This is an optimization exercise on Yosys and OpenROAD, whose aim is small area, not a production implementation.
In this exercise RTL edits were held to simulation tests only and were not proved equivalent to the original.
Some runs may be left out. An edit can pass the tests and still lose a function that they never use.
Power is estimated from default activity; no workload was simulated.

File: flow/run.sh
#!/bin/bash
# synth_recipe.tcl (not shown) runs the flow's synth.tcl, then flattens the netlist and writes it again
# the make line also repeats each setting of config.mk as NAME=value (left out here)
make -C /OpenROAD-flow-scripts/flow DESIGN_CONFIG=/design/flow/config.mk WORK_HOME=/design/flow/orfs CLKGATE_MAP_FILE= SYNTH_SCRIPT=/design/flow/synth_recipe.tcl finish
File: flow/design.v
module rising_edge_detector (
    input clk,           
    input reset_n,       
    input input_signal,  
    output rising_edge_detected  
);
reg input_signal_d1;
reg input_signal_d2;
always @(posedge clk or negedge reset_n) begin
    if (!reset_n) begin
        input_signal_d1 <= 0;
        input_signal_d2 <= 0;
    end else begin
        input_signal_d1 <= input_signal;
        input_signal_d2 <= input_signal_d1;
    end
end
assign rising_edge_detected = ~input_signal_d2 & input_signal_d1;
endmodule
module fastinput_in (
    input rst,
    input clk,
    input [3:0]Fast,
    output reg [31:0] channel0,
    output reg [31:0] channel1,
    output reg [31:0] channel2,
    output reg [31:0] channel3
);
wire Rchannel0;
wire Rchannel1;
wire Rchannel2;
wire Rchannel3;
rising_edge_detector rising_edge_detector0 (
    .clk(clk),           
    .reset_n(rst),       
    .input_signal(Fast[0]),  
   .rising_edge_detected(Rchannel0)  
);
rising_edge_detector rising_edge_detector1 (
    .clk(clk),           
    .reset_n(rst),       
    .input_signal(Fast[1]),  
   .rising_edge_detected(Rchannel1)  
);
rising_edge_detector rising_edge_detector2 (
    .clk(clk),           
    .reset_n(rst),       
    .input_signal(Fast[2]),  
   .rising_edge_detected(Rchannel2)  
);
rising_edge_detector rising_edge_detector3 (
    .clk(clk),           
    .reset_n(rst),       
    .input_signal(Fast[3]),  
   .rising_edge_detected(Rchannel3)  
);
always @(posedge clk or negedge rst) begin
    if (!rst) begin
        channel0 <= 32'd0;
    end else if(Rchannel0) begin
        channel0 <= channel0 + 1'b1;
    end
    else begin
        channel0 <= channel0;
    end
end
always @(posedge clk or negedge rst) begin
    if (!rst) begin
        channel1 <= 32'd0;
    end else if(Rchannel1) begin
        channel1 <= channel1 + 1'b1;
    end
    else begin
        channel1 <= channel1;
    end
end
always @(posedge clk or negedge rst) begin
    if (!rst) begin
        channel2 <= 32'd0;
    end else if(Rchannel2) begin
        channel2 <= channel2 + 1'b1;
    end
    else begin
        channel2 <= channel2;
    end
end
always @(posedge clk or negedge rst) begin
    if (!rst) begin
        channel3 <= 32'd0;
    end else if(Rchannel3) begin
        channel3 <= channel3 + 1'b1;
    end
    else begin
        channel3 <= channel3;
    end
end
endmodule
module Receive2uart(
	input  uart_rxd,
	input  Clk,
	input  Rst,
	output is_cmd,
	output reg Rx_Done
);
reg s0_uart_rx, s1_uart_rx;
reg tmp0_uart_rx, tmp1_uart_rx;
reg uart_state;
reg [4:0] div_cnt;
reg bps_Clk;
reg [7:0] bps_cnt;
reg [2:0] acc;
reg match;
wire nedege = !tmp0_uart_rx & tmp1_uart_rx;
wire reject = (bps_cnt == 8'd12) && (acc[2] | (acc[1] & acc[0]));
assign is_cmd = match;
always @(posedge Clk or negedge Rst) begin
	if (!Rst) begin
		s0_uart_rx <= 1'b0;
		s1_uart_rx <= 1'b0;
		tmp0_uart_rx <= 1'b0;
		tmp1_uart_rx <= 1'b0;
	end else begin
		s0_uart_rx <= uart_rxd;
		s1_uart_rx <= s0_uart_rx;
		tmp0_uart_rx <= s1_uart_rx;
		tmp1_uart_rx <= tmp0_uart_rx;
	end
end
always @(posedge Clk or negedge Rst) begin
	if (!Rst)
		div_cnt <= 5'd0;
	else if (uart_state && div_cnt != 5'd26)
		div_cnt <= div_cnt + 1'b1;
	else
		div_cnt <= 5'd0;
end
always @(posedge Clk or negedge Rst) begin
	if (!Rst)
		bps_Clk <= 1'b0;
	else
		bps_Clk <= (div_cnt == 5'd1);
end
always @(posedge Clk or negedge Rst) begin
	if (!Rst)
		bps_cnt <= 8'd0;
	else if (bps_cnt == 8'd159 || reject)
		bps_cnt <= 8'd0;
	else if (bps_Clk)
		bps_cnt <= bps_cnt + 1'b1;
end
always @(posedge Clk or negedge Rst) begin
	if (!Rst)
		Rx_Done <= 1'b0;
	else
		Rx_Done <= (bps_cnt == 8'd159);
end
wire in_win = (bps_cnt[3:0] >= 4'd6) && (bps_cnt[3:0] <= 4'd11) && (bps_cnt != 8'd41);
wire [3:0] grp = bps_cnt[7:4];
wire exp_bit = (grp == 4'd1) || (grp == 4'd3);
always @(posedge Clk or negedge Rst) begin
	if (!Rst) begin
		acc <= 3'd0;
		match <= 1'b0;
	end else if (bps_Clk) begin
		if (bps_cnt[3:0] == 4'd0)
			acc <= 3'd0;
		else if (in_win)
			acc <= acc + s1_uart_rx;
		if (bps_cnt == 8'd12)
			match <= 1'b1;
		else if (bps_cnt[3:0] == 4'd12 && grp <= 4'd8 && acc[2] != exp_bit)
			match <= 1'b0;
	end
end
always @(posedge Clk or negedge Rst) begin
	if (!Rst)
		uart_state <= 1'b0;
	else if (nedege)
		uart_state <= 1'b1;
	else if (Rx_Done || reject)
		uart_state <= 1'b0;
end
endmodule
module Write2uart(
	input Clk,
	input Rst,
	input Send_en,
	input [7:0] Send_Data,
	output reg uart_txd,
	output reg TX_Done
);
reg bps_clk;
reg [8:0] div_cnt;
reg uart_state;
reg [3:0] bps_cnt;
always @(posedge Clk or negedge Rst) begin
	if (!Rst)
		bps_clk <= 1'b0;
	else
		bps_clk <= (div_cnt == 9'd1);
end
always @(posedge Clk or negedge Rst) begin
	if (!Rst)
		uart_state <= 1'b0;
	else if (Send_en)
		uart_state <= 1'b1;
	else if (bps_cnt == 4'd11)
		uart_state <= 1'b0;
end
always @(posedge Clk or negedge Rst) begin
	if (!Rst)
		bps_cnt <= 4'd0;
	else if (bps_cnt == 4'd11)
		bps_cnt <= 4'd0;
	else if (bps_clk)
		bps_cnt <= bps_cnt + 1'b1;
end
always @(posedge Clk or negedge Rst) begin
	if (!Rst)
		div_cnt <= 9'd0;
	else if (uart_state && div_cnt != 9'd433)
		div_cnt <= div_cnt + 1'b1;
	else
		div_cnt <= 9'd0;
end
always @(posedge Clk or negedge Rst) begin
	if (!Rst)
		TX_Done <= 1'b0;
	else
		TX_Done <= (bps_cnt == 4'd11);
end
always @(posedge Clk or negedge Rst) begin
	if (!Rst)
		uart_txd <= 1'b1;
	else begin
		case (bps_cnt)
			4'd1: uart_txd <= 1'b0;
			4'd2: uart_txd <= Send_Data[0];
			4'd3: uart_txd <= Send_Data[1];
			4'd4: uart_txd <= Send_Data[2];
			4'd5: uart_txd <= Send_Data[3];
			4'd6: uart_txd <= Send_Data[4];
			4'd7: uart_txd <= Send_Data[5];
			4'd8: uart_txd <= Send_Data[6];
			4'd9: uart_txd <= Send_Data[7];
			default: uart_txd <= 1'b1;
		endcase
	end
end
endmodule
module fastinput (
    input rst,
    input clk,
	input [3:0]CheckIO,
	input  receive,
    output write
);
wire RxDone;
wire is_cmd;
wire tx_done;
wire [31:0] channel0;
wire [31:0] channel1;
wire [31:0] channel2;
wire [31:0] channel3;
wire ReadyWrite1;
reg WriteEnable;
reg ReadyWrite0;
reg [7:0] WriteBuffer [1:17];
reg [4:0] cntSend;
reg [7:0] SendData;
wire [7:0] Check = channel0[7:0] + channel1[7:0] + channel2[7:0] + channel3[7:0];
wire accept = RxDone && !WriteEnable && is_cmd;
Write2uart Write2uart(
	.Clk(clk),
	.Rst(rst),
	.Send_en(WriteEnable),
	.Send_Data(SendData),
	.uart_txd(write),
	.TX_Done(tx_done)
);
fastinput_in fastinput_in (
    .rst(rst),
    .clk(clk),
    .Fast(CheckIO),
    .channel0(channel0),
    .channel1(channel1),
    .channel2(channel2),
    .channel3(channel3)
);
Receive2uart Receive2uart(
	.uart_rxd(receive),
	.Clk(clk),
	.Rst(rst),
	.is_cmd(is_cmd),
	.Rx_Done(RxDone)
);
rising_edge_detector rising_edge_detectortx (
    .clk(clk),
    .reset_n(rst),
    .input_signal(ReadyWrite0),
    .rising_edge_detected(ReadyWrite1)
);
always @(posedge clk or negedge rst) begin
	if (!rst)
		WriteEnable <= 1'b0;
	else if (ReadyWrite1)
		WriteEnable <= 1'b1;
	else if (cntSend == 5'd18)
		WriteEnable <= 1'b0;
end
always @(posedge clk or negedge rst) begin
	if (!rst)
		cntSend <= 5'd0;
	else if (tx_done)
		cntSend <= cntSend + 1'b1;
	else if (cntSend == 5'd18)
		cntSend <= 5'd0;
end
reg [7:0] nextByte;
always @(*) begin
	case (cntSend)
		5'd0:  nextByte = 8'h06;
		5'd1:  nextByte = WriteBuffer[1];
		5'd2:  nextByte = WriteBuffer[2];
		5'd3:  nextByte = WriteBuffer[3];
		5'd4:  nextByte = WriteBuffer[4];
		5'd5:  nextByte = WriteBuffer[5];
		5'd6:  nextByte = WriteBuffer[6];
		5'd7:  nextByte = WriteBuffer[7];
		5'd8:  nextByte = WriteBuffer[8];
		5'd9:  nextByte = WriteBuffer[9];
		5'd10: nextByte = WriteBuffer[10];
		5'd11: nextByte = WriteBuffer[11];
		5'd12: nextByte = WriteBuffer[12];
		5'd13: nextByte = WriteBuffer[13];
		5'd14: nextByte = WriteBuffer[14];
		5'd15: nextByte = WriteBuffer[15];
		5'd16: nextByte = WriteBuffer[16];
		default: nextByte = WriteBuffer[17];
	endcase
end
always @(posedge clk or negedge rst) begin
	if (!rst)
		SendData <= 8'd0;
	else if (tx_done)
		SendData <= nextByte;
end
always @(posedge clk or negedge rst) begin
	if (!rst)
		ReadyWrite0 <= 1'b0;
	else if (accept)
		ReadyWrite0 <= 1'b1;
	else if (tx_done)
		ReadyWrite0 <= 1'b0;
end
always @(posedge clk) begin
	if (accept) begin
		WriteBuffer[1]  <= channel0[7:0];
		WriteBuffer[2]  <= channel0[15:8];
		WriteBuffer[3]  <= channel0[23:16];
		WriteBuffer[4]  <= channel0[31:24];
		WriteBuffer[5]  <= channel1[7:0];
		WriteBuffer[6]  <= channel1[15:8];
		WriteBuffer[7]  <= channel1[23:16];
		WriteBuffer[8]  <= channel1[31:24];
		WriteBuffer[9]  <= channel2[7:0];
		WriteBuffer[10] <= channel2[15:8];
		WriteBuffer[11] <= channel2[23:16];
		WriteBuffer[12] <= channel2[31:24];
		WriteBuffer[13] <= channel3[7:0];
		WriteBuffer[14] <= channel3[15:8];
		WriteBuffer[15] <= channel3[23:16];
		WriteBuffer[16] <= channel3[31:24];
		WriteBuffer[17] <= Check;
	end
end
endmodule
File: flow/constraint.sdc
create_clock -name core_clock -period 10.0 [get_ports {clk}]
set_input_delay 2.0000 -clock core_clock [delete_from_list [all_inputs] [get_ports {clk}]]
set_output_delay 2.0000 -clock core_clock [all_outputs]
set_load 0.01 [all_outputs]
File: flow/config.mk
export PLATFORM = sky130hd
export DESIGN_NAME = fastinput
export DESIGN_NICKNAME = fastinput
export VERILOG_FILES = /design/flow/design.v
export SDC_FILE = /design/flow/constraint.sdc
export NUM_CORES = 4
export LEC_CHECK = 0
export CAP_MARGIN = 20
export CORE_MARGIN = 2
export CORE_UTILIZATION = 40
export PLACE_DENSITY = 0.6
export SLEW_MARGIN = 20
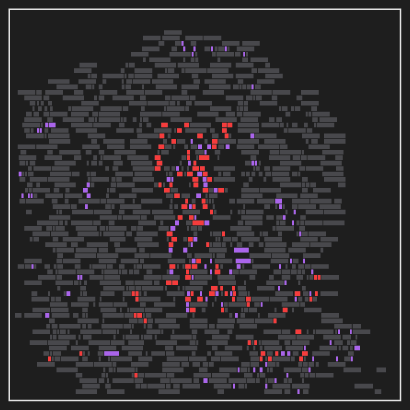
run_1/gate_families.png
(2 px per um)
[NOR gates] purple | cells: 107
[inverting AOI/OAI gates] red | cells: 98

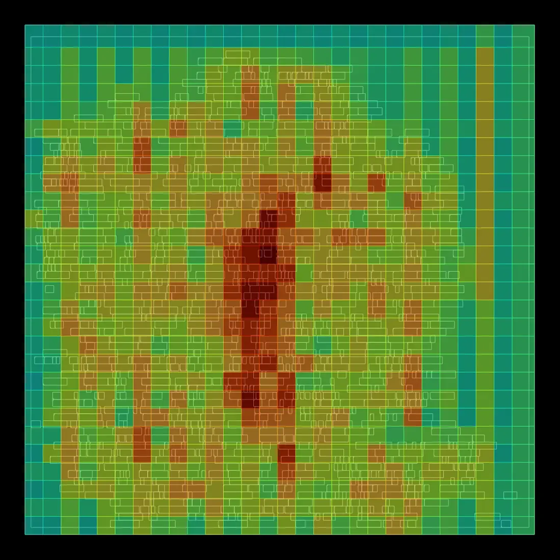
run_1/final_congestion.png
met2 usage: 25.3%
GRT Util Overall: 16.9%

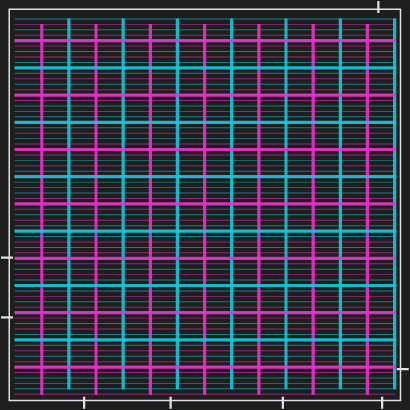
run_1/pdn.png
(2 px per um) Pins as bars on the die edge.
[VSS] magenta
[VDD] cyan
signal pins: 8
rows: 69
met1 rails: 70
met4 straps: 14
met5 straps: 13
Core Box Area: 35700 sq um
Die W: 195 um
peak supply drop: 0.176 mV
Die Y: 195 um

==> run summary, run 1 <==
CP cell instances: clkdlybuf4s50_1
WHS: 0.368 ns
Setup CP Type: register to primary output
CP Max Fanout: 1
DP Worst Slack: 6.52 ns
FF-to-FF End: WriteBuffer[17][7]
total wire length: 30.9 mm
share of cells above drive strength 1: 9.82%
period utilization: 35.4%
FF-to-FF Start: fastinput_in.channel1[1]
WHS Path Cells: 0
unrepaired setup endpoints after global routing: false
CTS clk-pin slew, worst paths: 0.06 ns
commonest non-fill, non-tap cell in the layout: dfrtp_1
CTS root buffer: clkbuf_16
Int Pwr: 2560 uW
post-CTS sizing: 0
Crit path arrival time: 1.54 ns
Clk power: 1300 uW
CP Depth: 1
Post-CTS Setup Inserts: 0
placed cell area: 15100 sq um
post-synthesis sequential area ratio: 61.4%
ys flop type: dfrtp_1
Final Instance Area: 16300 sq um
Setup crit end: write
CP Capture Type: primary output
row cnt: 69
Synth warnings: 6
first-pass GRT wire length: 49.9 mm
pin count of the biggest net entering global routing: 75
Worst path slowest cell: clkdlybuf4s50_1
P_seq: 1630 uW
Hold-fix buffers, CTS: 0
clk sinks: 330
Static Leak: 0.00642 uW
Post-synth EDFFs: 136
Syn Nets: 1184
Synth top area share: 33.1%
CP startpoint: Write2uart.uart_txd
CP max stage delay: 0.52 ns
post-synthesis cell count: 1132
Net Sw Frac: 26.7%
status: no timing/DRC/antenna violations
Hold WC Path Type: register to register
Final min period: 3.54 ns
Initial Util: 40.8%
layout net count: 1205
area growth from synthesis to layout: 11.7%
Vias/cell: 5.30
GPL Wtd Cong: 0.927
Core Util, Final: 45.6%
initial antenna violation count: 0
FMAX: 0.282 GHz
most frequent cells in the layout: dfrtp_1 (192), edfxtp_1 (136), xnor2_1 (106)
Setup-failing EPs final: 0
## run 1: cell type report
cell class	instances	area, sq um
fill	3280	19500
sequential	330	8940
multi-input combinational	717	5270
clock buffer	51	1060
tap	461	577
inverter	56	210
clock inverter	15	111
timing repair buffer	12	111
## run 1: layer usage
layer | vias up | wire length (um) | track usage (%)
li1 | 4103 | - | -
met1 | 4325 | 14500 | 24.2
met2 | 204 | 13800 | 25.3
met3 | 71 | 1530 | 3.16
met4 | 0 | 1190 | 6.93
met5 | - | 0 | 0
## run 1: logic make-up after synthesis
kind of cell             count (synthesis)  synth area share, %
AO/OA/AOI/OAI                          111                 5.58
XOR/XNOR                               153                 9.20
adder cells (fa/ha/maj)                 45                 4.59
buffers and inverters                   85                 2.50
flip-flops                             330                 61.4
multiplexers                            29                 2.53
AND/OR/NAND/NOR                        379                 14.3
## run 1: metrics by stage
stage | total power [uW] | std cells
after global routing | 3700 | 1642
after CTS | 3530 | 1642
after floorplan | 2080 | 1132
after global placement | 2210 | 1576
after detailed placement | 2220 | 1576
final | 3490 | 1642
run_1/metal_stack.png
(2 px per um)
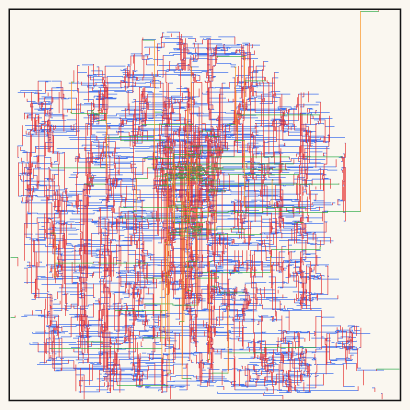

--- run 2 (changed files replaced; the others as in run 1) ---
==> flow/design.v <==
module rising_edge_detector (
    input clk,           
    input reset_n,       
    input input_signal,  
    output rising_edge_detected  
);
reg input_signal_d1;
reg input_signal_d2;
always @(posedge clk or negedge reset_n) begin
    if (!reset_n) begin
        input_signal_d1 <= 0;
        input_signal_d2 <= 0;
    end else begin
        input_signal_d1 <= input_signal;
        input_signal_d2 <= input_signal_d1;
    end
end
assign rising_edge_detected = ~input_signal_d2 & input_signal_d1;
endmodule
module fi_channel (
    input  clk,
    input  rst,
    input  pin,
    input  ph0,       
    input  dph0,      
    input  [1:0] sph,
    input  hclr,      
    input  frz,
    input  mstate,
    input  accept,
    output hbit,      
    output slbit      
);
wire e;
rising_edge_detector red (
    .clk(clk),
    .reset_n(rst),
    .input_signal(pin),
    .rising_edge_detected(e)
);
reg [3:0] L;
reg fH, fD, cH, cD;
reg [27:0] H;
reg [13:0] D;
reg [3:0] SL;
wire w   = e & (&L);
wire toD = frz | accept;
wire hout = H[0] & ~hclr;
wire a    = mstate & D[0];
wire cHe  = ph0 ? (fH | (mstate & fD)) : cH;
wire hin  = hout ^ a ^ cHe;
wire cHn  = (hout & a) | (hout & cHe) | (a & cHe);
wire cDe  = dph0 ? (fD & frz) : cD;
wire din  = frz & (D[0] ^ cDe);
always @(posedge clk or negedge rst) begin
    if (!rst)
        L <= 4'd0;
    else if (e)
        L <= L + 1'b1;
end
always @(posedge clk or negedge rst) begin
    if (!rst) begin
        fH <= 1'b0;
        fD <= 1'b0;
        cH <= 1'b0;
        cD <= 1'b0;
    end else begin
        fH <= (w & ~toD) | (fH & ~ph0);
        fD <= (w & toD) | (fD & ~(dph0 & frz) & ~(ph0 & mstate));
        cH <= cHn;
        cD <= D[0] & cDe;
    end
end
always @(posedge clk) begin
    H <= {hin, H[27:1]};
    D <= {din, D[13:1]};
    if (accept)
        SL <= L;
end
assign hbit  = hout;
assign slbit = SL[sph];
endmodule
module fastinput_in (
    input  rst,
    input  clk,
    input  [3:0] Fast,
    input  ph0,
    input  dph0,
    input  [1:0] sph,
    input  hclr,
    input  frz,
    input  mstate,
    input  accept,
    output [3:0] hbit,
    output [3:0] slbit
);
genvar i;
generate
    for (i = 0; i < 4; i = i + 1) begin : ch
        fi_channel u (
            .clk(clk), .rst(rst), .pin(Fast[i]),
            .ph0(ph0), .dph0(dph0), .sph(sph),
            .hclr(hclr), .frz(frz), .mstate(mstate), .accept(accept),
            .hbit(hbit[i]), .slbit(slbit[i])
        );
    end
endgenerate
endmodule
module Receive2uart(
	input  uart_rxd,
	input  Clk,
	input  Rst,
	output is_cmd,
	output reg Rx_Done
);
reg s0_uart_rx, s1_uart_rx;
reg tmp0_uart_rx, tmp1_uart_rx;
reg uart_state;
reg [4:0] div_cnt;
reg bps_Clk;
reg [7:0] bps_cnt;
reg [2:0] acc;
reg match;
wire nedege = !tmp0_uart_rx & tmp1_uart_rx;
wire reject = (bps_cnt == 8'd12) && (acc[2] | (acc[1] & acc[0]));
assign is_cmd = match;
always @(posedge Clk or negedge Rst) begin
	if (!Rst) begin
		s0_uart_rx <= 1'b0;
		s1_uart_rx <= 1'b0;
		tmp0_uart_rx <= 1'b0;
		tmp1_uart_rx <= 1'b0;
	end else begin
		s0_uart_rx <= uart_rxd;
		s1_uart_rx <= s0_uart_rx;
		tmp0_uart_rx <= s1_uart_rx;
		tmp1_uart_rx <= tmp0_uart_rx;
	end
end
always @(posedge Clk or negedge Rst) begin
	if (!Rst)
		div_cnt <= 5'd0;
	else if (uart_state && div_cnt != 5'd26)
		div_cnt <= div_cnt + 1'b1;
	else
		div_cnt <= 5'd0;
end
always @(posedge Clk or negedge Rst) begin
	if (!Rst)
		bps_Clk <= 1'b0;
	else
		bps_Clk <= (div_cnt == 5'd1);
end
always @(posedge Clk or negedge Rst) begin
	if (!Rst)
		bps_cnt <= 8'd0;
	else if (bps_cnt == 8'd159 || reject)
		bps_cnt <= 8'd0;
	else if (bps_Clk)
		bps_cnt <= bps_cnt + 1'b1;
end
always @(posedge Clk or negedge Rst) begin
	if (!Rst)
		Rx_Done <= 1'b0;
	else
		Rx_Done <= (bps_cnt == 8'd159);
end
wire in_win = (bps_cnt[3:0] >= 4'd6) && (bps_cnt[3:0] <= 4'd11) && (bps_cnt != 8'd41);
wire [3:0] grp = bps_cnt[7:4];
wire exp_bit = (grp == 4'd1) || (grp == 4'd3);
always @(posedge Clk or negedge Rst) begin
	if (!Rst) begin
		acc <= 3'd0;
		match <= 1'b0;
	end else if (bps_Clk) begin
		if (bps_cnt[3:0] == 4'd0)
			acc <= 3'd0;
		else if (in_win)
			acc <= acc + s1_uart_rx;
		if (bps_cnt == 8'd12)
			match <= 1'b1;
		else if (bps_cnt[3:0] == 4'd12 && grp <= 4'd8 && acc[2] != exp_bit)
			match <= 1'b0;
	end
end
always @(posedge Clk or negedge Rst) begin
	if (!Rst)
		uart_state <= 1'b0;
	else if (nedege)
		uart_state <= 1'b1;
	else if (Rx_Done || reject)
		uart_state <= 1'b0;
end
endmodule
module Write2uart(
	input Clk,
	input Rst,
	input Send_en,
	input nbit,
	output reg uart_txd,
	output reg TX_Done,
	output reg [3:0] q
);
reg bps_clk;
reg bclk_d;
reg [8:0] div_cnt;
reg uart_state;
always @(posedge Clk or negedge Rst) begin
	if (!Rst) begin
		bps_clk <= 1'b0;
		bclk_d <= 1'b0;
	end else begin
		bps_clk <= (div_cnt == 9'd1);
		bclk_d <= bps_clk;
	end
end
always @(posedge Clk or negedge Rst) begin
	if (!Rst)
		uart_state <= 1'b0;
	else if (Send_en)
		uart_state <= 1'b1;
	else if (q == 4'd10)
		uart_state <= 1'b0;
end
always @(posedge Clk or negedge Rst) begin
	if (!Rst)
		q <= 4'd15;
	else if (q == 4'd10)
		q <= 4'd15;
	else if (bps_clk)
		q <= q + 1'b1;
end
always @(posedge Clk or negedge Rst) begin
	if (!Rst)
		div_cnt <= 9'd0;
	else if (uart_state && div_cnt != 9'd433)
		div_cnt <= div_cnt + 1'b1;
	else
		div_cnt <= 9'd0;
end
always @(posedge Clk or negedge Rst) begin
	if (!Rst)
		TX_Done <= 1'b0;
	else
		TX_Done <= (q == 4'd10);
end
always @(posedge Clk or negedge Rst) begin
	if (!Rst)
		uart_txd <= 1'b1;
	else if (bclk_d) begin
		if (q == 4'd0)
			uart_txd <= 1'b0;
		else if (q <= 4'd8)
			uart_txd <= nbit;
		else
			uart_txd <= 1'b1;
	end
end
endmodule
module fastinput (
    input rst,
    input clk,
	input [3:0]CheckIO,
	input  receive,
    output write
);
wire RxDone;
wire is_cmd;
wire tx_done;
wire [3:0] q;
wire ReadyWrite1;
reg WriteEnable;
reg ReadyWrite0;
reg fresh;           
reg [4:0] m;         
reg [4:0] php;
reg hclr;
reg frz;
reg mstate;
reg nbit;
reg [1:0] k;
reg [3:0] SumLo;
reg [3:0] SumHi;
wire accept = RxDone && !WriteEnable && is_cmd;
wire [3:0] hbit;
wire [3:0] slbit;
wire ph0  = (php == 5'd4);
wire dph0 = ph0 || (php == 5'd18);
wire ph31 = (php == 5'd31);
Write2uart Write2uart(
	.Clk(clk),
	.Rst(rst),
	.Send_en(WriteEnable),
	.nbit(nbit),
	.uart_txd(write),
	.TX_Done(tx_done),
	.q(q)
);
fastinput_in fastinput_in (
    .rst(rst),
    .clk(clk),
    .Fast(CheckIO),
    .ph0(ph0),
    .dph0(dph0),
    .sph(php[1:0]),
    .hclr(hclr),
    .frz(frz),
    .mstate(mstate),
    .accept(accept),
    .hbit(hbit),
    .slbit(slbit)
);
Receive2uart Receive2uart(
	.uart_rxd(receive),
	.Clk(clk),
	.Rst(rst),
	.is_cmd(is_cmd),
	.Rx_Done(RxDone)
);
rising_edge_detector rising_edge_detectortx (
    .clk(clk),
    .reset_n(rst),
    .input_signal(ReadyWrite0),
    .rising_edge_detected(ReadyWrite1)
);
always @(posedge clk or negedge rst) begin
	if (!rst)
		WriteEnable <= 1'b0;
	else if (ReadyWrite1)
		WriteEnable <= 1'b1;
	else if (m == 5'd16)
		WriteEnable <= 1'b0;
end
always @(posedge clk or negedge rst) begin
	if (!rst)
		m <= 5'd30;
	else if (tx_done)
		m <= m + 1'b1;
	else if (m == 5'd16)
		m <= 5'd30;
end
always @(posedge clk or negedge rst) begin
	if (!rst)
		fresh <= 1'b1;
	else if (tx_done)
		fresh <= 1'b0;
end
always @(posedge clk or negedge rst) begin
	if (!rst)
		ReadyWrite0 <= 1'b0;
	else if (accept)
		ReadyWrite0 <= 1'b1;
	else if (tx_done)
		ReadyWrite0 <= 1'b0;
end
wire unfz = (m == 5'd15) && q[3] && !q[2];
always @(posedge clk or negedge rst) begin
	if (!rst) begin
		php <= 5'd4;
		hclr <= 1'b1;
		frz <= 1'b0;
		mstate <= 1'b0;
	end else begin
		php <= ph31 ? 5'd4 : php + 1'b1;
		if (ph31)
			hclr <= 1'b0;
		if (accept)
			frz <= 1'b1;
		else if (ph31 && unfz)
			frz <= 1'b0;
		if (ph31)
			mstate <= frz && unfz;
	end
end
wire [3:0] x = php[4] ? slbit : hbit;
wire [1:0] ke = (php == 5'd28) ? 2'd0 : k;
wire [2:0] tot = x[0] + x[1] + x[2] + x[3] + ke;
wire win = (m[4:3] == 2'b00);
always @(posedge clk or negedge rst) begin
	if (!rst)
		k <= 2'd0;
	else
		k <= tot[2:1];
end
always @(posedge clk) begin
	SumLo <= (win && php[4:2] == 3'b111) ? {tot[0], SumLo[3:1]} : {SumLo[0], SumLo[3:1]};
	SumHi <= (win && php[4:2] == 3'b001) ? {tot[0], SumHi[3:1]} : {SumHi[0], SumHi[3:1]};
end
wire [1:0] c = m[3:2];
wire [1:0] j = m[1:0];
wire lowm = (php[1:0] == q[1:0]);
wire lowp = (j == 2'd0) && !q[2];
wire hm   = (php[4:2] == {j, q[2]});
reg cond;
reg src;
always @(*) begin
	if (!m[4]) begin
		cond = lowm && (lowp || hm);
		src  = lowp ? slbit[c] : hbit[c];
	end else if (m == 5'd31) begin
		cond = 1'b1;
		src  = (q == 4'd1) || (q == 4'd2);
	end else if (fresh) begin
		cond = 1'b1;
		src  = 1'b0;
	end else begin
		cond = lowm;
		src  = q[2] ? SumHi[0] : SumLo[0];
	end
end
always @(posedge clk) begin
	if (!q[3] && cond)
		nbit <= src;
end
endmodule
==> flow/config.mk <==
export PLATFORM = sky130hd
export DESIGN_NAME = fastinput
export DESIGN_NICKNAME = fastinput
export VERILOG_FILES = /design/flow/design.v
export SDC_FILE = /design/flow/constraint.sdc
export NUM_CORES = 4
export LEC_CHECK = 0
export CAP_MARGIN = 20
export CORE_MARGIN = 2
export CORE_UTILIZATION = 40
export CTS_BUF_LIST = sky130_fd_sc_hd__clkbuf_8
export PLACE_DENSITY = 0.6
export SLEW_MARGIN = 20
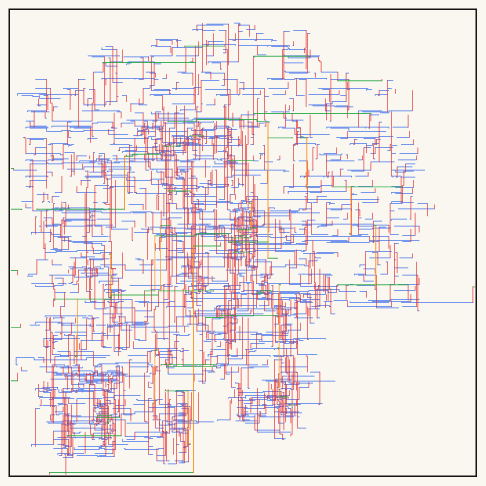
run_2/metal_stack.png
(3 px per um)
[met2] red | wire length: 6010 um
[met3] green | wire length: 585 um
[met4] orange | wire length: 344 um
[met1] blue | wire length: 6520 um
DR WL/cell: 13.2 um
GRT Util Overall: 11.9%

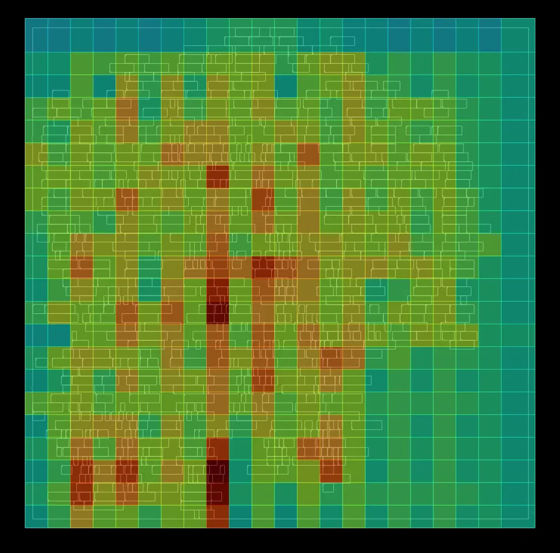
run_2/final_congestion.png
met3 usage: 3.26%
grt met1 use: 15.7%
GRT busiest layer: met2
Core Util, Final: 46.4%
met2 usage: 18.3%

==> run summary, run 2 <==
status: no timing/DRC/antenna violations
Int Pwr: 1890 uW
pin count of the biggest net entering global routing: 89
Seq area share: 63.0%
Final Non-Filler Cells: 1024
TAP cells: 285
sequential cell count: 295
FMAX: 0.277 GHz
Crit path arrival time: 1.61 ns
Syn Nets: 705
CP max stage delay: 0.55 ns
Clock buffer cells: 60
Setup crit end: write
multi-input logic area: 2360 sq um
layout net count: 746
Final Instance Area: 10500 sq um
Placed Cells incl. Taps: 938
ys flop type: dfxtp_1
CP Depth: 1
Layout fillers: 2006
Final min period: 3.61 ns
total wire length: 13.5 mm
largest family of logic cells by synthesized area: simple AND/OR/NAND/NOR gates
CP startpoint: Write2uart.uart_txd
post-synthesis sequential area ratio: 72.2%
P_seq: 1350 uW
Synth Area in Compound Gates: 4.30%
Post-synth EDFFs: 17
CP cell instances: clkdlybuf4s50_1
Die W: 155 um
WHS Path Cells: 0
row cnt: 55
Hold WC Path Type: register to register
Net Sw Frac: 24.0%
simple-gate share of the synthesized area: 9.03%
Setup CP Type: register to primary output
Setup-failing EPs final: 0
commonest non-fill, non-tap cell in the layout: dfxtp_1
area growth from synthesis to layout: 14.5%
Core Box Area: 22600 sq um
Synth warnings: 5
==> run 2: cell count changes in the layout (fill, tap and decap cells not counted), moves of 17 or more <==
cell | before | now
and3_1 | 31 | 9
clkbuf_16 | 37 | 0
clkbuf_8 | 9 | 60
dfrtp_1 | 192 | 90
dfxtp_1 | 0 | 176
edfxtp_1 | 136 | 17
nand2_1 | 100 | 29
nand3_1 | 50 | 17
nand4_1 | 39 | 15
nor2_1 | 58 | 41
xnor2_1 | 106 | 19
xor2_1 | 47 | 22
==> run 2: kinds of logic (layout without fill, tap and decap cells) <==
| kind of cell | count (synthesis) | count (layout) |
|---|---|---|
| DFF | 295 | 295 |
| and+or+nand+nor | 160 | 160 |
| AOI/OAI and AO/OA | 61 | 61 |
| buffers and inverters | 47 | 126 |
| xor gates and xnor gates | 41 | 41 |
| adders and majority gates | 38 | 38 |
| muxes | 18 | 18 |
==> run 2: layer usage <==
| metal | global-route usage, % | wire (um) |
|---|---|---|
| met1 | 15.7 | 6520 |
| met2 | 18.3 | 6010 |
| met3 | 3.26 | 585 |
| met4 | 5.50 | 344 |
| met5 | 0 | 0 |
run_2/met1.png
(4 px per um) Supply wires on this layer in grey.
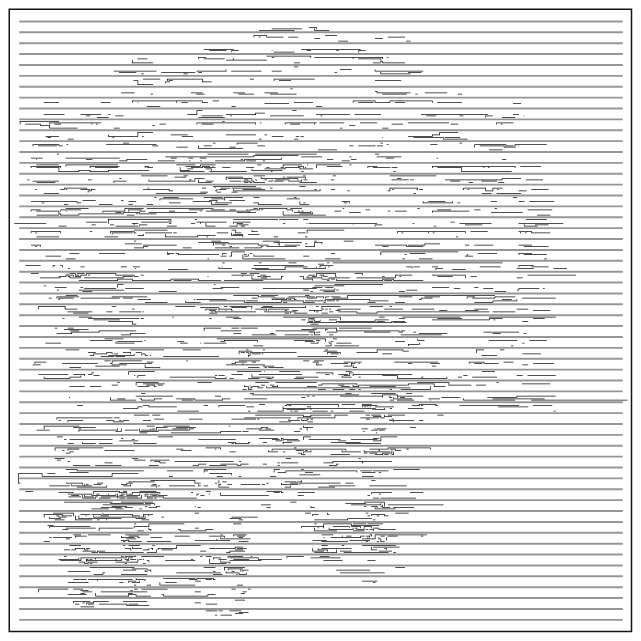

--- run 3 (diff from run 2) ---
--- a/flow/config.mk
+++ b/flow/config.mk
@@ -8,6 +8,5 @@
 export CAP_MARGIN = 20
 export CORE_MARGIN = 2
 export CORE_UTILIZATION = 40
-export CTS_BUF_LIST = sky130_fd_sc_hd__clkbuf_8
 export PLACE_DENSITY = 0.6
 export SLEW_MARGIN = 20
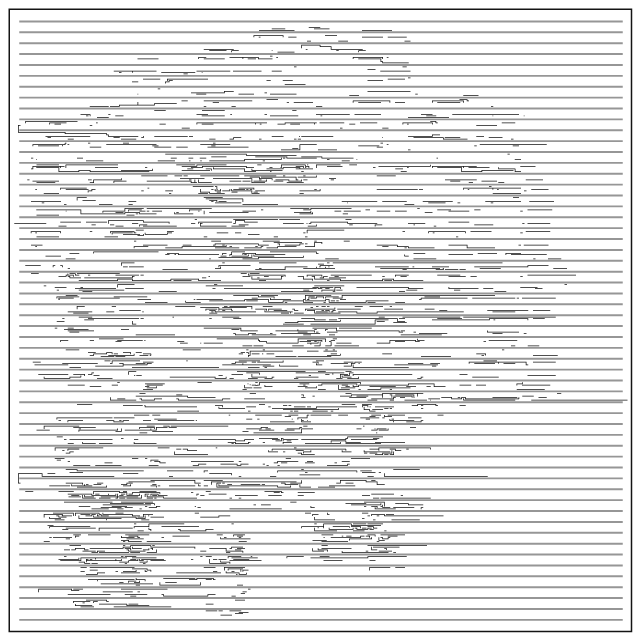
run_3/met1.png
(4 px per um) Supply wires on this layer in grey.
wire length on this layer: 6440 um
nets with wire on the layer: 678
main direction: horizontal
share of all routed wire: 49%
longest straight run: 42.3 um

==> run summary, run 3 <==
CP Depth: 1
Vias/cell: 4.66
Hold WC Path Type: register to register
Post-synth EDFFs: 17
Non-clock inverters: 32
Hold-fix buffers, CTS: 0
share of cells above drive strength 1: 10.5%
Crit path arrival time: 1.63 ns
non-clk buf share: 0.753%
Syn Nets: 705
clk sinks: 295
Leading cell kind: flip-flops and latches
CTS clk-pin slew, worst paths: 0.06 ns
Post-CTS Setup Inserts: 0
Synth warnings: 5
status: no timing/DRC/antenna violations
Setup CP Type: register to primary output
area growth from synthesis to layout: 14.5%
Post-Synth XOR/XNOR Area: 3.93%
simple-gate share of the synthesized area: 9.03%
largest family of logic cells by synthesized area: simple AND/OR/NAND/NOR gates
P_seq: 1350 uW
Static Leak: 0.00447 uW
row cnt: 55
adder-cell share of the synthesized area: 5.78%
GRT Util Overall: 11.5%
Seq area share: 63.0%
Worst path slowest cell: clkdlybuf4s50_1
WHS: 0.323 ns
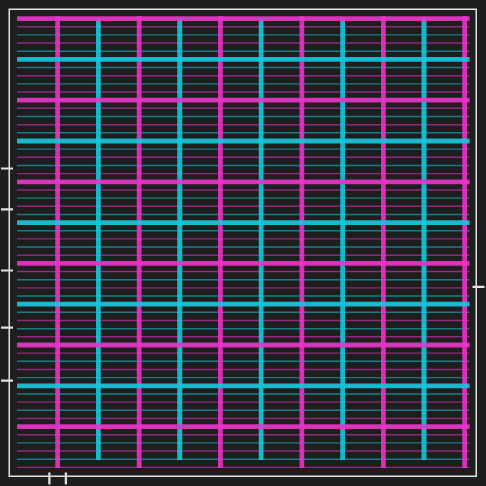
run_3/pdn.png
(3 px per um) Pins as bars on the die edge.
[VDD] cyan
[VSS] magenta
met5 straps: 11
met4 straps: 11
rows: 55
met1 rails: 56
signal pins: 8
Die W: 155 um
Die Y: 155 um
Core Box Area: 22600 sq um
peak supply drop: 0.123 mV

-- run 3: cell counts after synthesis --
No cell type changed its count.
-- run 3: cell families (layout without fill, tap and decap cells) --
family                   Yosys count  after routing
flip-flops                       295            295
AND/OR/NAND/NOR                  160            160
AO/OA/AOI/OAI                     61             61
buffers and inverters             47             92
XOR/XNOR                          41             41
adder cells (fa/ha/maj)           38             38
multiplexers                      18             18
-- run 3: per-layer routing --
layer	wire (um)	share of wire [%]	global-route usage (%)
met1	6440	49	15.7
met2	5830	44	18.2
met3	550	4.2	2.45
met4	314	2.4	4.15
met5	0	0	0
-- run 3: metrics by stage --
| stage | area (sq um) | cells | total power, uW | setup WS (ns) |
|---|---|---|---|---|
| floorplan | 9140 | 660 | 1470 | 7.47 |
| global placement | 9510 | 938 | 1500 | 6.79 |
| detailed placement | 9510 | 938 | 1520 | 6.72 |
| CTS | 10500 | 990 | 2580 | 6.34 |
| global route | 10500 | 990 | 2670 | 6.32 |
| finish | 10500 | 990 | 2550 | 6.37 |
run_3/metal_stack.png
(3 px per um)
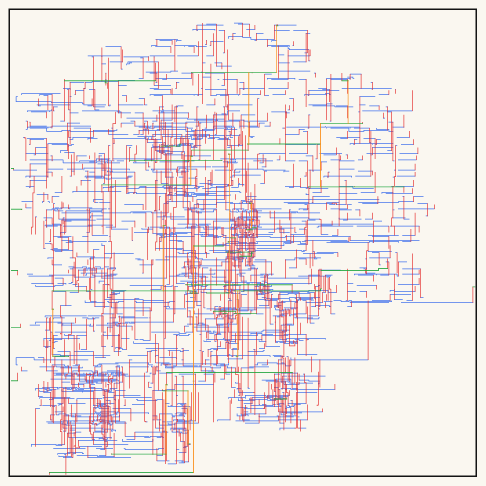

--- run 4 (diff from run 3) ---
--- a/flow/config.mk
+++ b/flow/config.mk
@@ -8,5 +8,6 @@
 export CAP_MARGIN = 20
 export CORE_MARGIN = 2
 export CORE_UTILIZATION = 40
+export CTS_BUF_LIST = sky130_fd_sc_hd__clkbuf_4
 export PLACE_DENSITY = 0.6
 export SLEW_MARGIN = 20
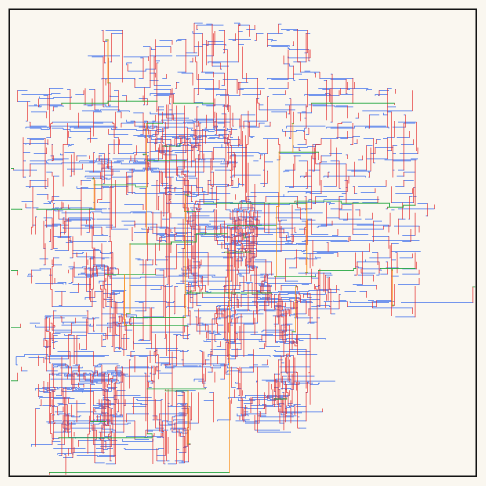
run_4/metal_stack.png
(3 px per um)
[met3] green | wire length: 566 um
[met4] orange | wire length: 338 um
[met1] blue | wire length: 6540 um
[met2] red | wire length: 6180 um
total wire length: 13.6 mm
DR WL/cell: 12.7 um
GRT Util Overall: 12.3%
detailed-route via count: 4916

==> run summary, run 4 <==
Final min period: 3.73 ns
post-synthesis cell count: 660
Clock-cell share: 9.37%
register area: 6600 sq um
Non-clock inverters: 32
Final Instance Area: 10500 sq um
CP cell instances: clkdlybuf4s50_1
Crit path arrival time: 1.73 ns
Syn Nets: 705
FMAX: 0.268 GHz
TAP cells: 285
pin count of the biggest net entering global routing: 89
DP Worst Slack: 6.72 ns
Setup-failing EPs final: 0
placed cell area: 9510 sq um
Hold WC Path Type: register to register
CP Max Fanout: 2
Clock buffer cells: 109
GPL Wtd Cong: 0.721
WHS Path Cells: 0
first-pass GRT wire length: 24.0 mm
peak supply drop: 0.143 mV
WHS: 0.308 ns
period utilization: 37.3%
Leading cell kind: flip-flops and latches
ys flop type: dfxtp_1
overall power: 2510 uW
non-clk buf share: 0.751%
most frequent cells in the layout: dfxtp_1 (176), clkbuf_4 (109), dfrtp_1 (90)
CP Depth: 1
CTS root buffer: clkbuf_4
Vias/cell: 4.59
clk sinks: 295
Non-clk bufs: 8
Layout fillers: 2049
CTS clk-pin slew, worst paths: 0.06 ns
Placed Cells incl. Taps: 938
CP Capture Type: primary output
Initial Util: 40.5%
post-CTS sizing: 0
row cnt: 55
status: no timing/DRC/antenna violations
Post-CTS Setup Inserts: 0
Net Sw Frac: 23.9%
Setup CP Type: register to primary output
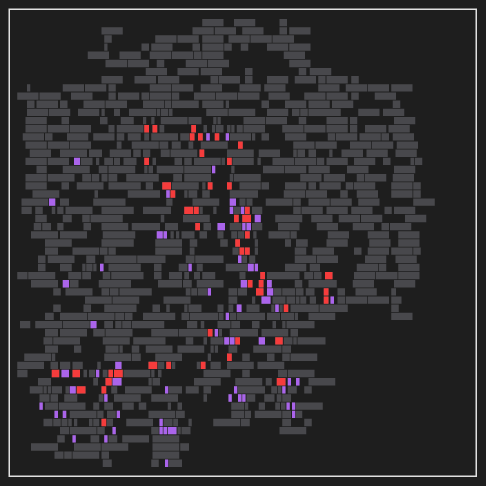
run_4/gate_families.png
(3 px per um)
[inverting AOI/OAI gates] red | cells: 48
[NOR gates] purple | cells: 64
Final Non-Filler Cells: 1072
commonest non-fill, non-tap cell in the layout: dfxtp_1
fraction of area in multi-input gates: 22.4%

-- run 4: cell counts after synthesis --
No cell type changed its count.
-- run 4: routing by layer --
metal | wire length (um) | global-route usage [%] | vias up
met5 | 0 | 0 | -
met4 | 338 | 7.30 | 0
met3 | 565 | 4.07 | 29
met2 | 6180 | 18.8 | 75
met1 | 6540 | 15.2 | 2402
li1 | - | - | 2410
-- run 4: worst paths after layout --
check	start	endpoint
setup / recovery	Write2uart.uart_txd	write
hold / removal	SumLo[1]	SumLo[0]
setup reg to reg	php[0]	SumLo[3]
hold reg to reg	SumLo[1]	SumLo[0]
max in group asynchronous	rst	fastinput_in.ch[3].u.cD
min in group asynchronous	rst	Receive2uart.bps_cnt[6]
-- run 4: power groups by stage --
stage / logic (uW) / clock network, uW / registers, uW
after floorplan: 122 / 0 / 1340
after global placement: 138 / 0 / 1370
final: 149 / 1010 / 1350
after CTS: 154 / 1050 / 1350
after detailed placement: 152 / 0 / 1370
after global routing: 175 / 1120 / 1360
-- run 4: cells by family after synthesis --
group           share of synthesized area, %
simple gates                            9.03
fa+ha+maj                               5.78
buf+inv                                 2.03
mux                                     2.74
xor+xnor                                3.93
flops                                   72.2
compound gates                          4.30
run_4/final_congestion.png
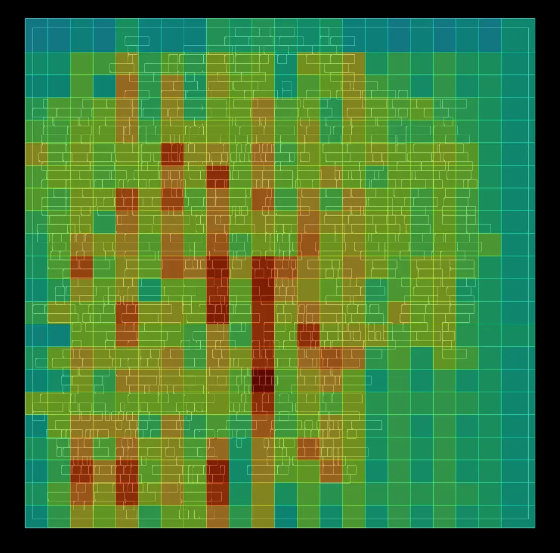

--- run 5 (diff from run 4) ---
--- a/flow/design.v
+++ b/flow/design.v
@@ -59,17 +59,15 @@
         L <= L + 1'b1;
 end
 always @(posedge clk or negedge rst) begin
-    if (!rst) begin
+    if (!rst)
         fH <= 1'b0;
-        fD <= 1'b0;
-        cH <= 1'b0;
-        cD <= 1'b0;
-    end else begin
+    else
         fH <= (w & ~toD) | (fH & ~ph0);
-        fD <= (w & toD) | (fD & ~(dph0 & frz) & ~(ph0 & mstate));
-        cH <= cHn;
-        cD <= D[0] & cDe;
-    end
+end
+always @(posedge clk) begin
+    cH <= cHn;
+    fD <= (w & toD) | (fD & ~dph0);
+    cD <= D[0] & cDe;
 end
 always @(posedge clk) begin
     H <= {hin, H[27:1]};
@@ -117,10 +115,10 @@
 reg tmp0_uart_rx, tmp1_uart_rx;
 reg uart_state;
 reg [4:0] div_cnt;
-reg bps_Clk;
 reg [7:0] bps_cnt;
 reg [2:0] acc;
 reg match;
+wire bps_Clk = uart_state && (div_cnt == 5'd2);
 wire nedege = !tmp0_uart_rx & tmp1_uart_rx;
 wire reject = (bps_cnt == 8'd12) && (acc[2] | (acc[1] & acc[0]));
 assign is_cmd = match;
@@ -137,22 +135,14 @@
 		tmp1_uart_rx <= tmp0_uart_rx;
 	end
 end
-always @(posedge Clk or negedge Rst) begin
-	if (!Rst)
-		div_cnt <= 5'd0;
-	else if (uart_state && div_cnt != 5'd26)
+always @(posedge Clk) begin
+	if (uart_state && div_cnt != 5'd26)
 		div_cnt <= div_cnt + 1'b1;
 	else
 		div_cnt <= 5'd0;
 end
 always @(posedge Clk or negedge Rst) begin
 	if (!Rst)
-		bps_Clk <= 1'b0;
-	else
-		bps_Clk <= (div_cnt == 5'd1);
-end
-always @(posedge Clk or negedge Rst) begin
-	if (!Rst)
 		bps_cnt <= 8'd0;
 	else if (bps_cnt == 8'd159 || reject)
 		bps_cnt <= 8'd0;
@@ -168,11 +158,8 @@
 wire in_win = (bps_cnt[3:0] >= 4'd6) && (bps_cnt[3:0] <= 4'd11) && (bps_cnt != 8'd41);
 wire [3:0] grp = bps_cnt[7:4];
 wire exp_bit = (grp == 4'd1) || (grp == 4'd3);
-always @(posedge Clk or negedge Rst) begin
-	if (!Rst) begin
-		acc <= 3'd0;
-		match <= 1'b0;
-	end else if (bps_Clk) begin
+always @(posedge Clk) begin
+	if (bps_Clk) begin
 		if (bps_cnt[3:0] == 4'd0)
 			acc <= 3'd0;
 		else if (in_win)
@@ -201,18 +188,16 @@
 	output reg TX_Done,
 	output reg [3:0] q
 );
-reg bps_clk;
-reg bclk_d;
 reg [8:0] div_cnt;
 reg uart_state;
+wire div_lo  = uart_state && (div_cnt[8:2] == 7'd0);
+wire bps_clk = div_lo && (div_cnt[1:0] == 2'd2);
+wire slot0   = div_lo && (div_cnt[1:0] == 2'd3);
 always @(posedge Clk or negedge Rst) begin
-	if (!Rst) begin
-		bps_clk <= 1'b0;
-		bclk_d <= 1'b0;
-	end else begin
-		bps_clk <= (div_cnt == 9'd1);
-		bclk_d <= bps_clk;
-	end
+	if (!Rst)
+		TX_Done <= 1'b0;
+	else
+		TX_Done <= (q == 4'd10);
 end
 always @(posedge Clk or negedge Rst) begin
 	if (!Rst)
@@ -230,24 +215,16 @@
 	else if (bps_clk)
 		q <= q + 1'b1;
 end
-always @(posedge Clk or negedge Rst) begin
-	if (!Rst)
-		div_cnt <= 9'd0;
-	else if (uart_state && div_cnt != 9'd433)
+always @(posedge Clk) begin
+	if (uart_state && div_cnt != 9'd433)
 		div_cnt <= div_cnt + 1'b1;
 	else
 		div_cnt <= 9'd0;
 end
 always @(posedge Clk or negedge Rst) begin
 	if (!Rst)
-		TX_Done <= 1'b0;
-	else
-		TX_Done <= (q == 4'd10);
-end
-always @(posedge Clk or negedge Rst) begin
-	if (!Rst)
 		uart_txd <= 1'b1;
-	else if (bclk_d) begin
+	else if (slot0) begin
 		if (q == 4'd0)
 			uart_txd <= 1'b0;
 		else if (q <= 4'd8)
@@ -268,9 +245,9 @@
 wire is_cmd;
 wire tx_done;
 wire [3:0] q;
-wire ReadyWrite1;
 reg WriteEnable;
-reg ReadyWrite0;
+reg acc_d1;          
+reg acc_d2;
 reg fresh;           
 reg [4:0] m;         
 reg [4:0] php;
@@ -317,16 +294,19 @@
 	.is_cmd(is_cmd),
 	.Rx_Done(RxDone)
 );
-rising_edge_detector rising_edge_detectortx (
-    .clk(clk),
-    .reset_n(rst),
-    .input_signal(ReadyWrite0),
-    .rising_edge_detected(ReadyWrite1)
-);
+always @(posedge clk or negedge rst) begin
+	if (!rst) begin
+		acc_d1 <= 1'b0;
+		acc_d2 <= 1'b0;
+	end else begin
+		acc_d1 <= accept;
+		acc_d2 <= acc_d1;
+	end
+end
 always @(posedge clk or negedge rst) begin
 	if (!rst)
 		WriteEnable <= 1'b0;
-	else if (ReadyWrite1)
+	else if (acc_d2)
 		WriteEnable <= 1'b1;
 	else if (m == 5'd16)
 		WriteEnable <= 1'b0;
@@ -345,14 +325,6 @@
 	else if (tx_done)
 		fresh <= 1'b0;
 end
-always @(posedge clk or negedge rst) begin
-	if (!rst)
-		ReadyWrite0 <= 1'b0;
-	else if (accept)
-		ReadyWrite0 <= 1'b1;
-	else if (tx_done)
-		ReadyWrite0 <= 1'b0;
-end
 wire unfz = (m == 5'd15) && q[3] && !q[2];
 always @(posedge clk or negedge rst) begin
 	if (!rst) begin
@@ -376,12 +348,8 @@
 wire [1:0] ke = (php == 5'd28) ? 2'd0 : k;
 wire [2:0] tot = x[0] + x[1] + x[2] + x[3] + ke;
 wire win = (m[4:3] == 2'b00);
-always @(posedge clk or negedge rst) begin
-	if (!rst)
-		k <= 2'd0;
-	else
-		k <= tot[2:1];
-end
+always @(posedge clk)
+	k <= tot[2:1];
 always @(posedge clk) begin
 	SumLo <= (win && php[4:2] == 3'b111) ? {tot[0], SumLo[3:1]} : {SumLo[0], SumLo[3:1]};
 	SumHi <= (win && php[4:2] == 3'b001) ? {tot[0], SumHi[3:1]} : {SumHi[0], SumHi[3:1]};
--- a/flow/config.mk
+++ b/flow/config.mk
@@ -8,6 +8,7 @@
 export CAP_MARGIN = 20
 export CORE_MARGIN = 2
 export CORE_UTILIZATION = 40
-export CTS_BUF_LIST = sky130_fd_sc_hd__clkbuf_4
+export CTS_CLUSTER_DIAMETER = 100
+export CTS_CLUSTER_SIZE = 30
 export PLACE_DENSITY = 0.6
 export SLEW_MARGIN = 20
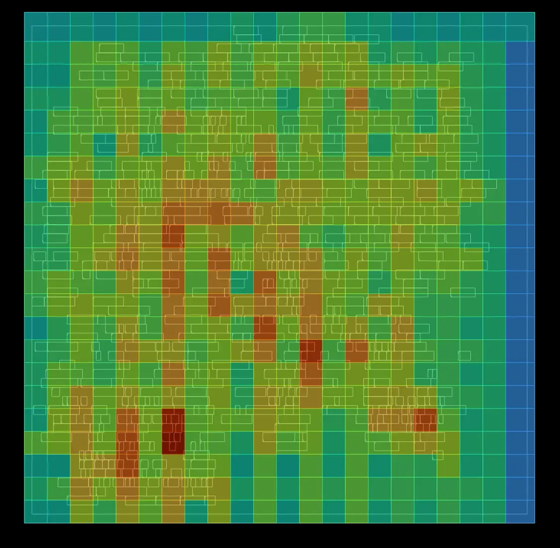
run_5/final_congestion.png
met3 usage: 1.63%
met2 usage: 17.1%

==> run summary, run 5 <==
Comb. pwr: 146 uW
Vias/cell: 4.61
Int Pwr: 1580 uW
area growth from synthesis to layout: 7.56%
unrepaired setup endpoints after global routing: false
status: no timing/DRC/antenna violations
GRT busiest layer: met2
M1 WL: 6.34 mm
post-synthesis cell count: 665
CP Depth: 1
Crit path arrival time: 1.54 ns
Initial Util: 40.9%
peak supply drop: 0.137 mV
Setup-failing EPs final: 0
Die Y: 154 um
WHS Path Cells: 0
first-pass GRT wire length: 21.8 mm
Core Util, Final: 44.0%
Post-CTS Setup Inserts: 0
Net Sw Frac: 22.9%
post-CTS sizing: 0
Hold-fix buffers, CTS: 0
FF-to-FF Start: php[0]
multiplexer share of the synthesized area: 2.42%
Synth warnings: 5
Worst path slowest cell: dfstp_2
Layout fillers: 2029
CP Max Fanout: 2
Synth top area share: 45.6%
grt met1 use: 15.9%
Die W: 154 um
Final min period: 3.54 ns
top sig layer: met4
commonest non-fill, non-tap cell in the layout: dfxtp_1
period utilization: 35.4%
clk sinks: 291
P_seq: 1320 uW
Setup crit end: write
Clk power: 573 uW
Post-Synth XOR/XNOR Area: 3.91%
CP cell instances: clkdlybuf4s50_1
Post-synth EDFFs: 21
DR WL/cell: 13.2 um
share of cells above drive strength 1: 5.94%
CP Capture Type: primary output
layout net count: 714
Core Box Area: 21900 sq um
CTS root buffer: clkbuf_16
GRT Util Overall: 11.0%
Static Leak: 0.00391 uW
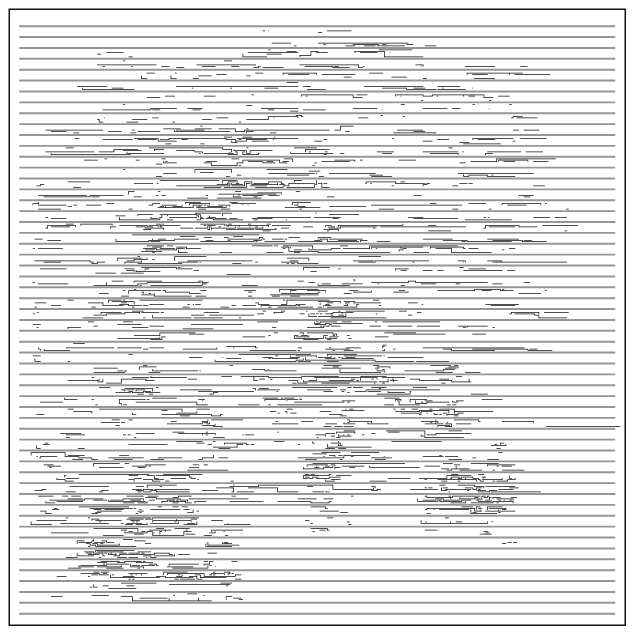
run_5/met1.png
(4 px per um) Supply wires on this layer in grey.
nets with wire on the layer: 671
wire length on this layer: 6340 um
share of all routed wire: 50%

run 5: how the worst min path moves through the flow:
stage / startpoint / end / slack, ns
after floorplan: SumHi[1] / SumHi[0] / 0.31
after global placement: SumLo[3] / SumLo[2] / 0.31
after detailed placement: fastinput_in.ch[0].u.H[27] / fastinput_in.ch[0].u.H[26] / 0.31
after CTS: fastinput_in.ch[1].u.D[2] / fastinput_in.ch[1].u.D[1] / 0.32
after global routing: fastinput_in.ch[1].u.D[2] / fastinput_in.ch[1].u.D[1] / 0.34
final: fastinput_in.ch[1].u.D[2] / fastinput_in.ch[1].u.D[1] / 0.33
run 5: per-stage QoR:
step | hold slack [ns] | area (sq um)
CTS | 0.324 | 9630
global placement | 0.310 | 9280
finish | 0.328 | 9630
floorplan | 0.310 | 8960
global route | 0.337 | 9630
detailed placement | 0.312 | 9280
run 5: area by class of cell:
type | instances | area [sq um] | area share (%)
Multi-Input combinational cell | 325 | 2360 | 24.5
Clock buffer | 18 | 344 | 3.57
Clock inverter | 1 | 8.76 | 0.0909
Inverter | 30 | 113 | 1.17
Sequential cell | 291 | 6380 | 66.2
Timing Repair Buffer | 8 | 72.6 | 0.753
Tap cell | 280 | 350 | 3.64
run_5/metal_stack.png
(3 px per um)
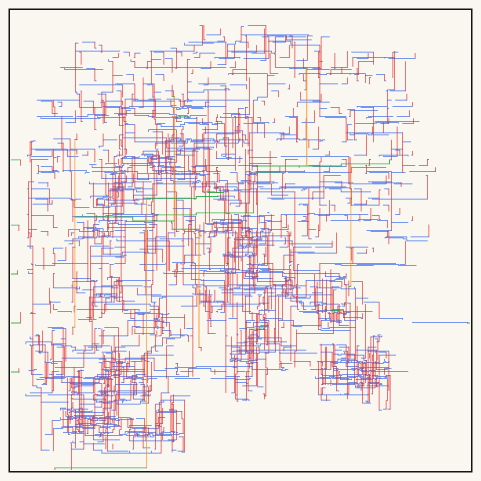

--- run 6 (diff from run 5) ---
--- a/flow/config.mk
+++ b/flow/config.mk
@@ -8,7 +8,5 @@
 export CAP_MARGIN = 20
 export CORE_MARGIN = 2
 export CORE_UTILIZATION = 40
-export CTS_CLUSTER_DIAMETER = 100
-export CTS_CLUSTER_SIZE = 30
 export PLACE_DENSITY = 0.6
 export SLEW_MARGIN = 20
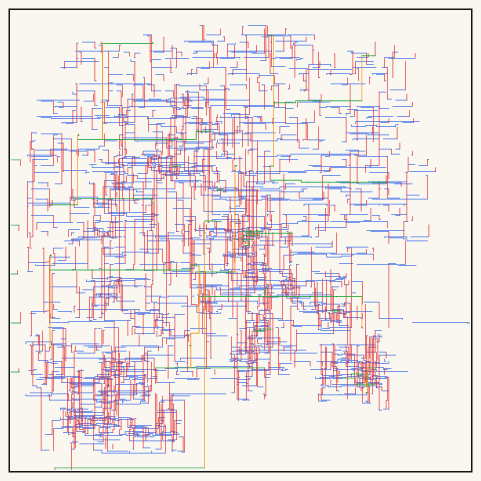
run_6/metal_stack.png
(3 px per um)
[met2] red | wire length: 5940 um
[met4] orange | wire length: 320 um
[met3] green | wire length: 486 um
[met1] blue | wire length: 6400 um
DR WL/cell: 13.3 um
GRT Util Overall: 11.4%

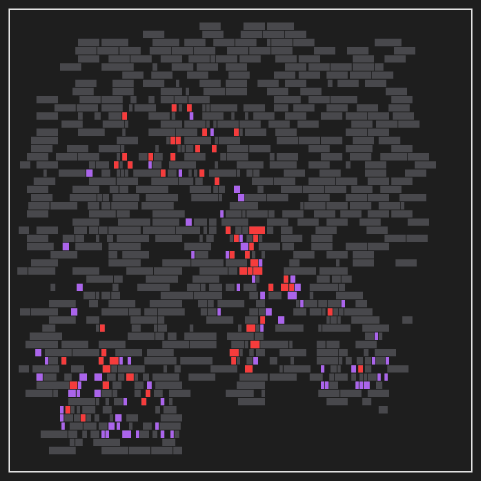
run_6/gate_families.png
(3 px per um)
[NOR gates] purple | cells: 69
[inverting AOI/OAI gates] red | cells: 53

==> run summary, run 6 <==
met2 usage: 17.9%
CP Capture Type: primary output
WHS: 0.322 ns
Hold-fix buffers, CTS: 0
Final min period: 3.60 ns
Syn Nets: 710
CP max stage delay: 0.54 ns
Int Pwr: 1890 uW
Setup CP Type: register to primary output
DP Worst Slack: 6.94 ns
clk sinks: 291
Max power group: registers
Core Util, Final: 46.5%
Die Y: 154 um
initial antenna violation count: 0
top sig layer: met4
P_seq: 1330 uW
Final Non-Filler Cells: 986
row cnt: 54
GRT busiest layer: met2
Vias/cell: 4.61
CP Max Fanout: 2
M1 WL: 6.40 mm
Hold WC Path Type: register to register
share of cells above drive strength 1: 10.2%
total wire length: 13.1 mm
Net Sw Frac: 23.2%
Core Box Area: 21900 sq um
commonest non-fill, non-tap cell in the layout: dfxtp_1
wire length on met2: 5.94 mm
Clk power: 990 uW
Worst path slowest cell: clkdlybuf4s50_1
CTS clk-pin slew, worst paths: 0.06 ns
post-synthesis cell count: 665
Initial Util: 40.9%
peak supply drop: 0.125 mV
Synth top area share: 45.6%
layout net count: 729
Final Instance Area: 10200 sq um
detailed-route via count: 4550
placed cell area: 9280 sq um
status: no timing/DRC/antenna violations
Setup-failing EPs final: 0
Post-CTS Setup Inserts: 0
period utilization: 36.0%
Placed Cells incl. Taps: 934
Static Leak: 0.00417 uW
CTS root buffer: clkbuf_16
Synth warnings: 5
unrepaired setup endpoints after global routing: false
CP cell instances: clkdlybuf4s50_1
overall power: 2460 uW
==> run 6: cell counts after synthesis <==
Identical to the previous run, type by type.
==> run 6: path summary, 6_finish.rpt <==
kind                                            from                   endpoint  slack, ns  cells after the start
max in group asynchronous                        rst  fastinput_in.ch[0].u.L[0]       7.79                      2
min in group asynchronous                        rst    Receive2uart.bps_cnt[2]       1.64                      2
hold / removal             fastinput_in.ch[2].u.D[6]  fastinput_in.ch[2].u.D[5]       0.32                      0
setup reg to reg                              php[0]                   SumHi[3]       7.25                      6
hold reg to reg            fastinput_in.ch[2].u.D[6]  fastinput_in.ch[2].u.D[5]       0.32                      0
setup / recovery                 Write2uart.uart_txd                      write       6.40                      1
==> run 6: cells by family after synthesis <==
kind of cell    Yosys count  synth area share [%]
xor+xnor                 40                  3.91
compound gates           60                  4.13
mux                      14                  2.42
flops                   291                  71.2
simple gates            172                  9.93
fa+ha+maj                39                  6.01
buf+inv                  49                  2.36
==> run 6: area by class of cell <==
type                            count  area (sq um)
Fill cell                        1989         11700
Inverter                           30           113
Multi-Input combinational cell    325          2360
Clock buffer                       35           747
Timing Repair Buffer                8          72.6
Sequential cell                   291          6380
Clock inverter                     17           143
Tap cell                          280           350
run_6/final_congestion.png
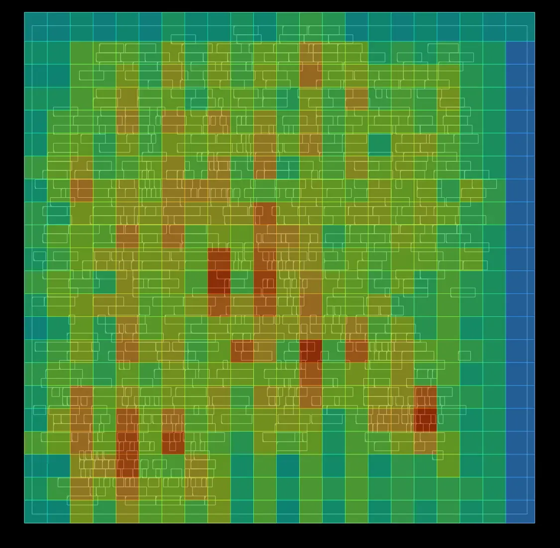

--- run 7 (diff from run 6) ---
--- a/flow/config.mk
+++ b/flow/config.mk
@@ -8,5 +8,8 @@
 export CAP_MARGIN = 20
 export CORE_MARGIN = 2
 export CORE_UTILIZATION = 40
+export CTS_BUF_LIST = sky130_fd_sc_hd__clkbuf_8
+export CTS_CLUSTER_DIAMETER = 80
+export CTS_CLUSTER_SIZE = 16
 export PLACE_DENSITY = 0.6
 export SLEW_MARGIN = 20
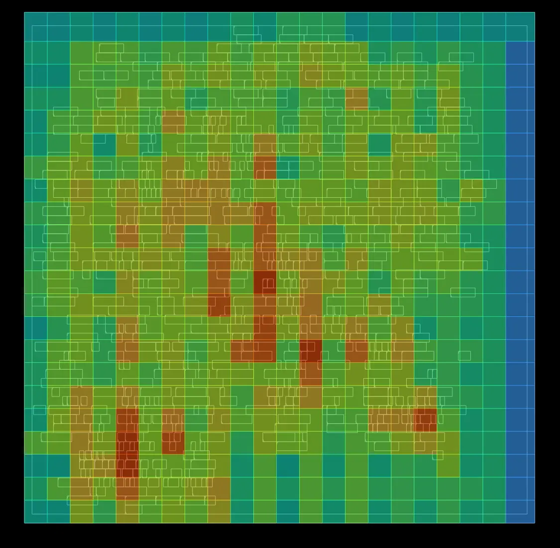
run_7/final_congestion.png
met2 usage: 17.4%
DR WL/cell: 13.3 um
Core Util, Final: 44.0%
met3 usage: 2.56%
GRT Util Overall: 11.2%

==> run summary, run 7 <==
GPL Wtd Cong: 0.785
CP startpoint: Write2uart.uart_txd
non-clk buf share: 0.753%
layout net count: 723
Hold-fix buffers, CTS: 0
Clock buffer cells: 22
fraction of area in multi-input gates: 24.5%
share of cells above drive strength 1: 7.43%
row cnt: 54
CTS clk-pin slew, worst paths: 0.10 ns
FF-to-FF Start: php[0]
Synth warnings: 5
Post-Synth XOR/XNOR Area: 3.91%
initial antenna violation count: 0
Vias/cell: 4.62
CP Capture Type: primary output
pin count of the biggest net entering global routing: 67
first-pass GRT wire length: 22.1 mm
area growth from synthesis to layout: 7.57%
Worst path slowest cell: dfstp_2
Initial Util: 40.9%
ys flop type: dfxtp_1
Final min period: 3.64 ns
Hold WC Path Type: register to register
CP max stage delay: 0.54 ns
multiplexer share of the synthesized area: 2.42%
status: no timing/DRC/antenna violations
Non-clock inverters: 30
total wire length: 12.8 mm
Die Y: 154 um
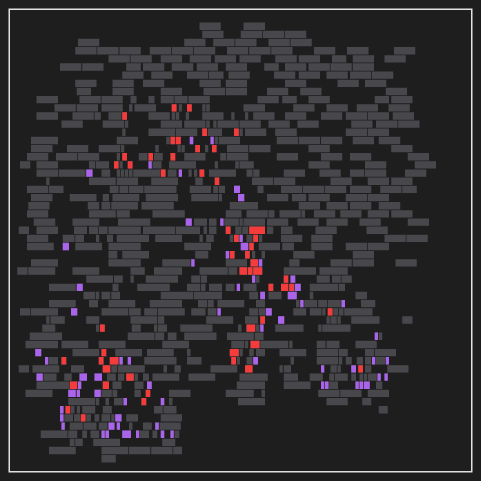
run_7/gate_families.png
(3 px per um)
[NOR gates] purple | cells: 69
[inverting AOI/OAI gates] red | cells: 53

==> run 7: path summary, 6_finish.rpt <==
kind,to,depth (start not counted)
min in group asynchronous,Receive2uart.bps_cnt[2],2
hold / removal,fastinput_in.ch[3].u.D[0],0
setup reg to reg,SumHi[3],6
hold reg to reg,fastinput_in.ch[3].u.D[0],0
setup / recovery,write,1
max in group asynchronous,fastinput_in.ch[0].u.L[1],2
==> run 7: metrics by stage <==
stage,hold WS (ns),std cells,cell area [sq um],setup WS (ns),utilization (%)
after floorplan,0.310,665,8960,7.47,-
after global placement,0.310,934,9280,6.95,42.4
after detailed placement,0.312,934,9280,6.94,42.4
after CTS,0.314,966,9640,6.30,44.0
after global routing,0.334,966,9640,6.29,44.0
final,0.307,966,9640,6.36,44.0
==> run 7: metal layers <==
metal  up-vias  track usage (%)  routed length [um]
met5         -                0                   0
met4         0             3.93                 291
met3        19             2.56                 527
met2        53             17.4                5730
met1      2167             15.4                6290
li1       2227                -                   -
==> run 7: where the power goes <==
group          internal [uW]  switching, uW
registers               1250           69.8
clock network            207            346
logic                   76.8           69.5
total                   1540            485
run_7/pdn.png
(3 px per um) Pins as bars on the die edge.
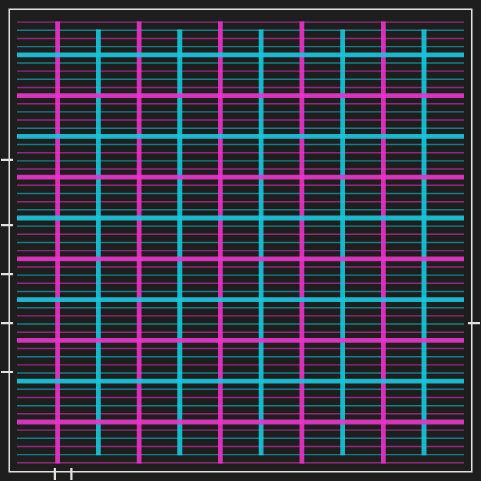

--- run 8 (diff from run 7) ---
==> flow/config.mk (replaced) <==
export PLATFORM = sky130hd
export DESIGN_NAME = fastinput
export DESIGN_NICKNAME = fastinput
export VERILOG_FILES = /design/flow/design.v
export SDC_FILE = /design/flow/constraint.sdc
export NUM_CORES = 4
export LEC_CHECK = 0
export CAP_MARGIN = 20
export CORE_MARGIN = 2
export CORE_UTILIZATION = 65
export CTS_CLUSTER_DIAMETER = 100
export CTS_CLUSTER_SIZE = 30
export PLACE_DENSITY = 0.8
export SLEW_MARGIN = 20
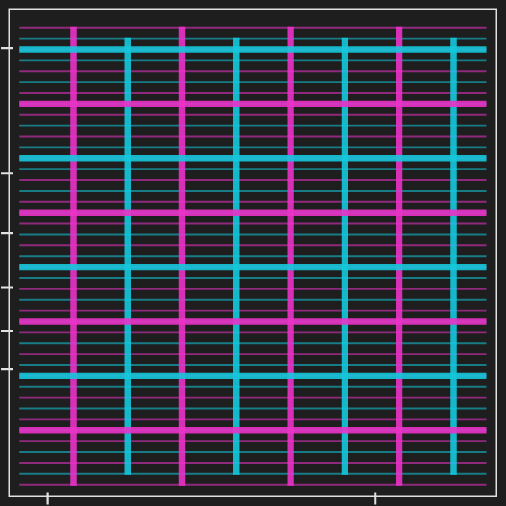
run_8/pdn.png
(4 px per um) Pins as bars on the die edge.
[VDD] cyan
[VSS] magenta
met5 straps: 8
signal pins: 8

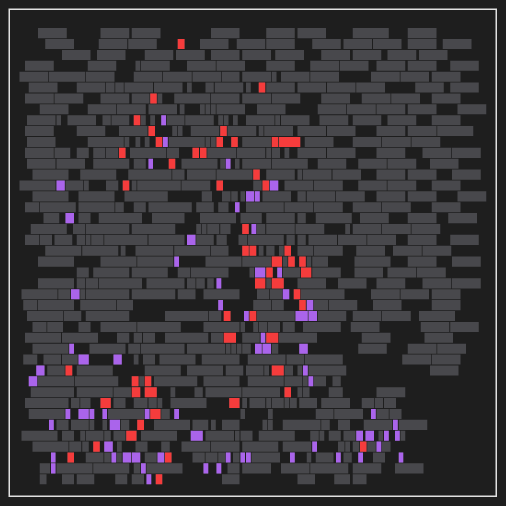
run_8/gate_families.png
(4 px per um)
[NOR gates] purple | cells: 69
[inverting AOI/OAI gates] red | cells: 53
Final Non-Filler Cells: 849
fraction of area in multi-input gates: 24.9%

==> run summary, run 8 <==
status: no timing/DRC/antenna violations
wire length on met2: 6.36 mm
grt met1 use: 25.3%
detailed-route via count: 4505
Static Leak: 0.00391 uW
Setup CP Type: register to primary output
Int Pwr: 1580 uW
GRT busiest layer: met2
Post-synth EDFFs: 21
Non-clk bufs: 8
CP max stage delay: 0.54 ns
Synth Area in Compound Gates: 4.13%
first-pass GRT wire length: 21.7 mm
multi-input logic area: 2360 sq um
FF-to-FF End: SumHi[3]
Die W: 121 um
R2R depth: 6
register share of total power: 64.7%
Synth top area share: 45.6%
GRT Util Overall: 18.4%
peak supply drop: 0.206 mV
GPL Wtd Cong: 0.792
P_seq: 1330 uW
simple-gate share of the synthesized area: 9.93%
unrepaired setup endpoints after global routing: false
total wire length: 13.1 mm
top sig layer: met4
Non-clock inverters: 30
met3 usage: 3.05%
row cnt: 42
post-synthesis sequential area ratio: 71.2%
ys flop type: dfxtp_1
CTS root buffer: clkbuf_16
CP Max Fanout: 2
CP Depth: 1
Hold-fix buffers, CTS: 0
Setup crit end: write
most frequent cells in the layout: dfxtp_1 (204), dfrtp_1 (54), nor2_1 (42)
multiplexer share of the synthesized area: 2.42%
Syn Nets: 710
clk sinks: 291
FMAX: 0.282 GHz
Initial Util: 67.1%
Post-CTS Setup Inserts: 0
Placed Cells incl. Taps: 830
combinational share of power: 7.2%
Seq area share: 67.1%
Psw: 472 uW
CP startpoint: Write2uart.uart_txd
Synth warnings: 5
Net Sw Frac: 23.0%
largest family of logic cells by synthesized area: simple AND/OR/NAND/NOR gates
Vias/cell: 5.31
met2 usage: 30.7%
area growth from synthesis to layout: 6.13%
Post-Synth XOR/XNOR Area: 3.91%
Worst path slowest cell: dfstp_2
-- run 8: worst min path at each step --
| stage | end | depth (start not counted) |
|---|---|---|
| final | fastinput_in.ch[3].u.D[0] | 0 |
| after floorplan | SumHi[0] | 0 |
| after detailed placement | fastinput_in.ch[0].u.H[23] | 0 |
| after global placement | fastinput_in.ch[3].u.H[26] | 0 |
| after CTS | fastinput_in.ch[1].u.D[11] | 0 |
| after global routing | fastinput_in.ch[1].u.D[2] | 0 |
-- run 8: worst register-to-register path: stages, from the launching register on --
cell and delay, ns:
dfrtp_1 0.58, mux4_1 0.65, a21oi_1 0.22, fa_1 0.45
inv_1 0.09, fa_1 0.41, mux2_2 0.27
-- run 8: metrics by stage --
step / setup WS, ns / total power, uW / area [sq um] / util, % / hold WS (ns)
floorplan: 7.47 / 1450 / 8960 / - / 0.310
global placement: 6.97 / 1470 / 9150 / 68.6 / 0.311
detailed placement: 6.97 / 1500 / 9150 / 68.6 / 0.312
CTS: 6.44 / 2060 / 9510 / 71.2 / 0.336
global route: 6.41 / 2140 / 9510 / 71.2 / 0.342
finish: 6.46 / 2050 / 9510 / 71.2 / 0.325
run_8/metal_stack.png
(4 px per um)
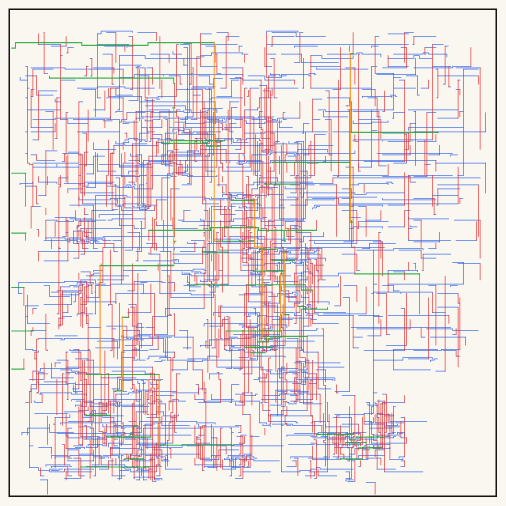

--- run 9 (diff from run 8) ---
--- a/flow/design.v
+++ b/flow/design.v
@@ -118,7 +118,7 @@
 reg [7:0] bps_cnt;
 reg [2:0] acc;
 reg match;
-wire bps_Clk = uart_state && (div_cnt == 5'd2);
+wire bps_Clk = uart_state && (div_cnt == 5'd3);
 wire nedege = !tmp0_uart_rx & tmp1_uart_rx;
 wire reject = (bps_cnt == 8'd12) && (acc[2] | (acc[1] & acc[0]));
 assign is_cmd = match;
@@ -136,8 +136,8 @@
 	end
 end
 always @(posedge Clk) begin
-	if (uart_state && div_cnt != 5'd26)
-		div_cnt <= div_cnt + 1'b1;
+	if (uart_state && div_cnt != 5'd19)
+		div_cnt <= {div_cnt[3:0], ~(div_cnt[4] ^ div_cnt[2])};
 	else
 		div_cnt <= 5'd0;
 end
@@ -190,9 +190,9 @@
 );
 reg [8:0] div_cnt;
 reg uart_state;
-wire div_lo  = uart_state && (div_cnt[8:2] == 7'd0);
-wire bps_clk = div_lo && (div_cnt[1:0] == 2'd2);
-wire slot0   = div_lo && (div_cnt[1:0] == 2'd3);
+wire div_lo  = uart_state && (div_cnt[8:3] == 6'd0) && div_cnt[1] && div_cnt[0];
+wire bps_clk = div_lo && !div_cnt[2];
+wire slot0   = div_lo && div_cnt[2];
 always @(posedge Clk or negedge Rst) begin
 	if (!Rst)
 		TX_Done <= 1'b0;
@@ -216,8 +216,8 @@
 		q <= q + 1'b1;
 end
 always @(posedge Clk) begin
-	if (uart_state && div_cnt != 9'd433)
-		div_cnt <= div_cnt + 1'b1;
+	if (uart_state && div_cnt != 9'd182)
+		div_cnt <= {div_cnt[7:0], ~(div_cnt[8] ^ div_cnt[4])};
 	else
 		div_cnt <= 9'd0;
 end
--- a/flow/config.mk
+++ b/flow/config.mk
@@ -5,10 +5,11 @@
 export SDC_FILE = /design/flow/constraint.sdc
 export NUM_CORES = 4
 export LEC_CHECK = 0
+export ABC_AREA = 1
 export CAP_MARGIN = 20
 export CORE_MARGIN = 2
-export CORE_UTILIZATION = 65
+export CORE_UTILIZATION = 40
 export CTS_CLUSTER_DIAMETER = 100
 export CTS_CLUSTER_SIZE = 30
-export PLACE_DENSITY = 0.8
+export PLACE_DENSITY = 0.6
 export SLEW_MARGIN = 20
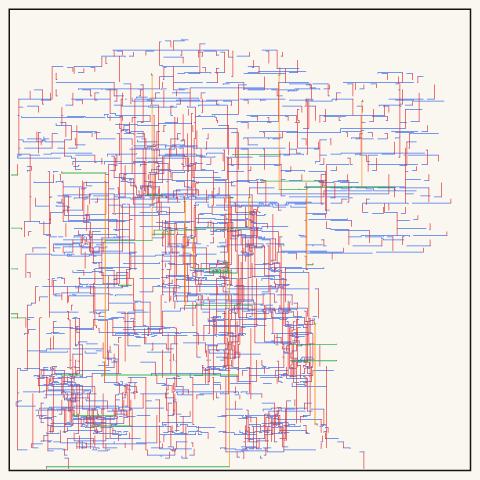
run_9/metal_stack.png
(3 px per um)
[met4] orange | wire length: 392 um
[met1] blue | wire length: 6380 um
[met3] green | wire length: 399 um
[met2] red | wire length: 5060 um

==> run summary, run 9 <==
Layout fillers: 2053
Setup crit end: write
Final Instance Area: 9660 sq um
peak supply drop: 0.137 mV
detailed-route via count: 4642
CTS clk-pin slew, worst paths: 0.11 ns
Setup-failing EPs final: 0
status: no timing/DRC/antenna violations
final setup margin: 6.45 ns
most frequent cells in the layout: dfxtp_1 (204), nand2_1 (107), inv_1 (87)
ys flop type: dfxtp_1
Crit path arrival time: 1.55 ns
Vias/cell: 4.40
WHS Path Cells: 0
Synth top area share: 45.8%
register share of total power: 65.2%
period utilization: 35.5%
combinational share of power: 6.4%
share of cells above drive strength 1: 7.09%
commonest non-fill, non-tap cell in the layout: dfxtp_1
CP max stage delay: 0.54 ns
Post-CTS Setup Inserts: 0
post-synthesis sequential area ratio: 71.6%
min-delay src: fastinput_in.ch[2].u.D[3]
total wire length: 12.2 mm
area growth from synthesis to layout: 8.38%
CP Capture Type: primary output
clk sinks: 291
GPL Wtd Cong: 0.824
CP Max Fanout: 2
post-CTS sizing: 0
Worst path slowest cell: dfstp_2
largest family of logic cells by synthesized area: simple AND/OR/NAND/NOR gates
Synth warnings: 5
DP Worst Slack: 6.97 ns
Syn Nets: 796
initial antenna violation count: 0
Net Sw Frac: 22.4%
Final min period: 3.55 ns
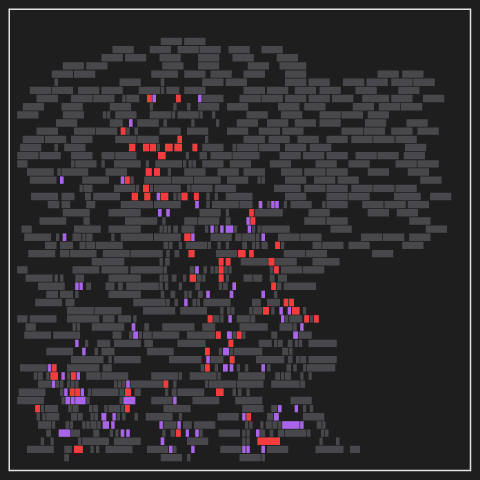
run_9/gate_families.png
(3 px per um)
[NOR gates] purple | cells: 80
[inverting AOI/OAI gates] red | cells: 62
Final Non-Filler Cells: 1056
fraction of area in multi-input gates: 22.2%

run 9: cell types whose count changed in the layout (fill, tap and decap cells not counted), sizes merged, moves of 9 or more:
cell and delta:
and2 -9, o22ai +9, inv +62, nand2 +73
nor2b -12, nor2 +27, xnor2 -12, nand3 +23
run 9: area by class of cell:
class,count,share of cell area [%]
repair buffers,8,0.751
well taps,280,3.63
clock inverters,1,0.0907
clock buffers,18,3.67
flip-flops and latches,291,66.1
inverters,93,3.61
multi-input cells,365,22.2
run 9: metal layers:
metal | vias up | track usage, % | part of all wire, %
met5 | - | 0 | 0
met4 | 0 | 4.06 | 3.2
met3 | 23 | 1.96 | 3.3
met2 | 53 | 16.8 | 41
met1 | 2143 | 15.1 | 52
li1 | 2423 | - | -
run 9: per-stage QoR:
| stage | hold WS, ns | cells | util (%) | total power, uW |
|---|---|---|---|---|
| finish | 0.334 | 1056 | 44.3 | 2060 |
| floorplan | 0.310 | 756 | - | 1460 |
| global route | 0.342 | 1056 | 44.3 | 2170 |
| global placement | 0.311 | 1037 | 42.6 | 1500 |
| CTS | 0.336 | 1056 | 44.3 | 2090 |
| detailed placement | 0.312 | 1037 | 42.6 | 1500 |
run_9/pdn.png
(3 px per um) Pins as bars on the die edge.
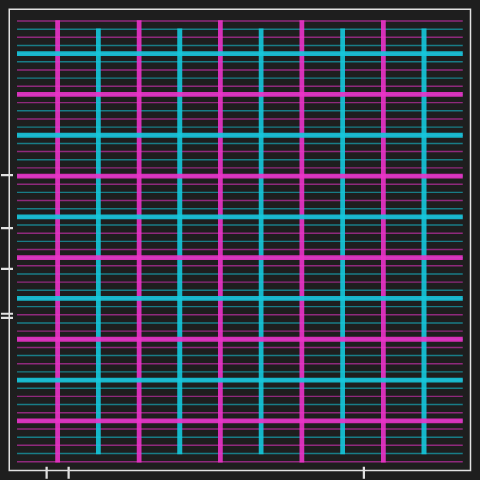

--- run 10 (diff from run 9) ---
--- a/flow/config.mk
+++ b/flow/config.mk
@@ -5,7 +5,6 @@
 export SDC_FILE = /design/flow/constraint.sdc
 export NUM_CORES = 4
 export LEC_CHECK = 0
-export ABC_AREA = 1
 export CAP_MARGIN = 20
 export CORE_MARGIN = 2
 export CORE_UTILIZATION = 40
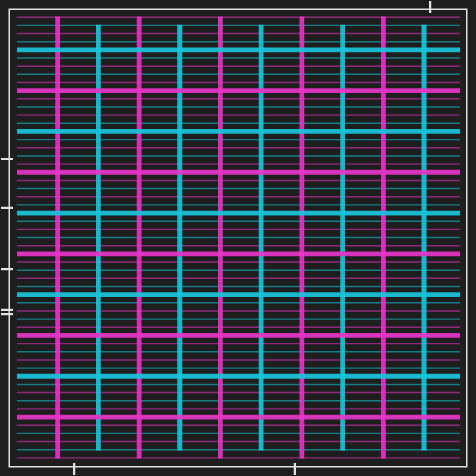
run_10/pdn.png
(3 px per um) Pins as bars on the die edge.
[VSS] magenta
[VDD] cyan
met4 straps: 10
met1 rails: 55
signal pins: 8

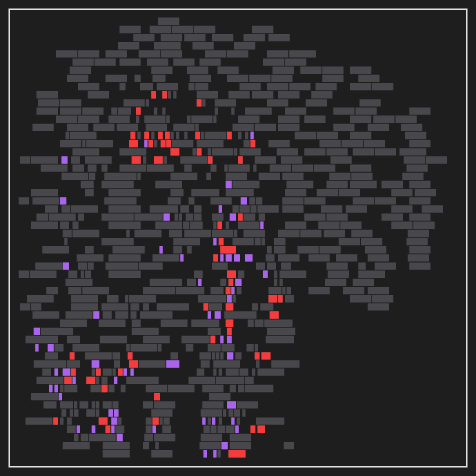
run_10/gate_families.png
(3 px per um)
[NOR gates] purple | cells: 59
[inverting AOI/OAI gates] red | cells: 56

==> run summary, run 10 <==
WHS: 0.333 ns
Layout fillers: 1939
Initial Util: 40.4%
Post-CTS Setup Inserts: 0
CP max stage delay: 0.55 ns
register area: 6380 sq um
area growth from synthesis to layout: 8.50%
total wire length: 12.0 mm
combinational share of power: 7.2%
non-clk buf share: 0.842%
placed cell area: 9130 sq um
Seq area share: 67.1%
first-pass GRT wire length: 20.7 mm
Final min period: 3.56 ns
Net Sw Frac: 22.6%
Worst Hold End: fastinput_in.ch[3].u.D[12]
Synth warnings: 5
post-CTS sizing: 0
CTS root buffer: clkbuf_16
CP Max Fanout: 2
Clock-cell share: 3.92%
#MultiIn Comb: 297
WHS Path Cells: 0
final setup margin: 6.44 ns
ys flop type: dfxtp_1
GPL Wtd Cong: 0.890
register share of total power: 64.2%
Core Util, Final: 43.8%
Die Y: 152 um
Die W: 152 um
status: no timing/DRC/antenna violations
sequential cell count: 291
P_seq: 1310 uW
R2R depth: 6
FF-to-FF End: SumLo[3]
Vias/cell: 4.57
unrepaired setup endpoints after global routing: false
post-synthesis sequential area ratio: 72.8%
TAP cells: 280
Worst path slowest cell: dfstp_2
row cnt: 54
Psw: 464 uW
FF-to-FF Start: php[0]
period utilization: 35.6%
Leading cell kind: flip-flops and latches
commonest non-fill, non-tap cell in the layout: dfxtp_1
Clk power: 586 uW
Post-synth EDFFs: 21
Syn Nets: 678
Clock buffer cells: 18
detailed-route via count: 4252
Final Non-Filler Cells: 931
[run 10: changes by cell type after synthesis, moves of 7 or more]
cell | previous run | this run
nand2_1 | 107 | 37
inv_1 | 87 | 35
nor2_1 | 66 | 31
nand3_1 | 36 | 10
nor2b_1 | 0 | 14
and2_1 | 0 | 13
clkbuf_1 | 1 | 13
xnor2_1 | 9 | 19
o22ai_1 | 10 | 1
a21oi_1 | 24 | 17
[run 10: layer usage]
layer | GRT usage (%) | vias up | routed length [um] | part of all wire [%]
met4 | 2.80 | 0 | 265 | 2.2
li1 | - | 2132 | - | -
met5 | 0 | - | 0 | 0
met2 | 16.8 | 48 | 5370 | 45
met1 | 14.7 | 2052 | 6000 | 50
met3 | 1.91 | 20 | 331 | 2.8
[run 10: cells by family (layout without fill, tap and decap cells)]
logic type / after synthesis / in the layout / share of synthesized area (%)
XOR/XNOR: 33 / 33 / 3.30
multiplexers: 16 / 16 / 2.71
flip-flops: 291 / 291 / 72.8
buffers and inverters: 50 / 63 / 2.23
AO/OA/AOI/OAI: 60 / 60 / 4.41
AND/OR/NAND/NOR: 154 / 154 / 9.10
adder cells (fa/ha/maj): 34 / 34 / 5.43
run_10/metal_stack.png
(3 px per um)
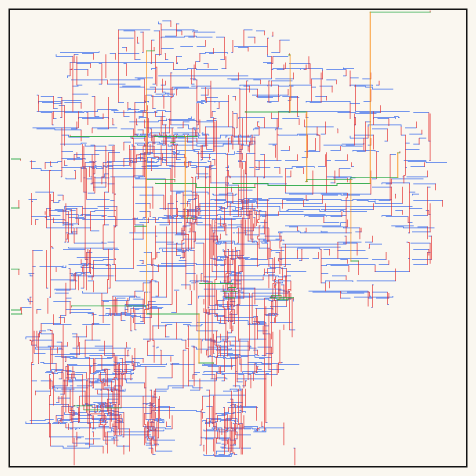

--- run 11 (diff from run 10) ---
--- a/flow/design.v
+++ b/flow/design.v
@@ -141,10 +141,8 @@
 	else
 		div_cnt <= 5'd0;
 end
-always @(posedge Clk or negedge Rst) begin
-	if (!Rst)
-		bps_cnt <= 8'd0;
-	else if (bps_cnt == 8'd159 || reject)
+always @(posedge Clk) begin
+	if (!uart_state || bps_cnt == 8'd159 || reject)
 		bps_cnt <= 8'd0;
 	else if (bps_Clk)
 		bps_cnt <= bps_cnt + 1'b1;
@@ -153,7 +151,7 @@
 	if (!Rst)
 		Rx_Done <= 1'b0;
 	else
-		Rx_Done <= (bps_cnt == 8'd159);
+		Rx_Done <= uart_state && (bps_cnt == 8'd159);
 end
 wire in_win = (bps_cnt[3:0] >= 4'd6) && (bps_cnt[3:0] <= 4'd11) && (bps_cnt != 8'd41);
 wire [3:0] grp = bps_cnt[7:4];
@@ -197,7 +195,7 @@
 	if (!Rst)
 		TX_Done <= 1'b0;
 	else
-		TX_Done <= (q == 4'd10);
+		TX_Done <= uart_state && (q == 4'd10);
 end
 always @(posedge Clk or negedge Rst) begin
 	if (!Rst)
@@ -207,10 +205,8 @@
 	else if (q == 4'd10)
 		uart_state <= 1'b0;
 end
-always @(posedge Clk or negedge Rst) begin
-	if (!Rst)
-		q <= 4'd15;
-	else if (q == 4'd10)
+always @(posedge Clk) begin
+	if (!uart_state || q == 4'd10)
 		q <= 4'd15;
 	else if (bps_clk)
 		q <= q + 1'b1;
==> flow/flow/run.sh (new file) <==
#!/bin/bash
set -euo pipefail
export BUFFER_PORTS_ARGS="-buffer_cell sky130_fd_sc_hd__buf_1"
export CTS_ARGS="-sink_clustering_enable -repair_clock_nets -sink_clustering_size 20 -sink_clustering_max_diameter 60 -buf_list sky130_fd_sc_hd__clkbuf_8 -dont_use_dummy_load"
bash standard.sh > standard.log 2>&1
==> flow/standard.sh (new file) <==
#!/bin/bash
# synth_recipe.tcl (not shown) runs the flow's synth.tcl, then flattens the netlist and writes it again
# the make line also repeats each setting of config.mk as NAME=value (left out here)
make -C /OpenROAD-flow-scripts/flow DESIGN_CONFIG=/design/flow/config.mk WORK_HOME=/design/flow/orfs CLKGATE_MAP_FILE= SYNTH_SCRIPT=/design/flow/synth_recipe.tcl "${@:-finish}"
removed: flow/run.sh
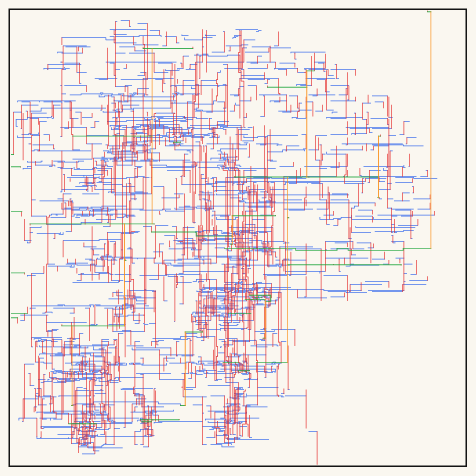
run_11/metal_stack.png
(3 px per um)
[met3] green | wire length: 425 um
[met2] red | wire length: 5520 um
[met1] blue | wire length: 6000 um
[met4] orange | wire length: 362 um

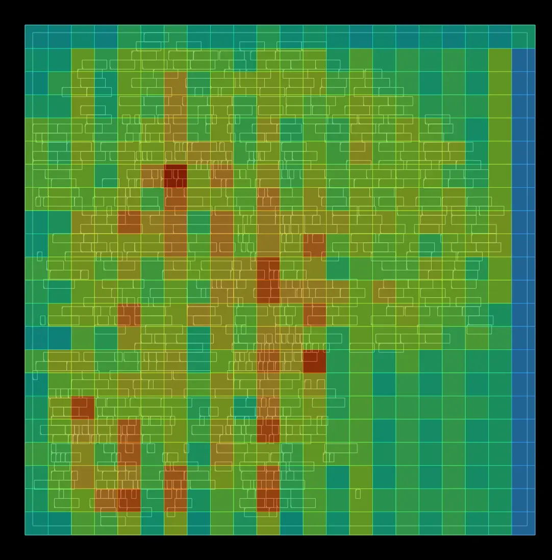
run_11/final_congestion.png
Core Util, Final: 43.3%
GRT Util Overall: 10.8%

==> run summary, run 11 <==
Final Non-Filler Cells: 935
Post-CTS Setup Inserts: 0
FF-to-FF Start: php[0]
Core Box Area: 21600 sq um
Die Y: 152 um
CTS root buffer: clkbuf_8
status: no timing/DRC/antenna violations
unrepaired setup endpoints after global routing: false
placed cell area: 9050 sq um
CTS clk-pin slew, worst paths: 0.11 ns
CP cell instances: buf_1
pin count of the biggest net entering global routing: 55
met3 usage: 2.54%
Vias/cell: 4.57
layout net count: 697
Setup-failing EPs final: 0
min-delay src: fastinput_in.ch[2].u.H[10]
row cnt: 54
Net Sw Frac: 23.2%
period utilization: 31.7%
combinational share of power: 7.0%
Placed Cells incl. Taps: 913
CP max stage delay: 0.53 ns
area growth from synthesis to layout: 6.95%
CP Depth: 1
## run 11: power groups by stage
stage,clock network (uW),registers (uW),logic (uW)
2_1_floorplan,0,1320,121
3_3_place_gp,0,1340,131
3_5_place_dp,0,1340,142
4_1_cts,554,1320,142
5_1_grt,593,1330,162
6_report,526,1320,139
## run 11: logic make-up after synthesis
kind of cell             after synthesis  share of synthesized area, %
AO/OA/AOI/OAI                         61                          4.38
AND/OR/NAND/NOR                      163                          10.1
adder cells (fa/ha/maj)               34                          5.44
XOR/XNOR                              30                          3.00
buffers and inverters                 48                          2.20
multiplexers                          17                          2.66
flip-flops                           291                          72.2
## run 11: final timing paths
path	endpoint	slack, ns
worst max-delay path	write	6.83
worst min-delay path	fastinput_in.ch[2].u.H[9]	0.27
worst max register to register	SumHi[3]	7.24
worst min register to register	fastinput_in.ch[2].u.H[9]	0.27
max in group asynchronous	fastinput_in.ch[0].u.red.input_signal_d1	7.89
min in group asynchronous	fastinput_in.ch[1].u.red.input_signal_d1	1.57
## run 11: area by class of cell
type	instances	area (sq um)
clock buffer	22	303
tap	280	350
fill	1985	12300
sequential	291	6320
inverter	28	105
multi-input combinational	305	2240
timing repair buffer	9	42.5
run_11/gate_families.png
(3 px per um)
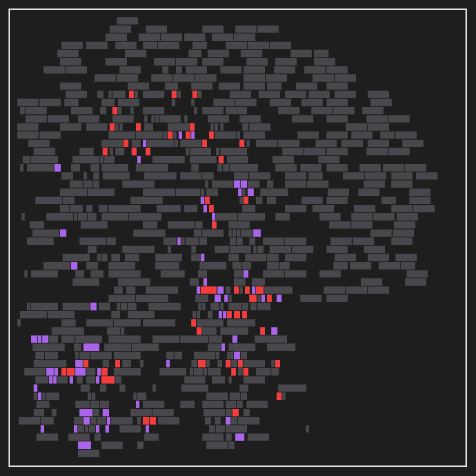

--- run 12 (diff from run 11) ---
==> flow/flow/run.sh (replaced) <==
#!/bin/bash
set -euo pipefail
export BUFFER_PORTS_ARGS="-buffer_cell sky130_fd_sc_hd__buf_1"
export CTS_ARGS="-sink_clustering_enable -repair_clock_nets -sink_clustering_size 30 -sink_clustering_max_diameter 100 -dont_use_dummy_load"
bash standard.sh > standard.log 2>&1
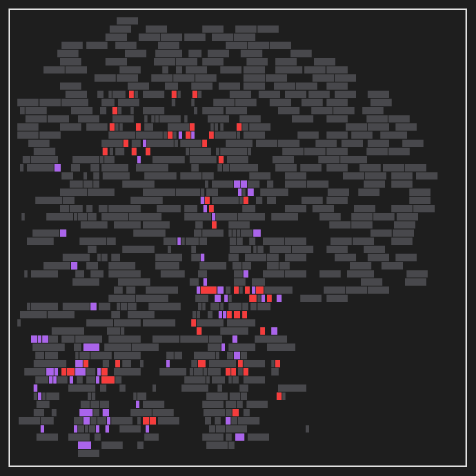
run_12/gate_families.png
(3 px per um)
[inverting AOI/OAI gates] red | cells: 49
[NOR gates] purple | cells: 62
fraction of area in multi-input gates: 23.9%
Final Non-Filler Cells: 926

==> run summary, run 12 <==
multiplexer share of the synthesized area: 2.66%
Non-clk bufs: 9
pin count of the biggest net entering global routing: 55
Syn Nets: 684
DR WL/cell: 13.0 um
met3 routed WL: 415 um
met3 usage: 2.22%
GPL Wtd Cong: 0.791
Leading cell kind: flip-flops and latches
Vias/cell: 4.60
adder-cell share of the synthesized area: 5.44%
status: no timing/DRC/antenna violations
CTS clk-pin slew, worst paths: 0.11 ns
initial antenna violation count: 0
non-clk buf share: 0.454%
Hold-fix buffers, CTS: 0
top sig layer: met4
overall power: 2010 uW
Synth warnings: 5
Initial Util: 40.5%
post-synthesis cell count: 644
Synth top area share: 49.4%
Seq area share: 67.4%
most frequent cells in the layout: dfxtp_1 (216), dfrtp_1 (46), nand2_1 (39)
Die W: 152 um
Placed Cells incl. Taps: 913
Static Leak: 0.00381 uW
Clock-cell share: 3.47%
CP startpoint: Write2uart.uart_txd
commonest non-fill, non-tap cell in the layout: dfxtp_1
Worst path slowest cell: dfstp_2
CP Capture Type: primary output
wire length on met2: 5.43 mm
peak supply drop: 0.141 mV
Clock buffer cells: 13
clk sinks: 291
share of cells above drive strength 1: 7.12%
unrepaired setup endpoints after global routing: false
Crit path arrival time: 1.17 ns
Die Y: 152 um
#MultiIn Comb: 305
Post-synth EDFFs: 21
M1 WL: 5.95 mm
CTS root buffer: clkbuf_16
ys flop type: dfxtp_1
Setup-failing EPs final: 0
Final min period: 3.17 ns
multi-input logic area: 2240 sq um
TAP cells: 280
simple-gate share of the synthesized area: 10.1%
Post-Synth XOR/XNOR Area: 3.00%
register area: 6320 sq um
Non-clock inverters: 28
Post-CTS Setup Inserts: 0
period utilization: 31.7%
area growth from synthesis to layout: 7.21%
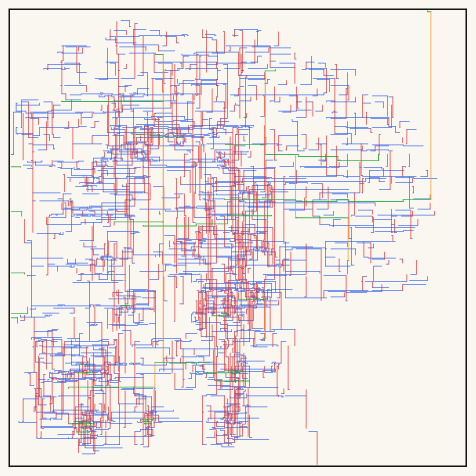
run_12/metal_stack.png
(3 px per um)
[met3] green | wire length: 415 um
[met2] red | wire length: 5430 um
[met4] orange | wire length: 250 um
[met1] blue | wire length: 5950 um
total wire length: 12.1 mm
detailed-route via count: 4256

run 12: cell types whose count changed in the layout (fill, tap and decap cells not counted):
cell	before	now
clkbuf_8	22	0
clkbuf_16	0	13
run 12: through the flow:
step / setup slack (ns) / instance area [sq um] / utilization, % / hold WS [ns]
finish: 6.83 / 9380 / 43.4 / 0.327
global route: 6.77 / 9380 / 43.4 / 0.341
CTS: 6.77 / 9380 / 43.4 / 0.327
detailed placement: 7.26 / 9050 / 41.9 / 0.312
global placement: 7.33 / 9050 / 41.9 / 0.310
floorplan: 7.47 / 8750 / - / 0.310
run 12: path summary, 6_finish.rpt:
check,endpoint,slack (ns),cells past startpoint
min,fastinput_in.ch[2].u.H[13],0.33,0
max,write,6.83,1
max reg2reg,SumHi[3],7.27,6
max in group asynchronous,Receive2uart.uart_state,7.87,2
min in group asynchronous,fastinput_in.ch[1].u.fH,1.65,2
min reg2reg,fastinput_in.ch[2].u.H[13],0.33,0
run 12: power by group:
part / total [uW] / switching, uW / internal [uW]
combinational: 139 / 67.5 / 71.2
clock: 554 / 318 / 236
sequential: 1320 / 64.2 / 1250
total: 2010 / 450 / 1560
run_12/met1.png
(4 px per um) Supply wires on this layer in grey.
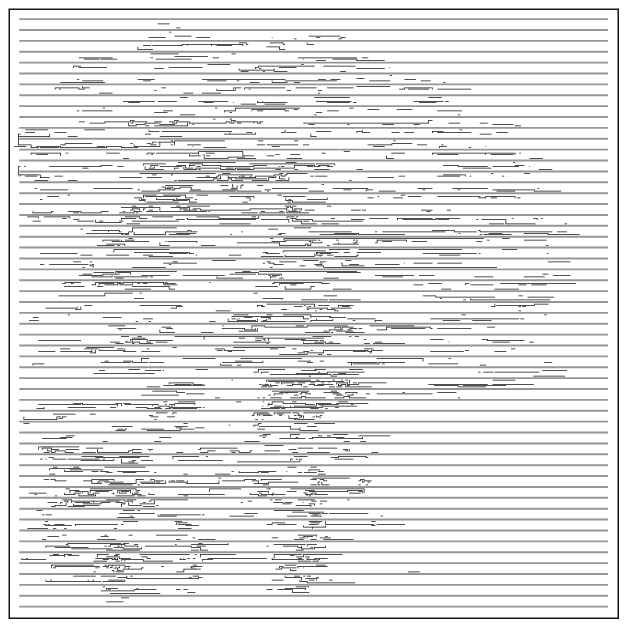

--- run 13 (diff from run 12) ---
==> flow/flow/run.sh (replaced) <==
#!/bin/bash
set -euo pipefail
export BUFFER_PORTS_ARGS="-buffer_cell sky130_fd_sc_hd__buf_1"
export CTS_ARGS="-sink_clustering_enable -repair_clock_nets -sink_clustering_size 12 -sink_clustering_max_diameter 50 -buf_list sky130_fd_sc_hd__clkbuf_4 -dont_use_dummy_load"
bash standard.sh > standard.log 2>&1
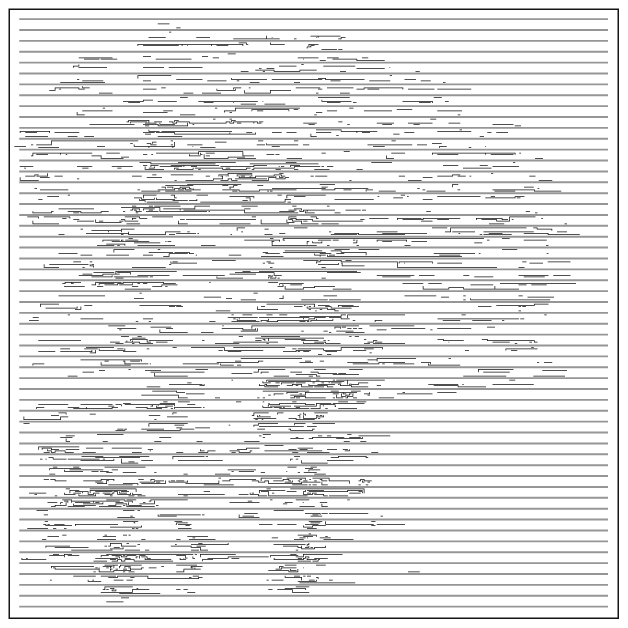
run_13/met1.png
(4 px per um) Supply wires on this layer in grey.
main direction: horizontal
nets with wire on the layer: 662
share of all routed wire: 48%
wire length on this layer: 5930 um
longest straight run: 50.1 um

==> run summary, run 13 <==
status: no timing/DRC/antenna violations
CP startpoint: Write2uart.uart_txd
R2R depth: 6
Post-CTS Setup Inserts: 0
WHS: 0.264 ns
pin count of the biggest net entering global routing: 55
reg-to-reg setup timing slack: 7.27 ns
FMAX: 0.308 GHz
Final Non-Filler Cells: 948
CP cell instances: buf_1
Layout fillers: 1989
clk sinks: 291
CTS root buffer: clkbuf_4
Vias/cell: 4.60
Final min period: 3.25 ns
commonest non-fill, non-tap cell in the layout: dfxtp_1
Final Instance Area: 9310 sq um
Initial Util: 40.5%
DP Worst Slack: 7.26 ns
post-synthesis cell count: 644
CTS clk-pin slew, worst paths: 0.11 ns
Core Util, Final: 43.1%
period utilization: 32.5%
FF-to-FF Start: php[0]
unrepaired setup endpoints after global routing: false
Hold WC Path Type: register to register
Hold-fix buffers, CTS: 0
most frequent cells in the layout: dfxtp_1 (216), dfrtp_1 (46), nand2_1 (39)
CP Max Fanout: 2
Post-synth EDFFs: 21
WHS Path Cells: 0
overall power: 1940 uW
post-CTS sizing: 0
CP Depth: 1
peak supply drop: 0.0968 mV
Setup crit end: write
DR WL/cell: 13.0 um
first-pass GRT wire length: 21.4 mm
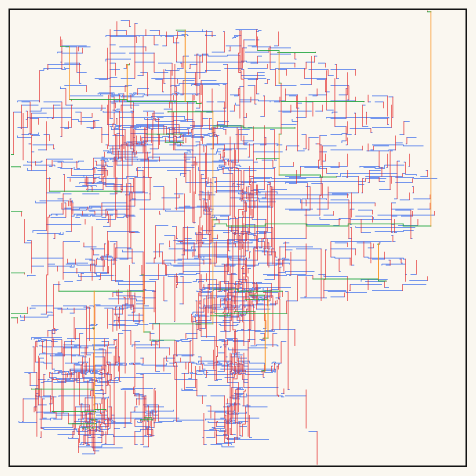
run_13/metal_stack.png
(3 px per um)
[met2] red | wire length: 5580 um
[met3] green | wire length: 532 um
[met1] blue | wire length: 5930 um
[met4] orange | wire length: 326 um

[run 13: where the power goes]
| part | internal (uW) | switching [uW] |
|---|---|---|
| clock network | 158 | 329 |
| registers | 1250 | 64.1 |
| logic | 71.2 | 68.6 |
[run 13: kinds of logic after synthesis]
logic type / Yosys count / synth area share, %
multiplexers: 17 / 2.66
buffers and inverters: 48 / 2.20
AND/OR/NAND/NOR: 163 / 10.1
AO/OA/AOI/OAI: 61 / 4.38
adder cells (fa/ha/maj): 34 / 5.44
flip-flops: 291 / 72.2
XOR/XNOR: 30 / 3.00
[run 13: layout make-up]
| type | instances | area (sq um) | area share [%] |
|---|---|---|---|
| sequential | 291 | 6320 | 67.8 |
| antenna | 1 | 2.50 | 0.0269 |
| clock buffer | 34 | 255 | 2.74 |
| timing repair buffer | 9 | 42.5 | 0.457 |
| multi-input combinational | 305 | 2240 | 24.0 |
| tap | 280 | 350 | 3.76 |
| inverter | 28 | 105 | 1.13 |
[run 13: layer usage]
layer  GRT usage [%]  vias up  share of wire (%)
met5               0        -                  0
met4            4.90        0                2.6
met3            3.42       33                4.3
met2            16.9       70                 45
met1            15.0     2077                 48
li1                -     2181                  -
--- run 14 (diff from run 13) ---
--- a/flow/config.mk
+++ b/flow/config.mk
@@ -5,10 +5,9 @@
 export SDC_FILE = /design/flow/constraint.sdc
 export NUM_CORES = 4
 export LEC_CHECK = 0
+export ABC_CLOCK_PERIOD_IN_PS = 100000
 export CAP_MARGIN = 20
 export CORE_MARGIN = 2
 export CORE_UTILIZATION = 40
-export CTS_CLUSTER_DIAMETER = 100
-export CTS_CLUSTER_SIZE = 30
 export PLACE_DENSITY = 0.6
 export SLEW_MARGIN = 20
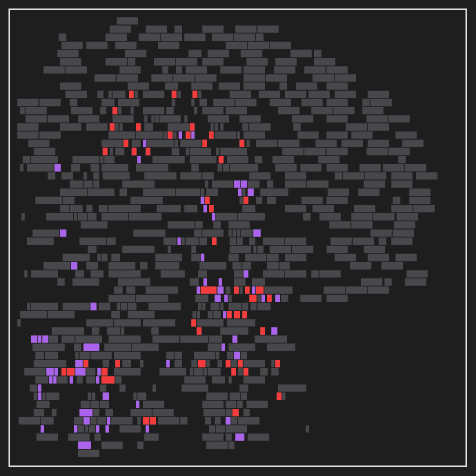
run_14/gate_families.png
(3 px per um)
[inverting AOI/OAI gates] red | cells: 49
[NOR gates] purple | cells: 62
fraction of area in multi-input gates: 24.0%
Final Non-Filler Cells: 948

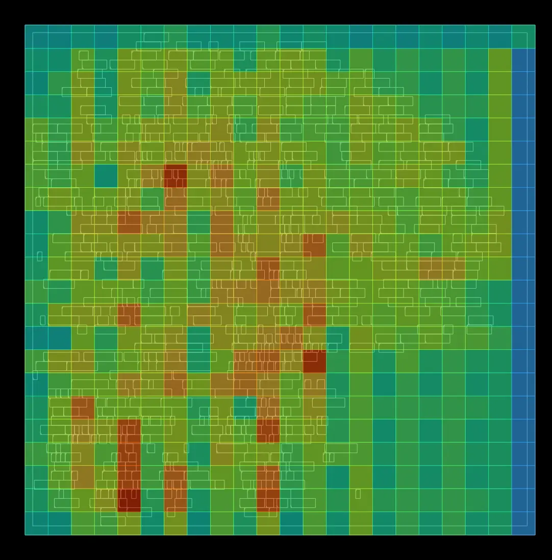
run_14/final_congestion.png
GRT Util Overall: 11.2%
DR WL/cell: 13.0 um

==> run summary, run 14 <==
status: no timing/DRC/antenna violations
Max power group: registers
Hold-fix buffers, CTS: 0
met2 usage: 16.9%
Comb. pwr: 140 uW
P_seq: 1320 uW
post-CTS sizing: 0
Final Instance Area: 9310 sq um
CTS clk-pin slew, worst paths: 0.11 ns
top sig layer: met4
Int Pwr: 1480 uW
Clk power: 487 uW
FF-to-FF End: SumHi[3]
pin count of the biggest net entering global routing: 55
area growth from synthesis to layout: 6.44%
Crit path arrival time: 1.25 ns
Vias/cell: 4.60
R2R depth: 6
layout net count: 709
Synth top area share: 49.4%
M1 WL: 5.93 mm
WHS Path Cells: 0
CP Capture Type: primary output
CP Max Fanout: 2
FMAX: 0.308 GHz
Hold WC Path Type: register to register
post-synthesis sequential area ratio: 72.2%
Net Sw Frac: 23.8%
met3 routed WL: 531 um
combinational share of power: 7.2%
share of cells above drive strength 1: 10.0%
Setup-failing EPs final: 0
Final min period: 3.25 ns
ys flop type: dfxtp_1
detailed-route via count: 4361
met3 usage: 3.42%
final setup margin: 6.75 ns
Clock Power Share: 25.1%
total wire length: 12.4 mm
Post-CTS Setup Inserts: 0
Post-synth EDFFs: 21
initial antenna violation count: 1
overall power: 1940 uW
Die Y: 152 um
Static Leak: 0.00381 uW
row cnt: 54
grt met1 use: 15.0%
CP startpoint: Write2uart.uart_txd
Initial Util: 40.5%
peak supply drop: 0.0968 mV
CP Depth: 1
[run 14: logic make-up (layout without fill, tap and decap cells)]
logic type | after synthesis | count (layout) | synth area share, %
xor gates and xnor gates | 30 | 30 | 3.00
and+or+nand+nor | 163 | 163 | 10.1
buffers and inverters | 48 | 71 | 2.20
muxes | 17 | 17 | 2.66
adders and majority gates | 34 | 34 | 5.44
AOI/OAI and AO/OA | 61 | 61 | 4.38
other | 0 | 1 | 0
DFF | 291 | 291 | 72.2
[run 14: metrics by stage]
stage / utilization (%) / hold WS [ns] / cells
global route: 43.1 / 0.250 / 948
finish: 43.1 / 0.264 / 948
global placement: 41.9 / 0.310 / 913
detailed placement: 41.9 / 0.312 / 913
CTS: 43.0 / 0.261 / 947
floorplan: - / 0.310 / 644
[run 14: area by class of cell]
cell class	count	area, sq um
antenna	1	2.50
clock buffer	34	255
fill	1989	12300
inverter	28	105
multi-input combinational	305	2240
sequential	291	6320
tap	280	350
timing repair buffer	9	42.5
[run 14: worst register-to-register path: stages, from the launching register on]
cell and delay (ns):
dfrtp_1 0.61, mux4_2 0.58, a21oi_1 0.24, fa_1 0.42
inv_1 0.09, fa_1 0.41, mux2_2 0.28
--- run 15 (diff from run 14) ---
==> flow/flow/run.sh (replaced) <==
#!/bin/bash
# The standard layout (standard.sh, unchanged synthesis and steps), with
# the port buffers that buffer_ports inserts made from sky130_fd_sc_hd__buf_1
# instead of the delay buffer it picks by default. ORFS writes each step's
# log under orfs/logs; the make output goes to standard.log.
set -euo pipefail
export BUFFER_PORTS_ARGS="-buffer_cell sky130_fd_sc_hd__buf_1"
bash standard.sh > standard.log 2>&1
--- a/flow/config.mk
+++ b/flow/config.mk
@@ -5,9 +5,10 @@
 export SDC_FILE = /design/flow/constraint.sdc
 export NUM_CORES = 4
 export LEC_CHECK = 0
-export ABC_CLOCK_PERIOD_IN_PS = 100000
 export CAP_MARGIN = 20
 export CORE_MARGIN = 2
 export CORE_UTILIZATION = 40
+export CTS_CLUSTER_DIAMETER = 80
+export CTS_CLUSTER_SIZE = 36
 export PLACE_DENSITY = 0.6
 export SLEW_MARGIN = 20
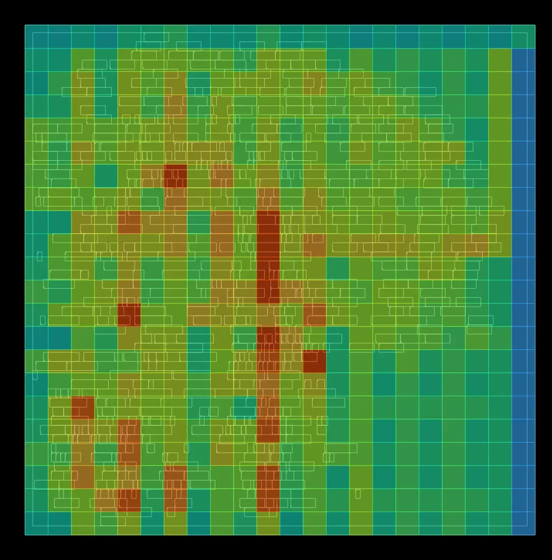
run_15/final_congestion.png
GRT Util Overall: 10.6%
Core Util, Final: 43.7%
grt met1 use: 14.9%
DR WL/cell: 12.9 um
met2 usage: 16.9%

==> run summary, run 15 <==
non-clk buf share: 0.450%
Vias/cell: 4.53
CP max stage delay: 0.55 ns
final setup margin: 6.82 ns
Final Non-Filler Cells: 933
period utilization: 31.8%
Initial Util: 40.5%
first-pass GRT wire length: 20.7 mm
fraction of area in multi-input gates: 23.7%
detailed-route via count: 4225
Worst path slowest cell: dfstp_2
register area: 6320 sq um
FF-to-FF Start: php[0]
CTS root buffer: clkbuf_16
CP Capture Type: primary output
TAP cells: 280
Non-clock inverters: 28
Placed Cells incl. Taps: 913
Setup CP Type: register to primary output
commonest non-fill, non-tap cell in the layout: dfxtp_1
initial antenna violation count: 0
FMAX: 0.314 GHz
FF-to-FF End: SumHi[3]
multi-input logic area: 2240 sq um
ys flop type: dfxtp_1
Die Y: 152 um
largest family of logic cells by synthesized area: simple AND/OR/NAND/NOR gates
Post-CTS Setup Inserts: 0
multiplexer share of the synthesized area: 2.66%
layout net count: 687
WHS Path Cells: 0
GPL Wtd Cong: 0.791
Antenna Cells: 0
simple-gate share of the synthesized area: 10.1%
Synth warnings: 5
adder-cell share of the synthesized area: 5.44%
Setup-failing EPs final: 0
Final Instance Area: 9460 sq um
Static Leak: 0.00385 uW
sequential cell count: 291
most frequent cells in the layout: dfxtp_1 (216), dfrtp_1 (46), nand2_1 (39)
Layout fillers: 1957
status: no timing/DRC/antenna violations
CP Max Fanout: 2
share of cells above drive strength 1: 7.66%
Leading cell kind: flip-flops and latches
area growth from synthesis to layout: 8.10%
pin count of the biggest net entering global routing: 55
Core Box Area: 21600 sq um
row cnt: 54
peak supply drop: 0.142 mV
R2R depth: 6
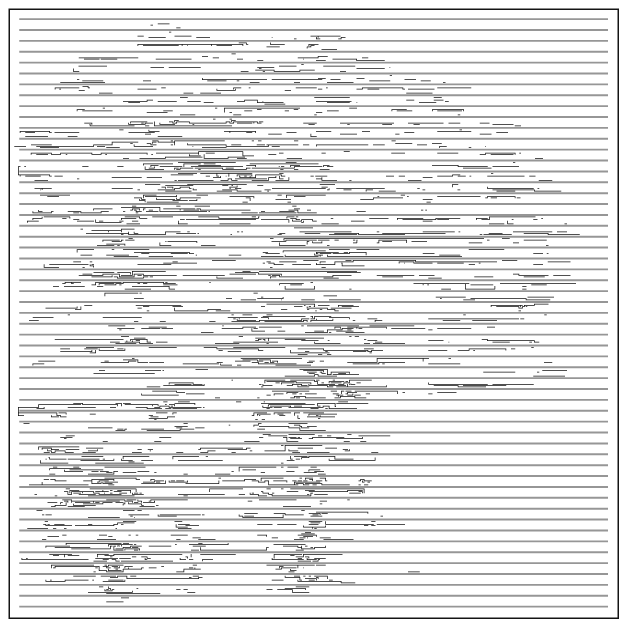
run_15/met1.png
(4 px per um) Supply wires on this layer in grey.
share of all routed wire: 50%
nets with wire on the layer: 642

[run 15: cell count changes in the layout (fill, tap and decap cells not counted)]
| cell | previous run | this run |
|---|---|---|
| clkbuf_4 | 34 | 0 |
| bufinv_16 | 0 | 1 |
| inv_8 | 0 | 1 |
| inv_6 | 0 | 1 |
| diode_2 | 1 | 0 |
| clkbuf_1 | 0 | 3 |
| clkbuf_16 | 0 | 13 |
| clkinv_8 | 0 | 1 |
[run 15: worst max path at each step]
stage	from	endpoint	cells after the start
floorplan	Write2uart.uart_txd	write	0
global placement	Write2uart.uart_txd	write	1
detailed placement	php[0]	SumHi[3]	6
CTS	Write2uart.uart_txd	write	1
global route	Write2uart.uart_txd	write	1
finish	Write2uart.uart_txd	write	1
[run 15: metal layers]
| metal | vias up | GRT usage, % | wire (um) |
|---|---|---|---|
| met3 | 16 | 2.28 | 435 |
| met2 | 58 | 16.9 | 5450 |
| li1 | 2141 | - | - |
| met5 | - | 0 | 0 |
| met4 | 0 | 2.49 | 173 |
| met1 | 2010 | 14.9 | 5950 |
[run 15: power breakdown]
group / switching (uW) / internal [uW]
clock network: 342 / 275
logic: 68.0 / 71.2
registers: 64.1 / 1250
run_15/metal_stack.png
(3 px per um)
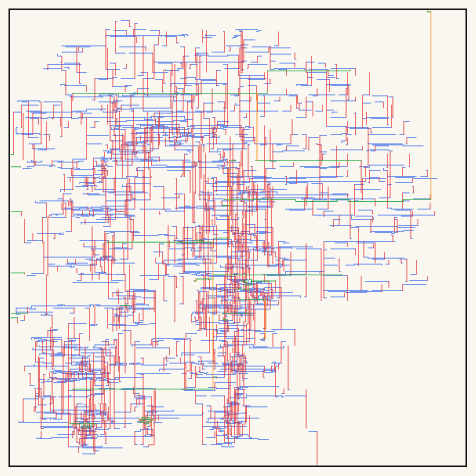

--- run 16 (diff from run 15) ---
--- a/flow/config.mk
+++ b/flow/config.mk
@@ -8,7 +8,7 @@
 export CAP_MARGIN = 20
 export CORE_MARGIN = 2
 export CORE_UTILIZATION = 40
-export CTS_CLUSTER_DIAMETER = 80
-export CTS_CLUSTER_SIZE = 36
+export CTS_CLUSTER_DIAMETER = 100
+export CTS_CLUSTER_SIZE = 30
 export PLACE_DENSITY = 0.6
 export SLEW_MARGIN = 20
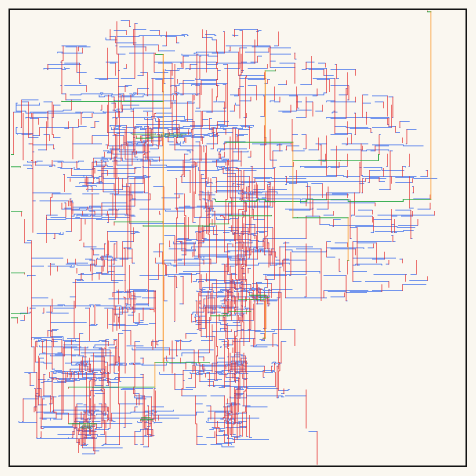
run_16/metal_stack.png
(3 px per um)
[met2] red | wire length: 5440 um
[met1] blue | wire length: 5970 um
[met3] green | wire length: 403 um
[met4] orange | wire length: 250 um
total wire length: 12.1 mm
DR WL/cell: 12.9 um
detailed-route via count: 4248
GRT Util Overall: 10.6%

==> run summary, run 16 <==
Layout fillers: 1972
post-synthesis sequential area ratio: 72.2%
row cnt: 54
Worst path slowest cell: dfstp_2
min-delay src: fastinput_in.ch[0].u.H[21]
ys flop type: dfxtp_1
R2R depth: 6
peak supply drop: 0.146 mV
Worst Hold End: fastinput_in.ch[0].u.H[20]
share of cells above drive strength 1: 7.36%
Hold WC Path Type: register to register
Setup crit end: write
area growth from synthesis to layout: 7.75%
Syn Nets: 684
Post-CTS Setup Inserts: 0
placed cell area: 9050 sq um
Synth top area share: 49.4%
CP cell instances: buf_1
most frequent cells in the layout: dfxtp_1 (216), dfrtp_1 (46), nand2_1 (39)
multi-input logic area: 2240 sq um
CP Depth: 1
Setup CP Type: register to primary output
Die W: 152 um
post-synthesis cell count: 644
CTS clk-pin slew, worst paths: 0.11 ns
register area: 6320 sq um
Initial Util: 40.5%
met3 usage: 2.22%
Core Box Area: 21600 sq um
CP max stage delay: 0.55 ns
GPL Wtd Cong: 0.791
commonest non-fill, non-tap cell in the layout: dfxtp_1
period utilization: 31.8%
top sig layer: met4
status: no timing/DRC/antenna violations
unrepaired setup endpoints after global routing: false
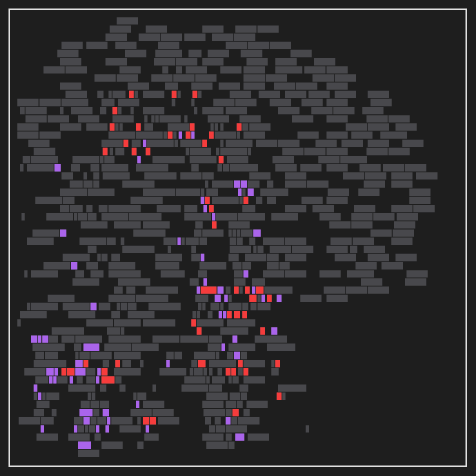
run_16/gate_families.png
(3 px per um)
[NOR gates] purple | cells: 62
[inverting AOI/OAI gates] red | cells: 49
fraction of area in multi-input gates: 23.7%
Final Non-Filler Cells: 932

-- run 16: through the flow --
step,setup WS [ns],std cells,total power (uW),hold slack (ns),util [%]
floorplan,7.47,644,1440,0.310,-
global placement,7.33,913,1470,0.310,41.9
global route,6.77,932,2150,0.341,43.6
finish,6.82,932,2040,0.335,43.6
detailed placement,7.26,913,1480,0.312,41.9
CTS,6.77,932,2070,0.327,43.6
-- run 16: power breakdown --
group	leakage (uW)	internal, uW	switching [uW]
Combinational	0.00108	71.2	67.6
Sequential	0.00258	1250	63.9
Clock	0.000177	260	328
Total	0.00383	1580	459
-- run 16: layout make-up --
cell class | instances | share of cell area (%)
timing repair buffer | 9 | 0.451
sequential | 291 | 67.0
multi-input combinational | 305 | 23.7
clock inverter | 1 | 0.0796
inverter | 28 | 1.12
clock buffer | 18 | 3.88
tap | 280 | 3.72
-- run 16: cell families (layout without fill, tap and decap cells) --
group	count (synthesis)	in the layout	synth area share, %
muxes	17	17	2.66
adders and majority gates	34	34	5.44
xor gates and xnor gates	30	30	3.00
buffers and inverters	48	56	2.20
AOI/OAI and AO/OA	61	61	4.38
DFF	291	291	72.2
and+or+nand+nor	163	163	10.1

re-timing with driven ports:
No port has a modelled driver above. Below, the same layouts with a new extraction and two added sets of constraints. Step 1 (the two cells are an assumption about what drives the block):
set clk [get_ports {clk}]
set_driving_cell -lib_cell sky130_fd_sc_hd__clkbuf_16 $clk
set_driving_cell -lib_cell sky130_fd_sc_hd__buf_2 [delete_from_list [all_inputs] $clk]
Step 2 moves the port delays by t, midway between the first and last clock arrival at a register: inputs arrive t later, outputs are due t later. That takes back most of the time a late clock gives input paths. Three values: no drivers, after step 1, after step 2; two values: the first two.
run	shift t [ns]	setup WS [ns]	worst setup path after step 2
run 1	0.569	6.456 / 6.403 / 6.656	input, reset recovery
run 2	0.579	6.390 / 6.353 / 6.931	register to output
run 3	0.581	6.371 / 6.329 / 6.910	register to output
run 4	0.669	6.270 / 6.233 / 6.902	register to output
run 5	0.516	6.459 / 6.412 / 6.927	register to output
run 6	0.581	6.398 / 6.356 / 6.937	register to output
run 7	0.582	6.364 / 6.326 / 6.908	register to output
run 8	0.510	6.460 / 6.418 / 6.929	register to output
run 9	0.520	6.447 / 6.400 / 6.919	register to output
run 10	0.507	6.444 / 6.404 / 6.911	register to output
run 11	0.553	6.826 / 6.784 / 7.244	register to register
run 12	0.506	6.828 / 6.784 / 7.275	register to register
run 13	0.606	6.751 / 6.711 / 7.274	register to register
run 14	0.606	6.751 / 6.711 / 7.274	register to register
run 15	0.526	6.815 / 6.770 / 7.288	register to register
run 16	0.512	6.823 / 6.778 / 7.279	register to register
After both steps setup and hold are still met in every run listed. The worst setup slack also covers recovery checks on asynchronous resets.
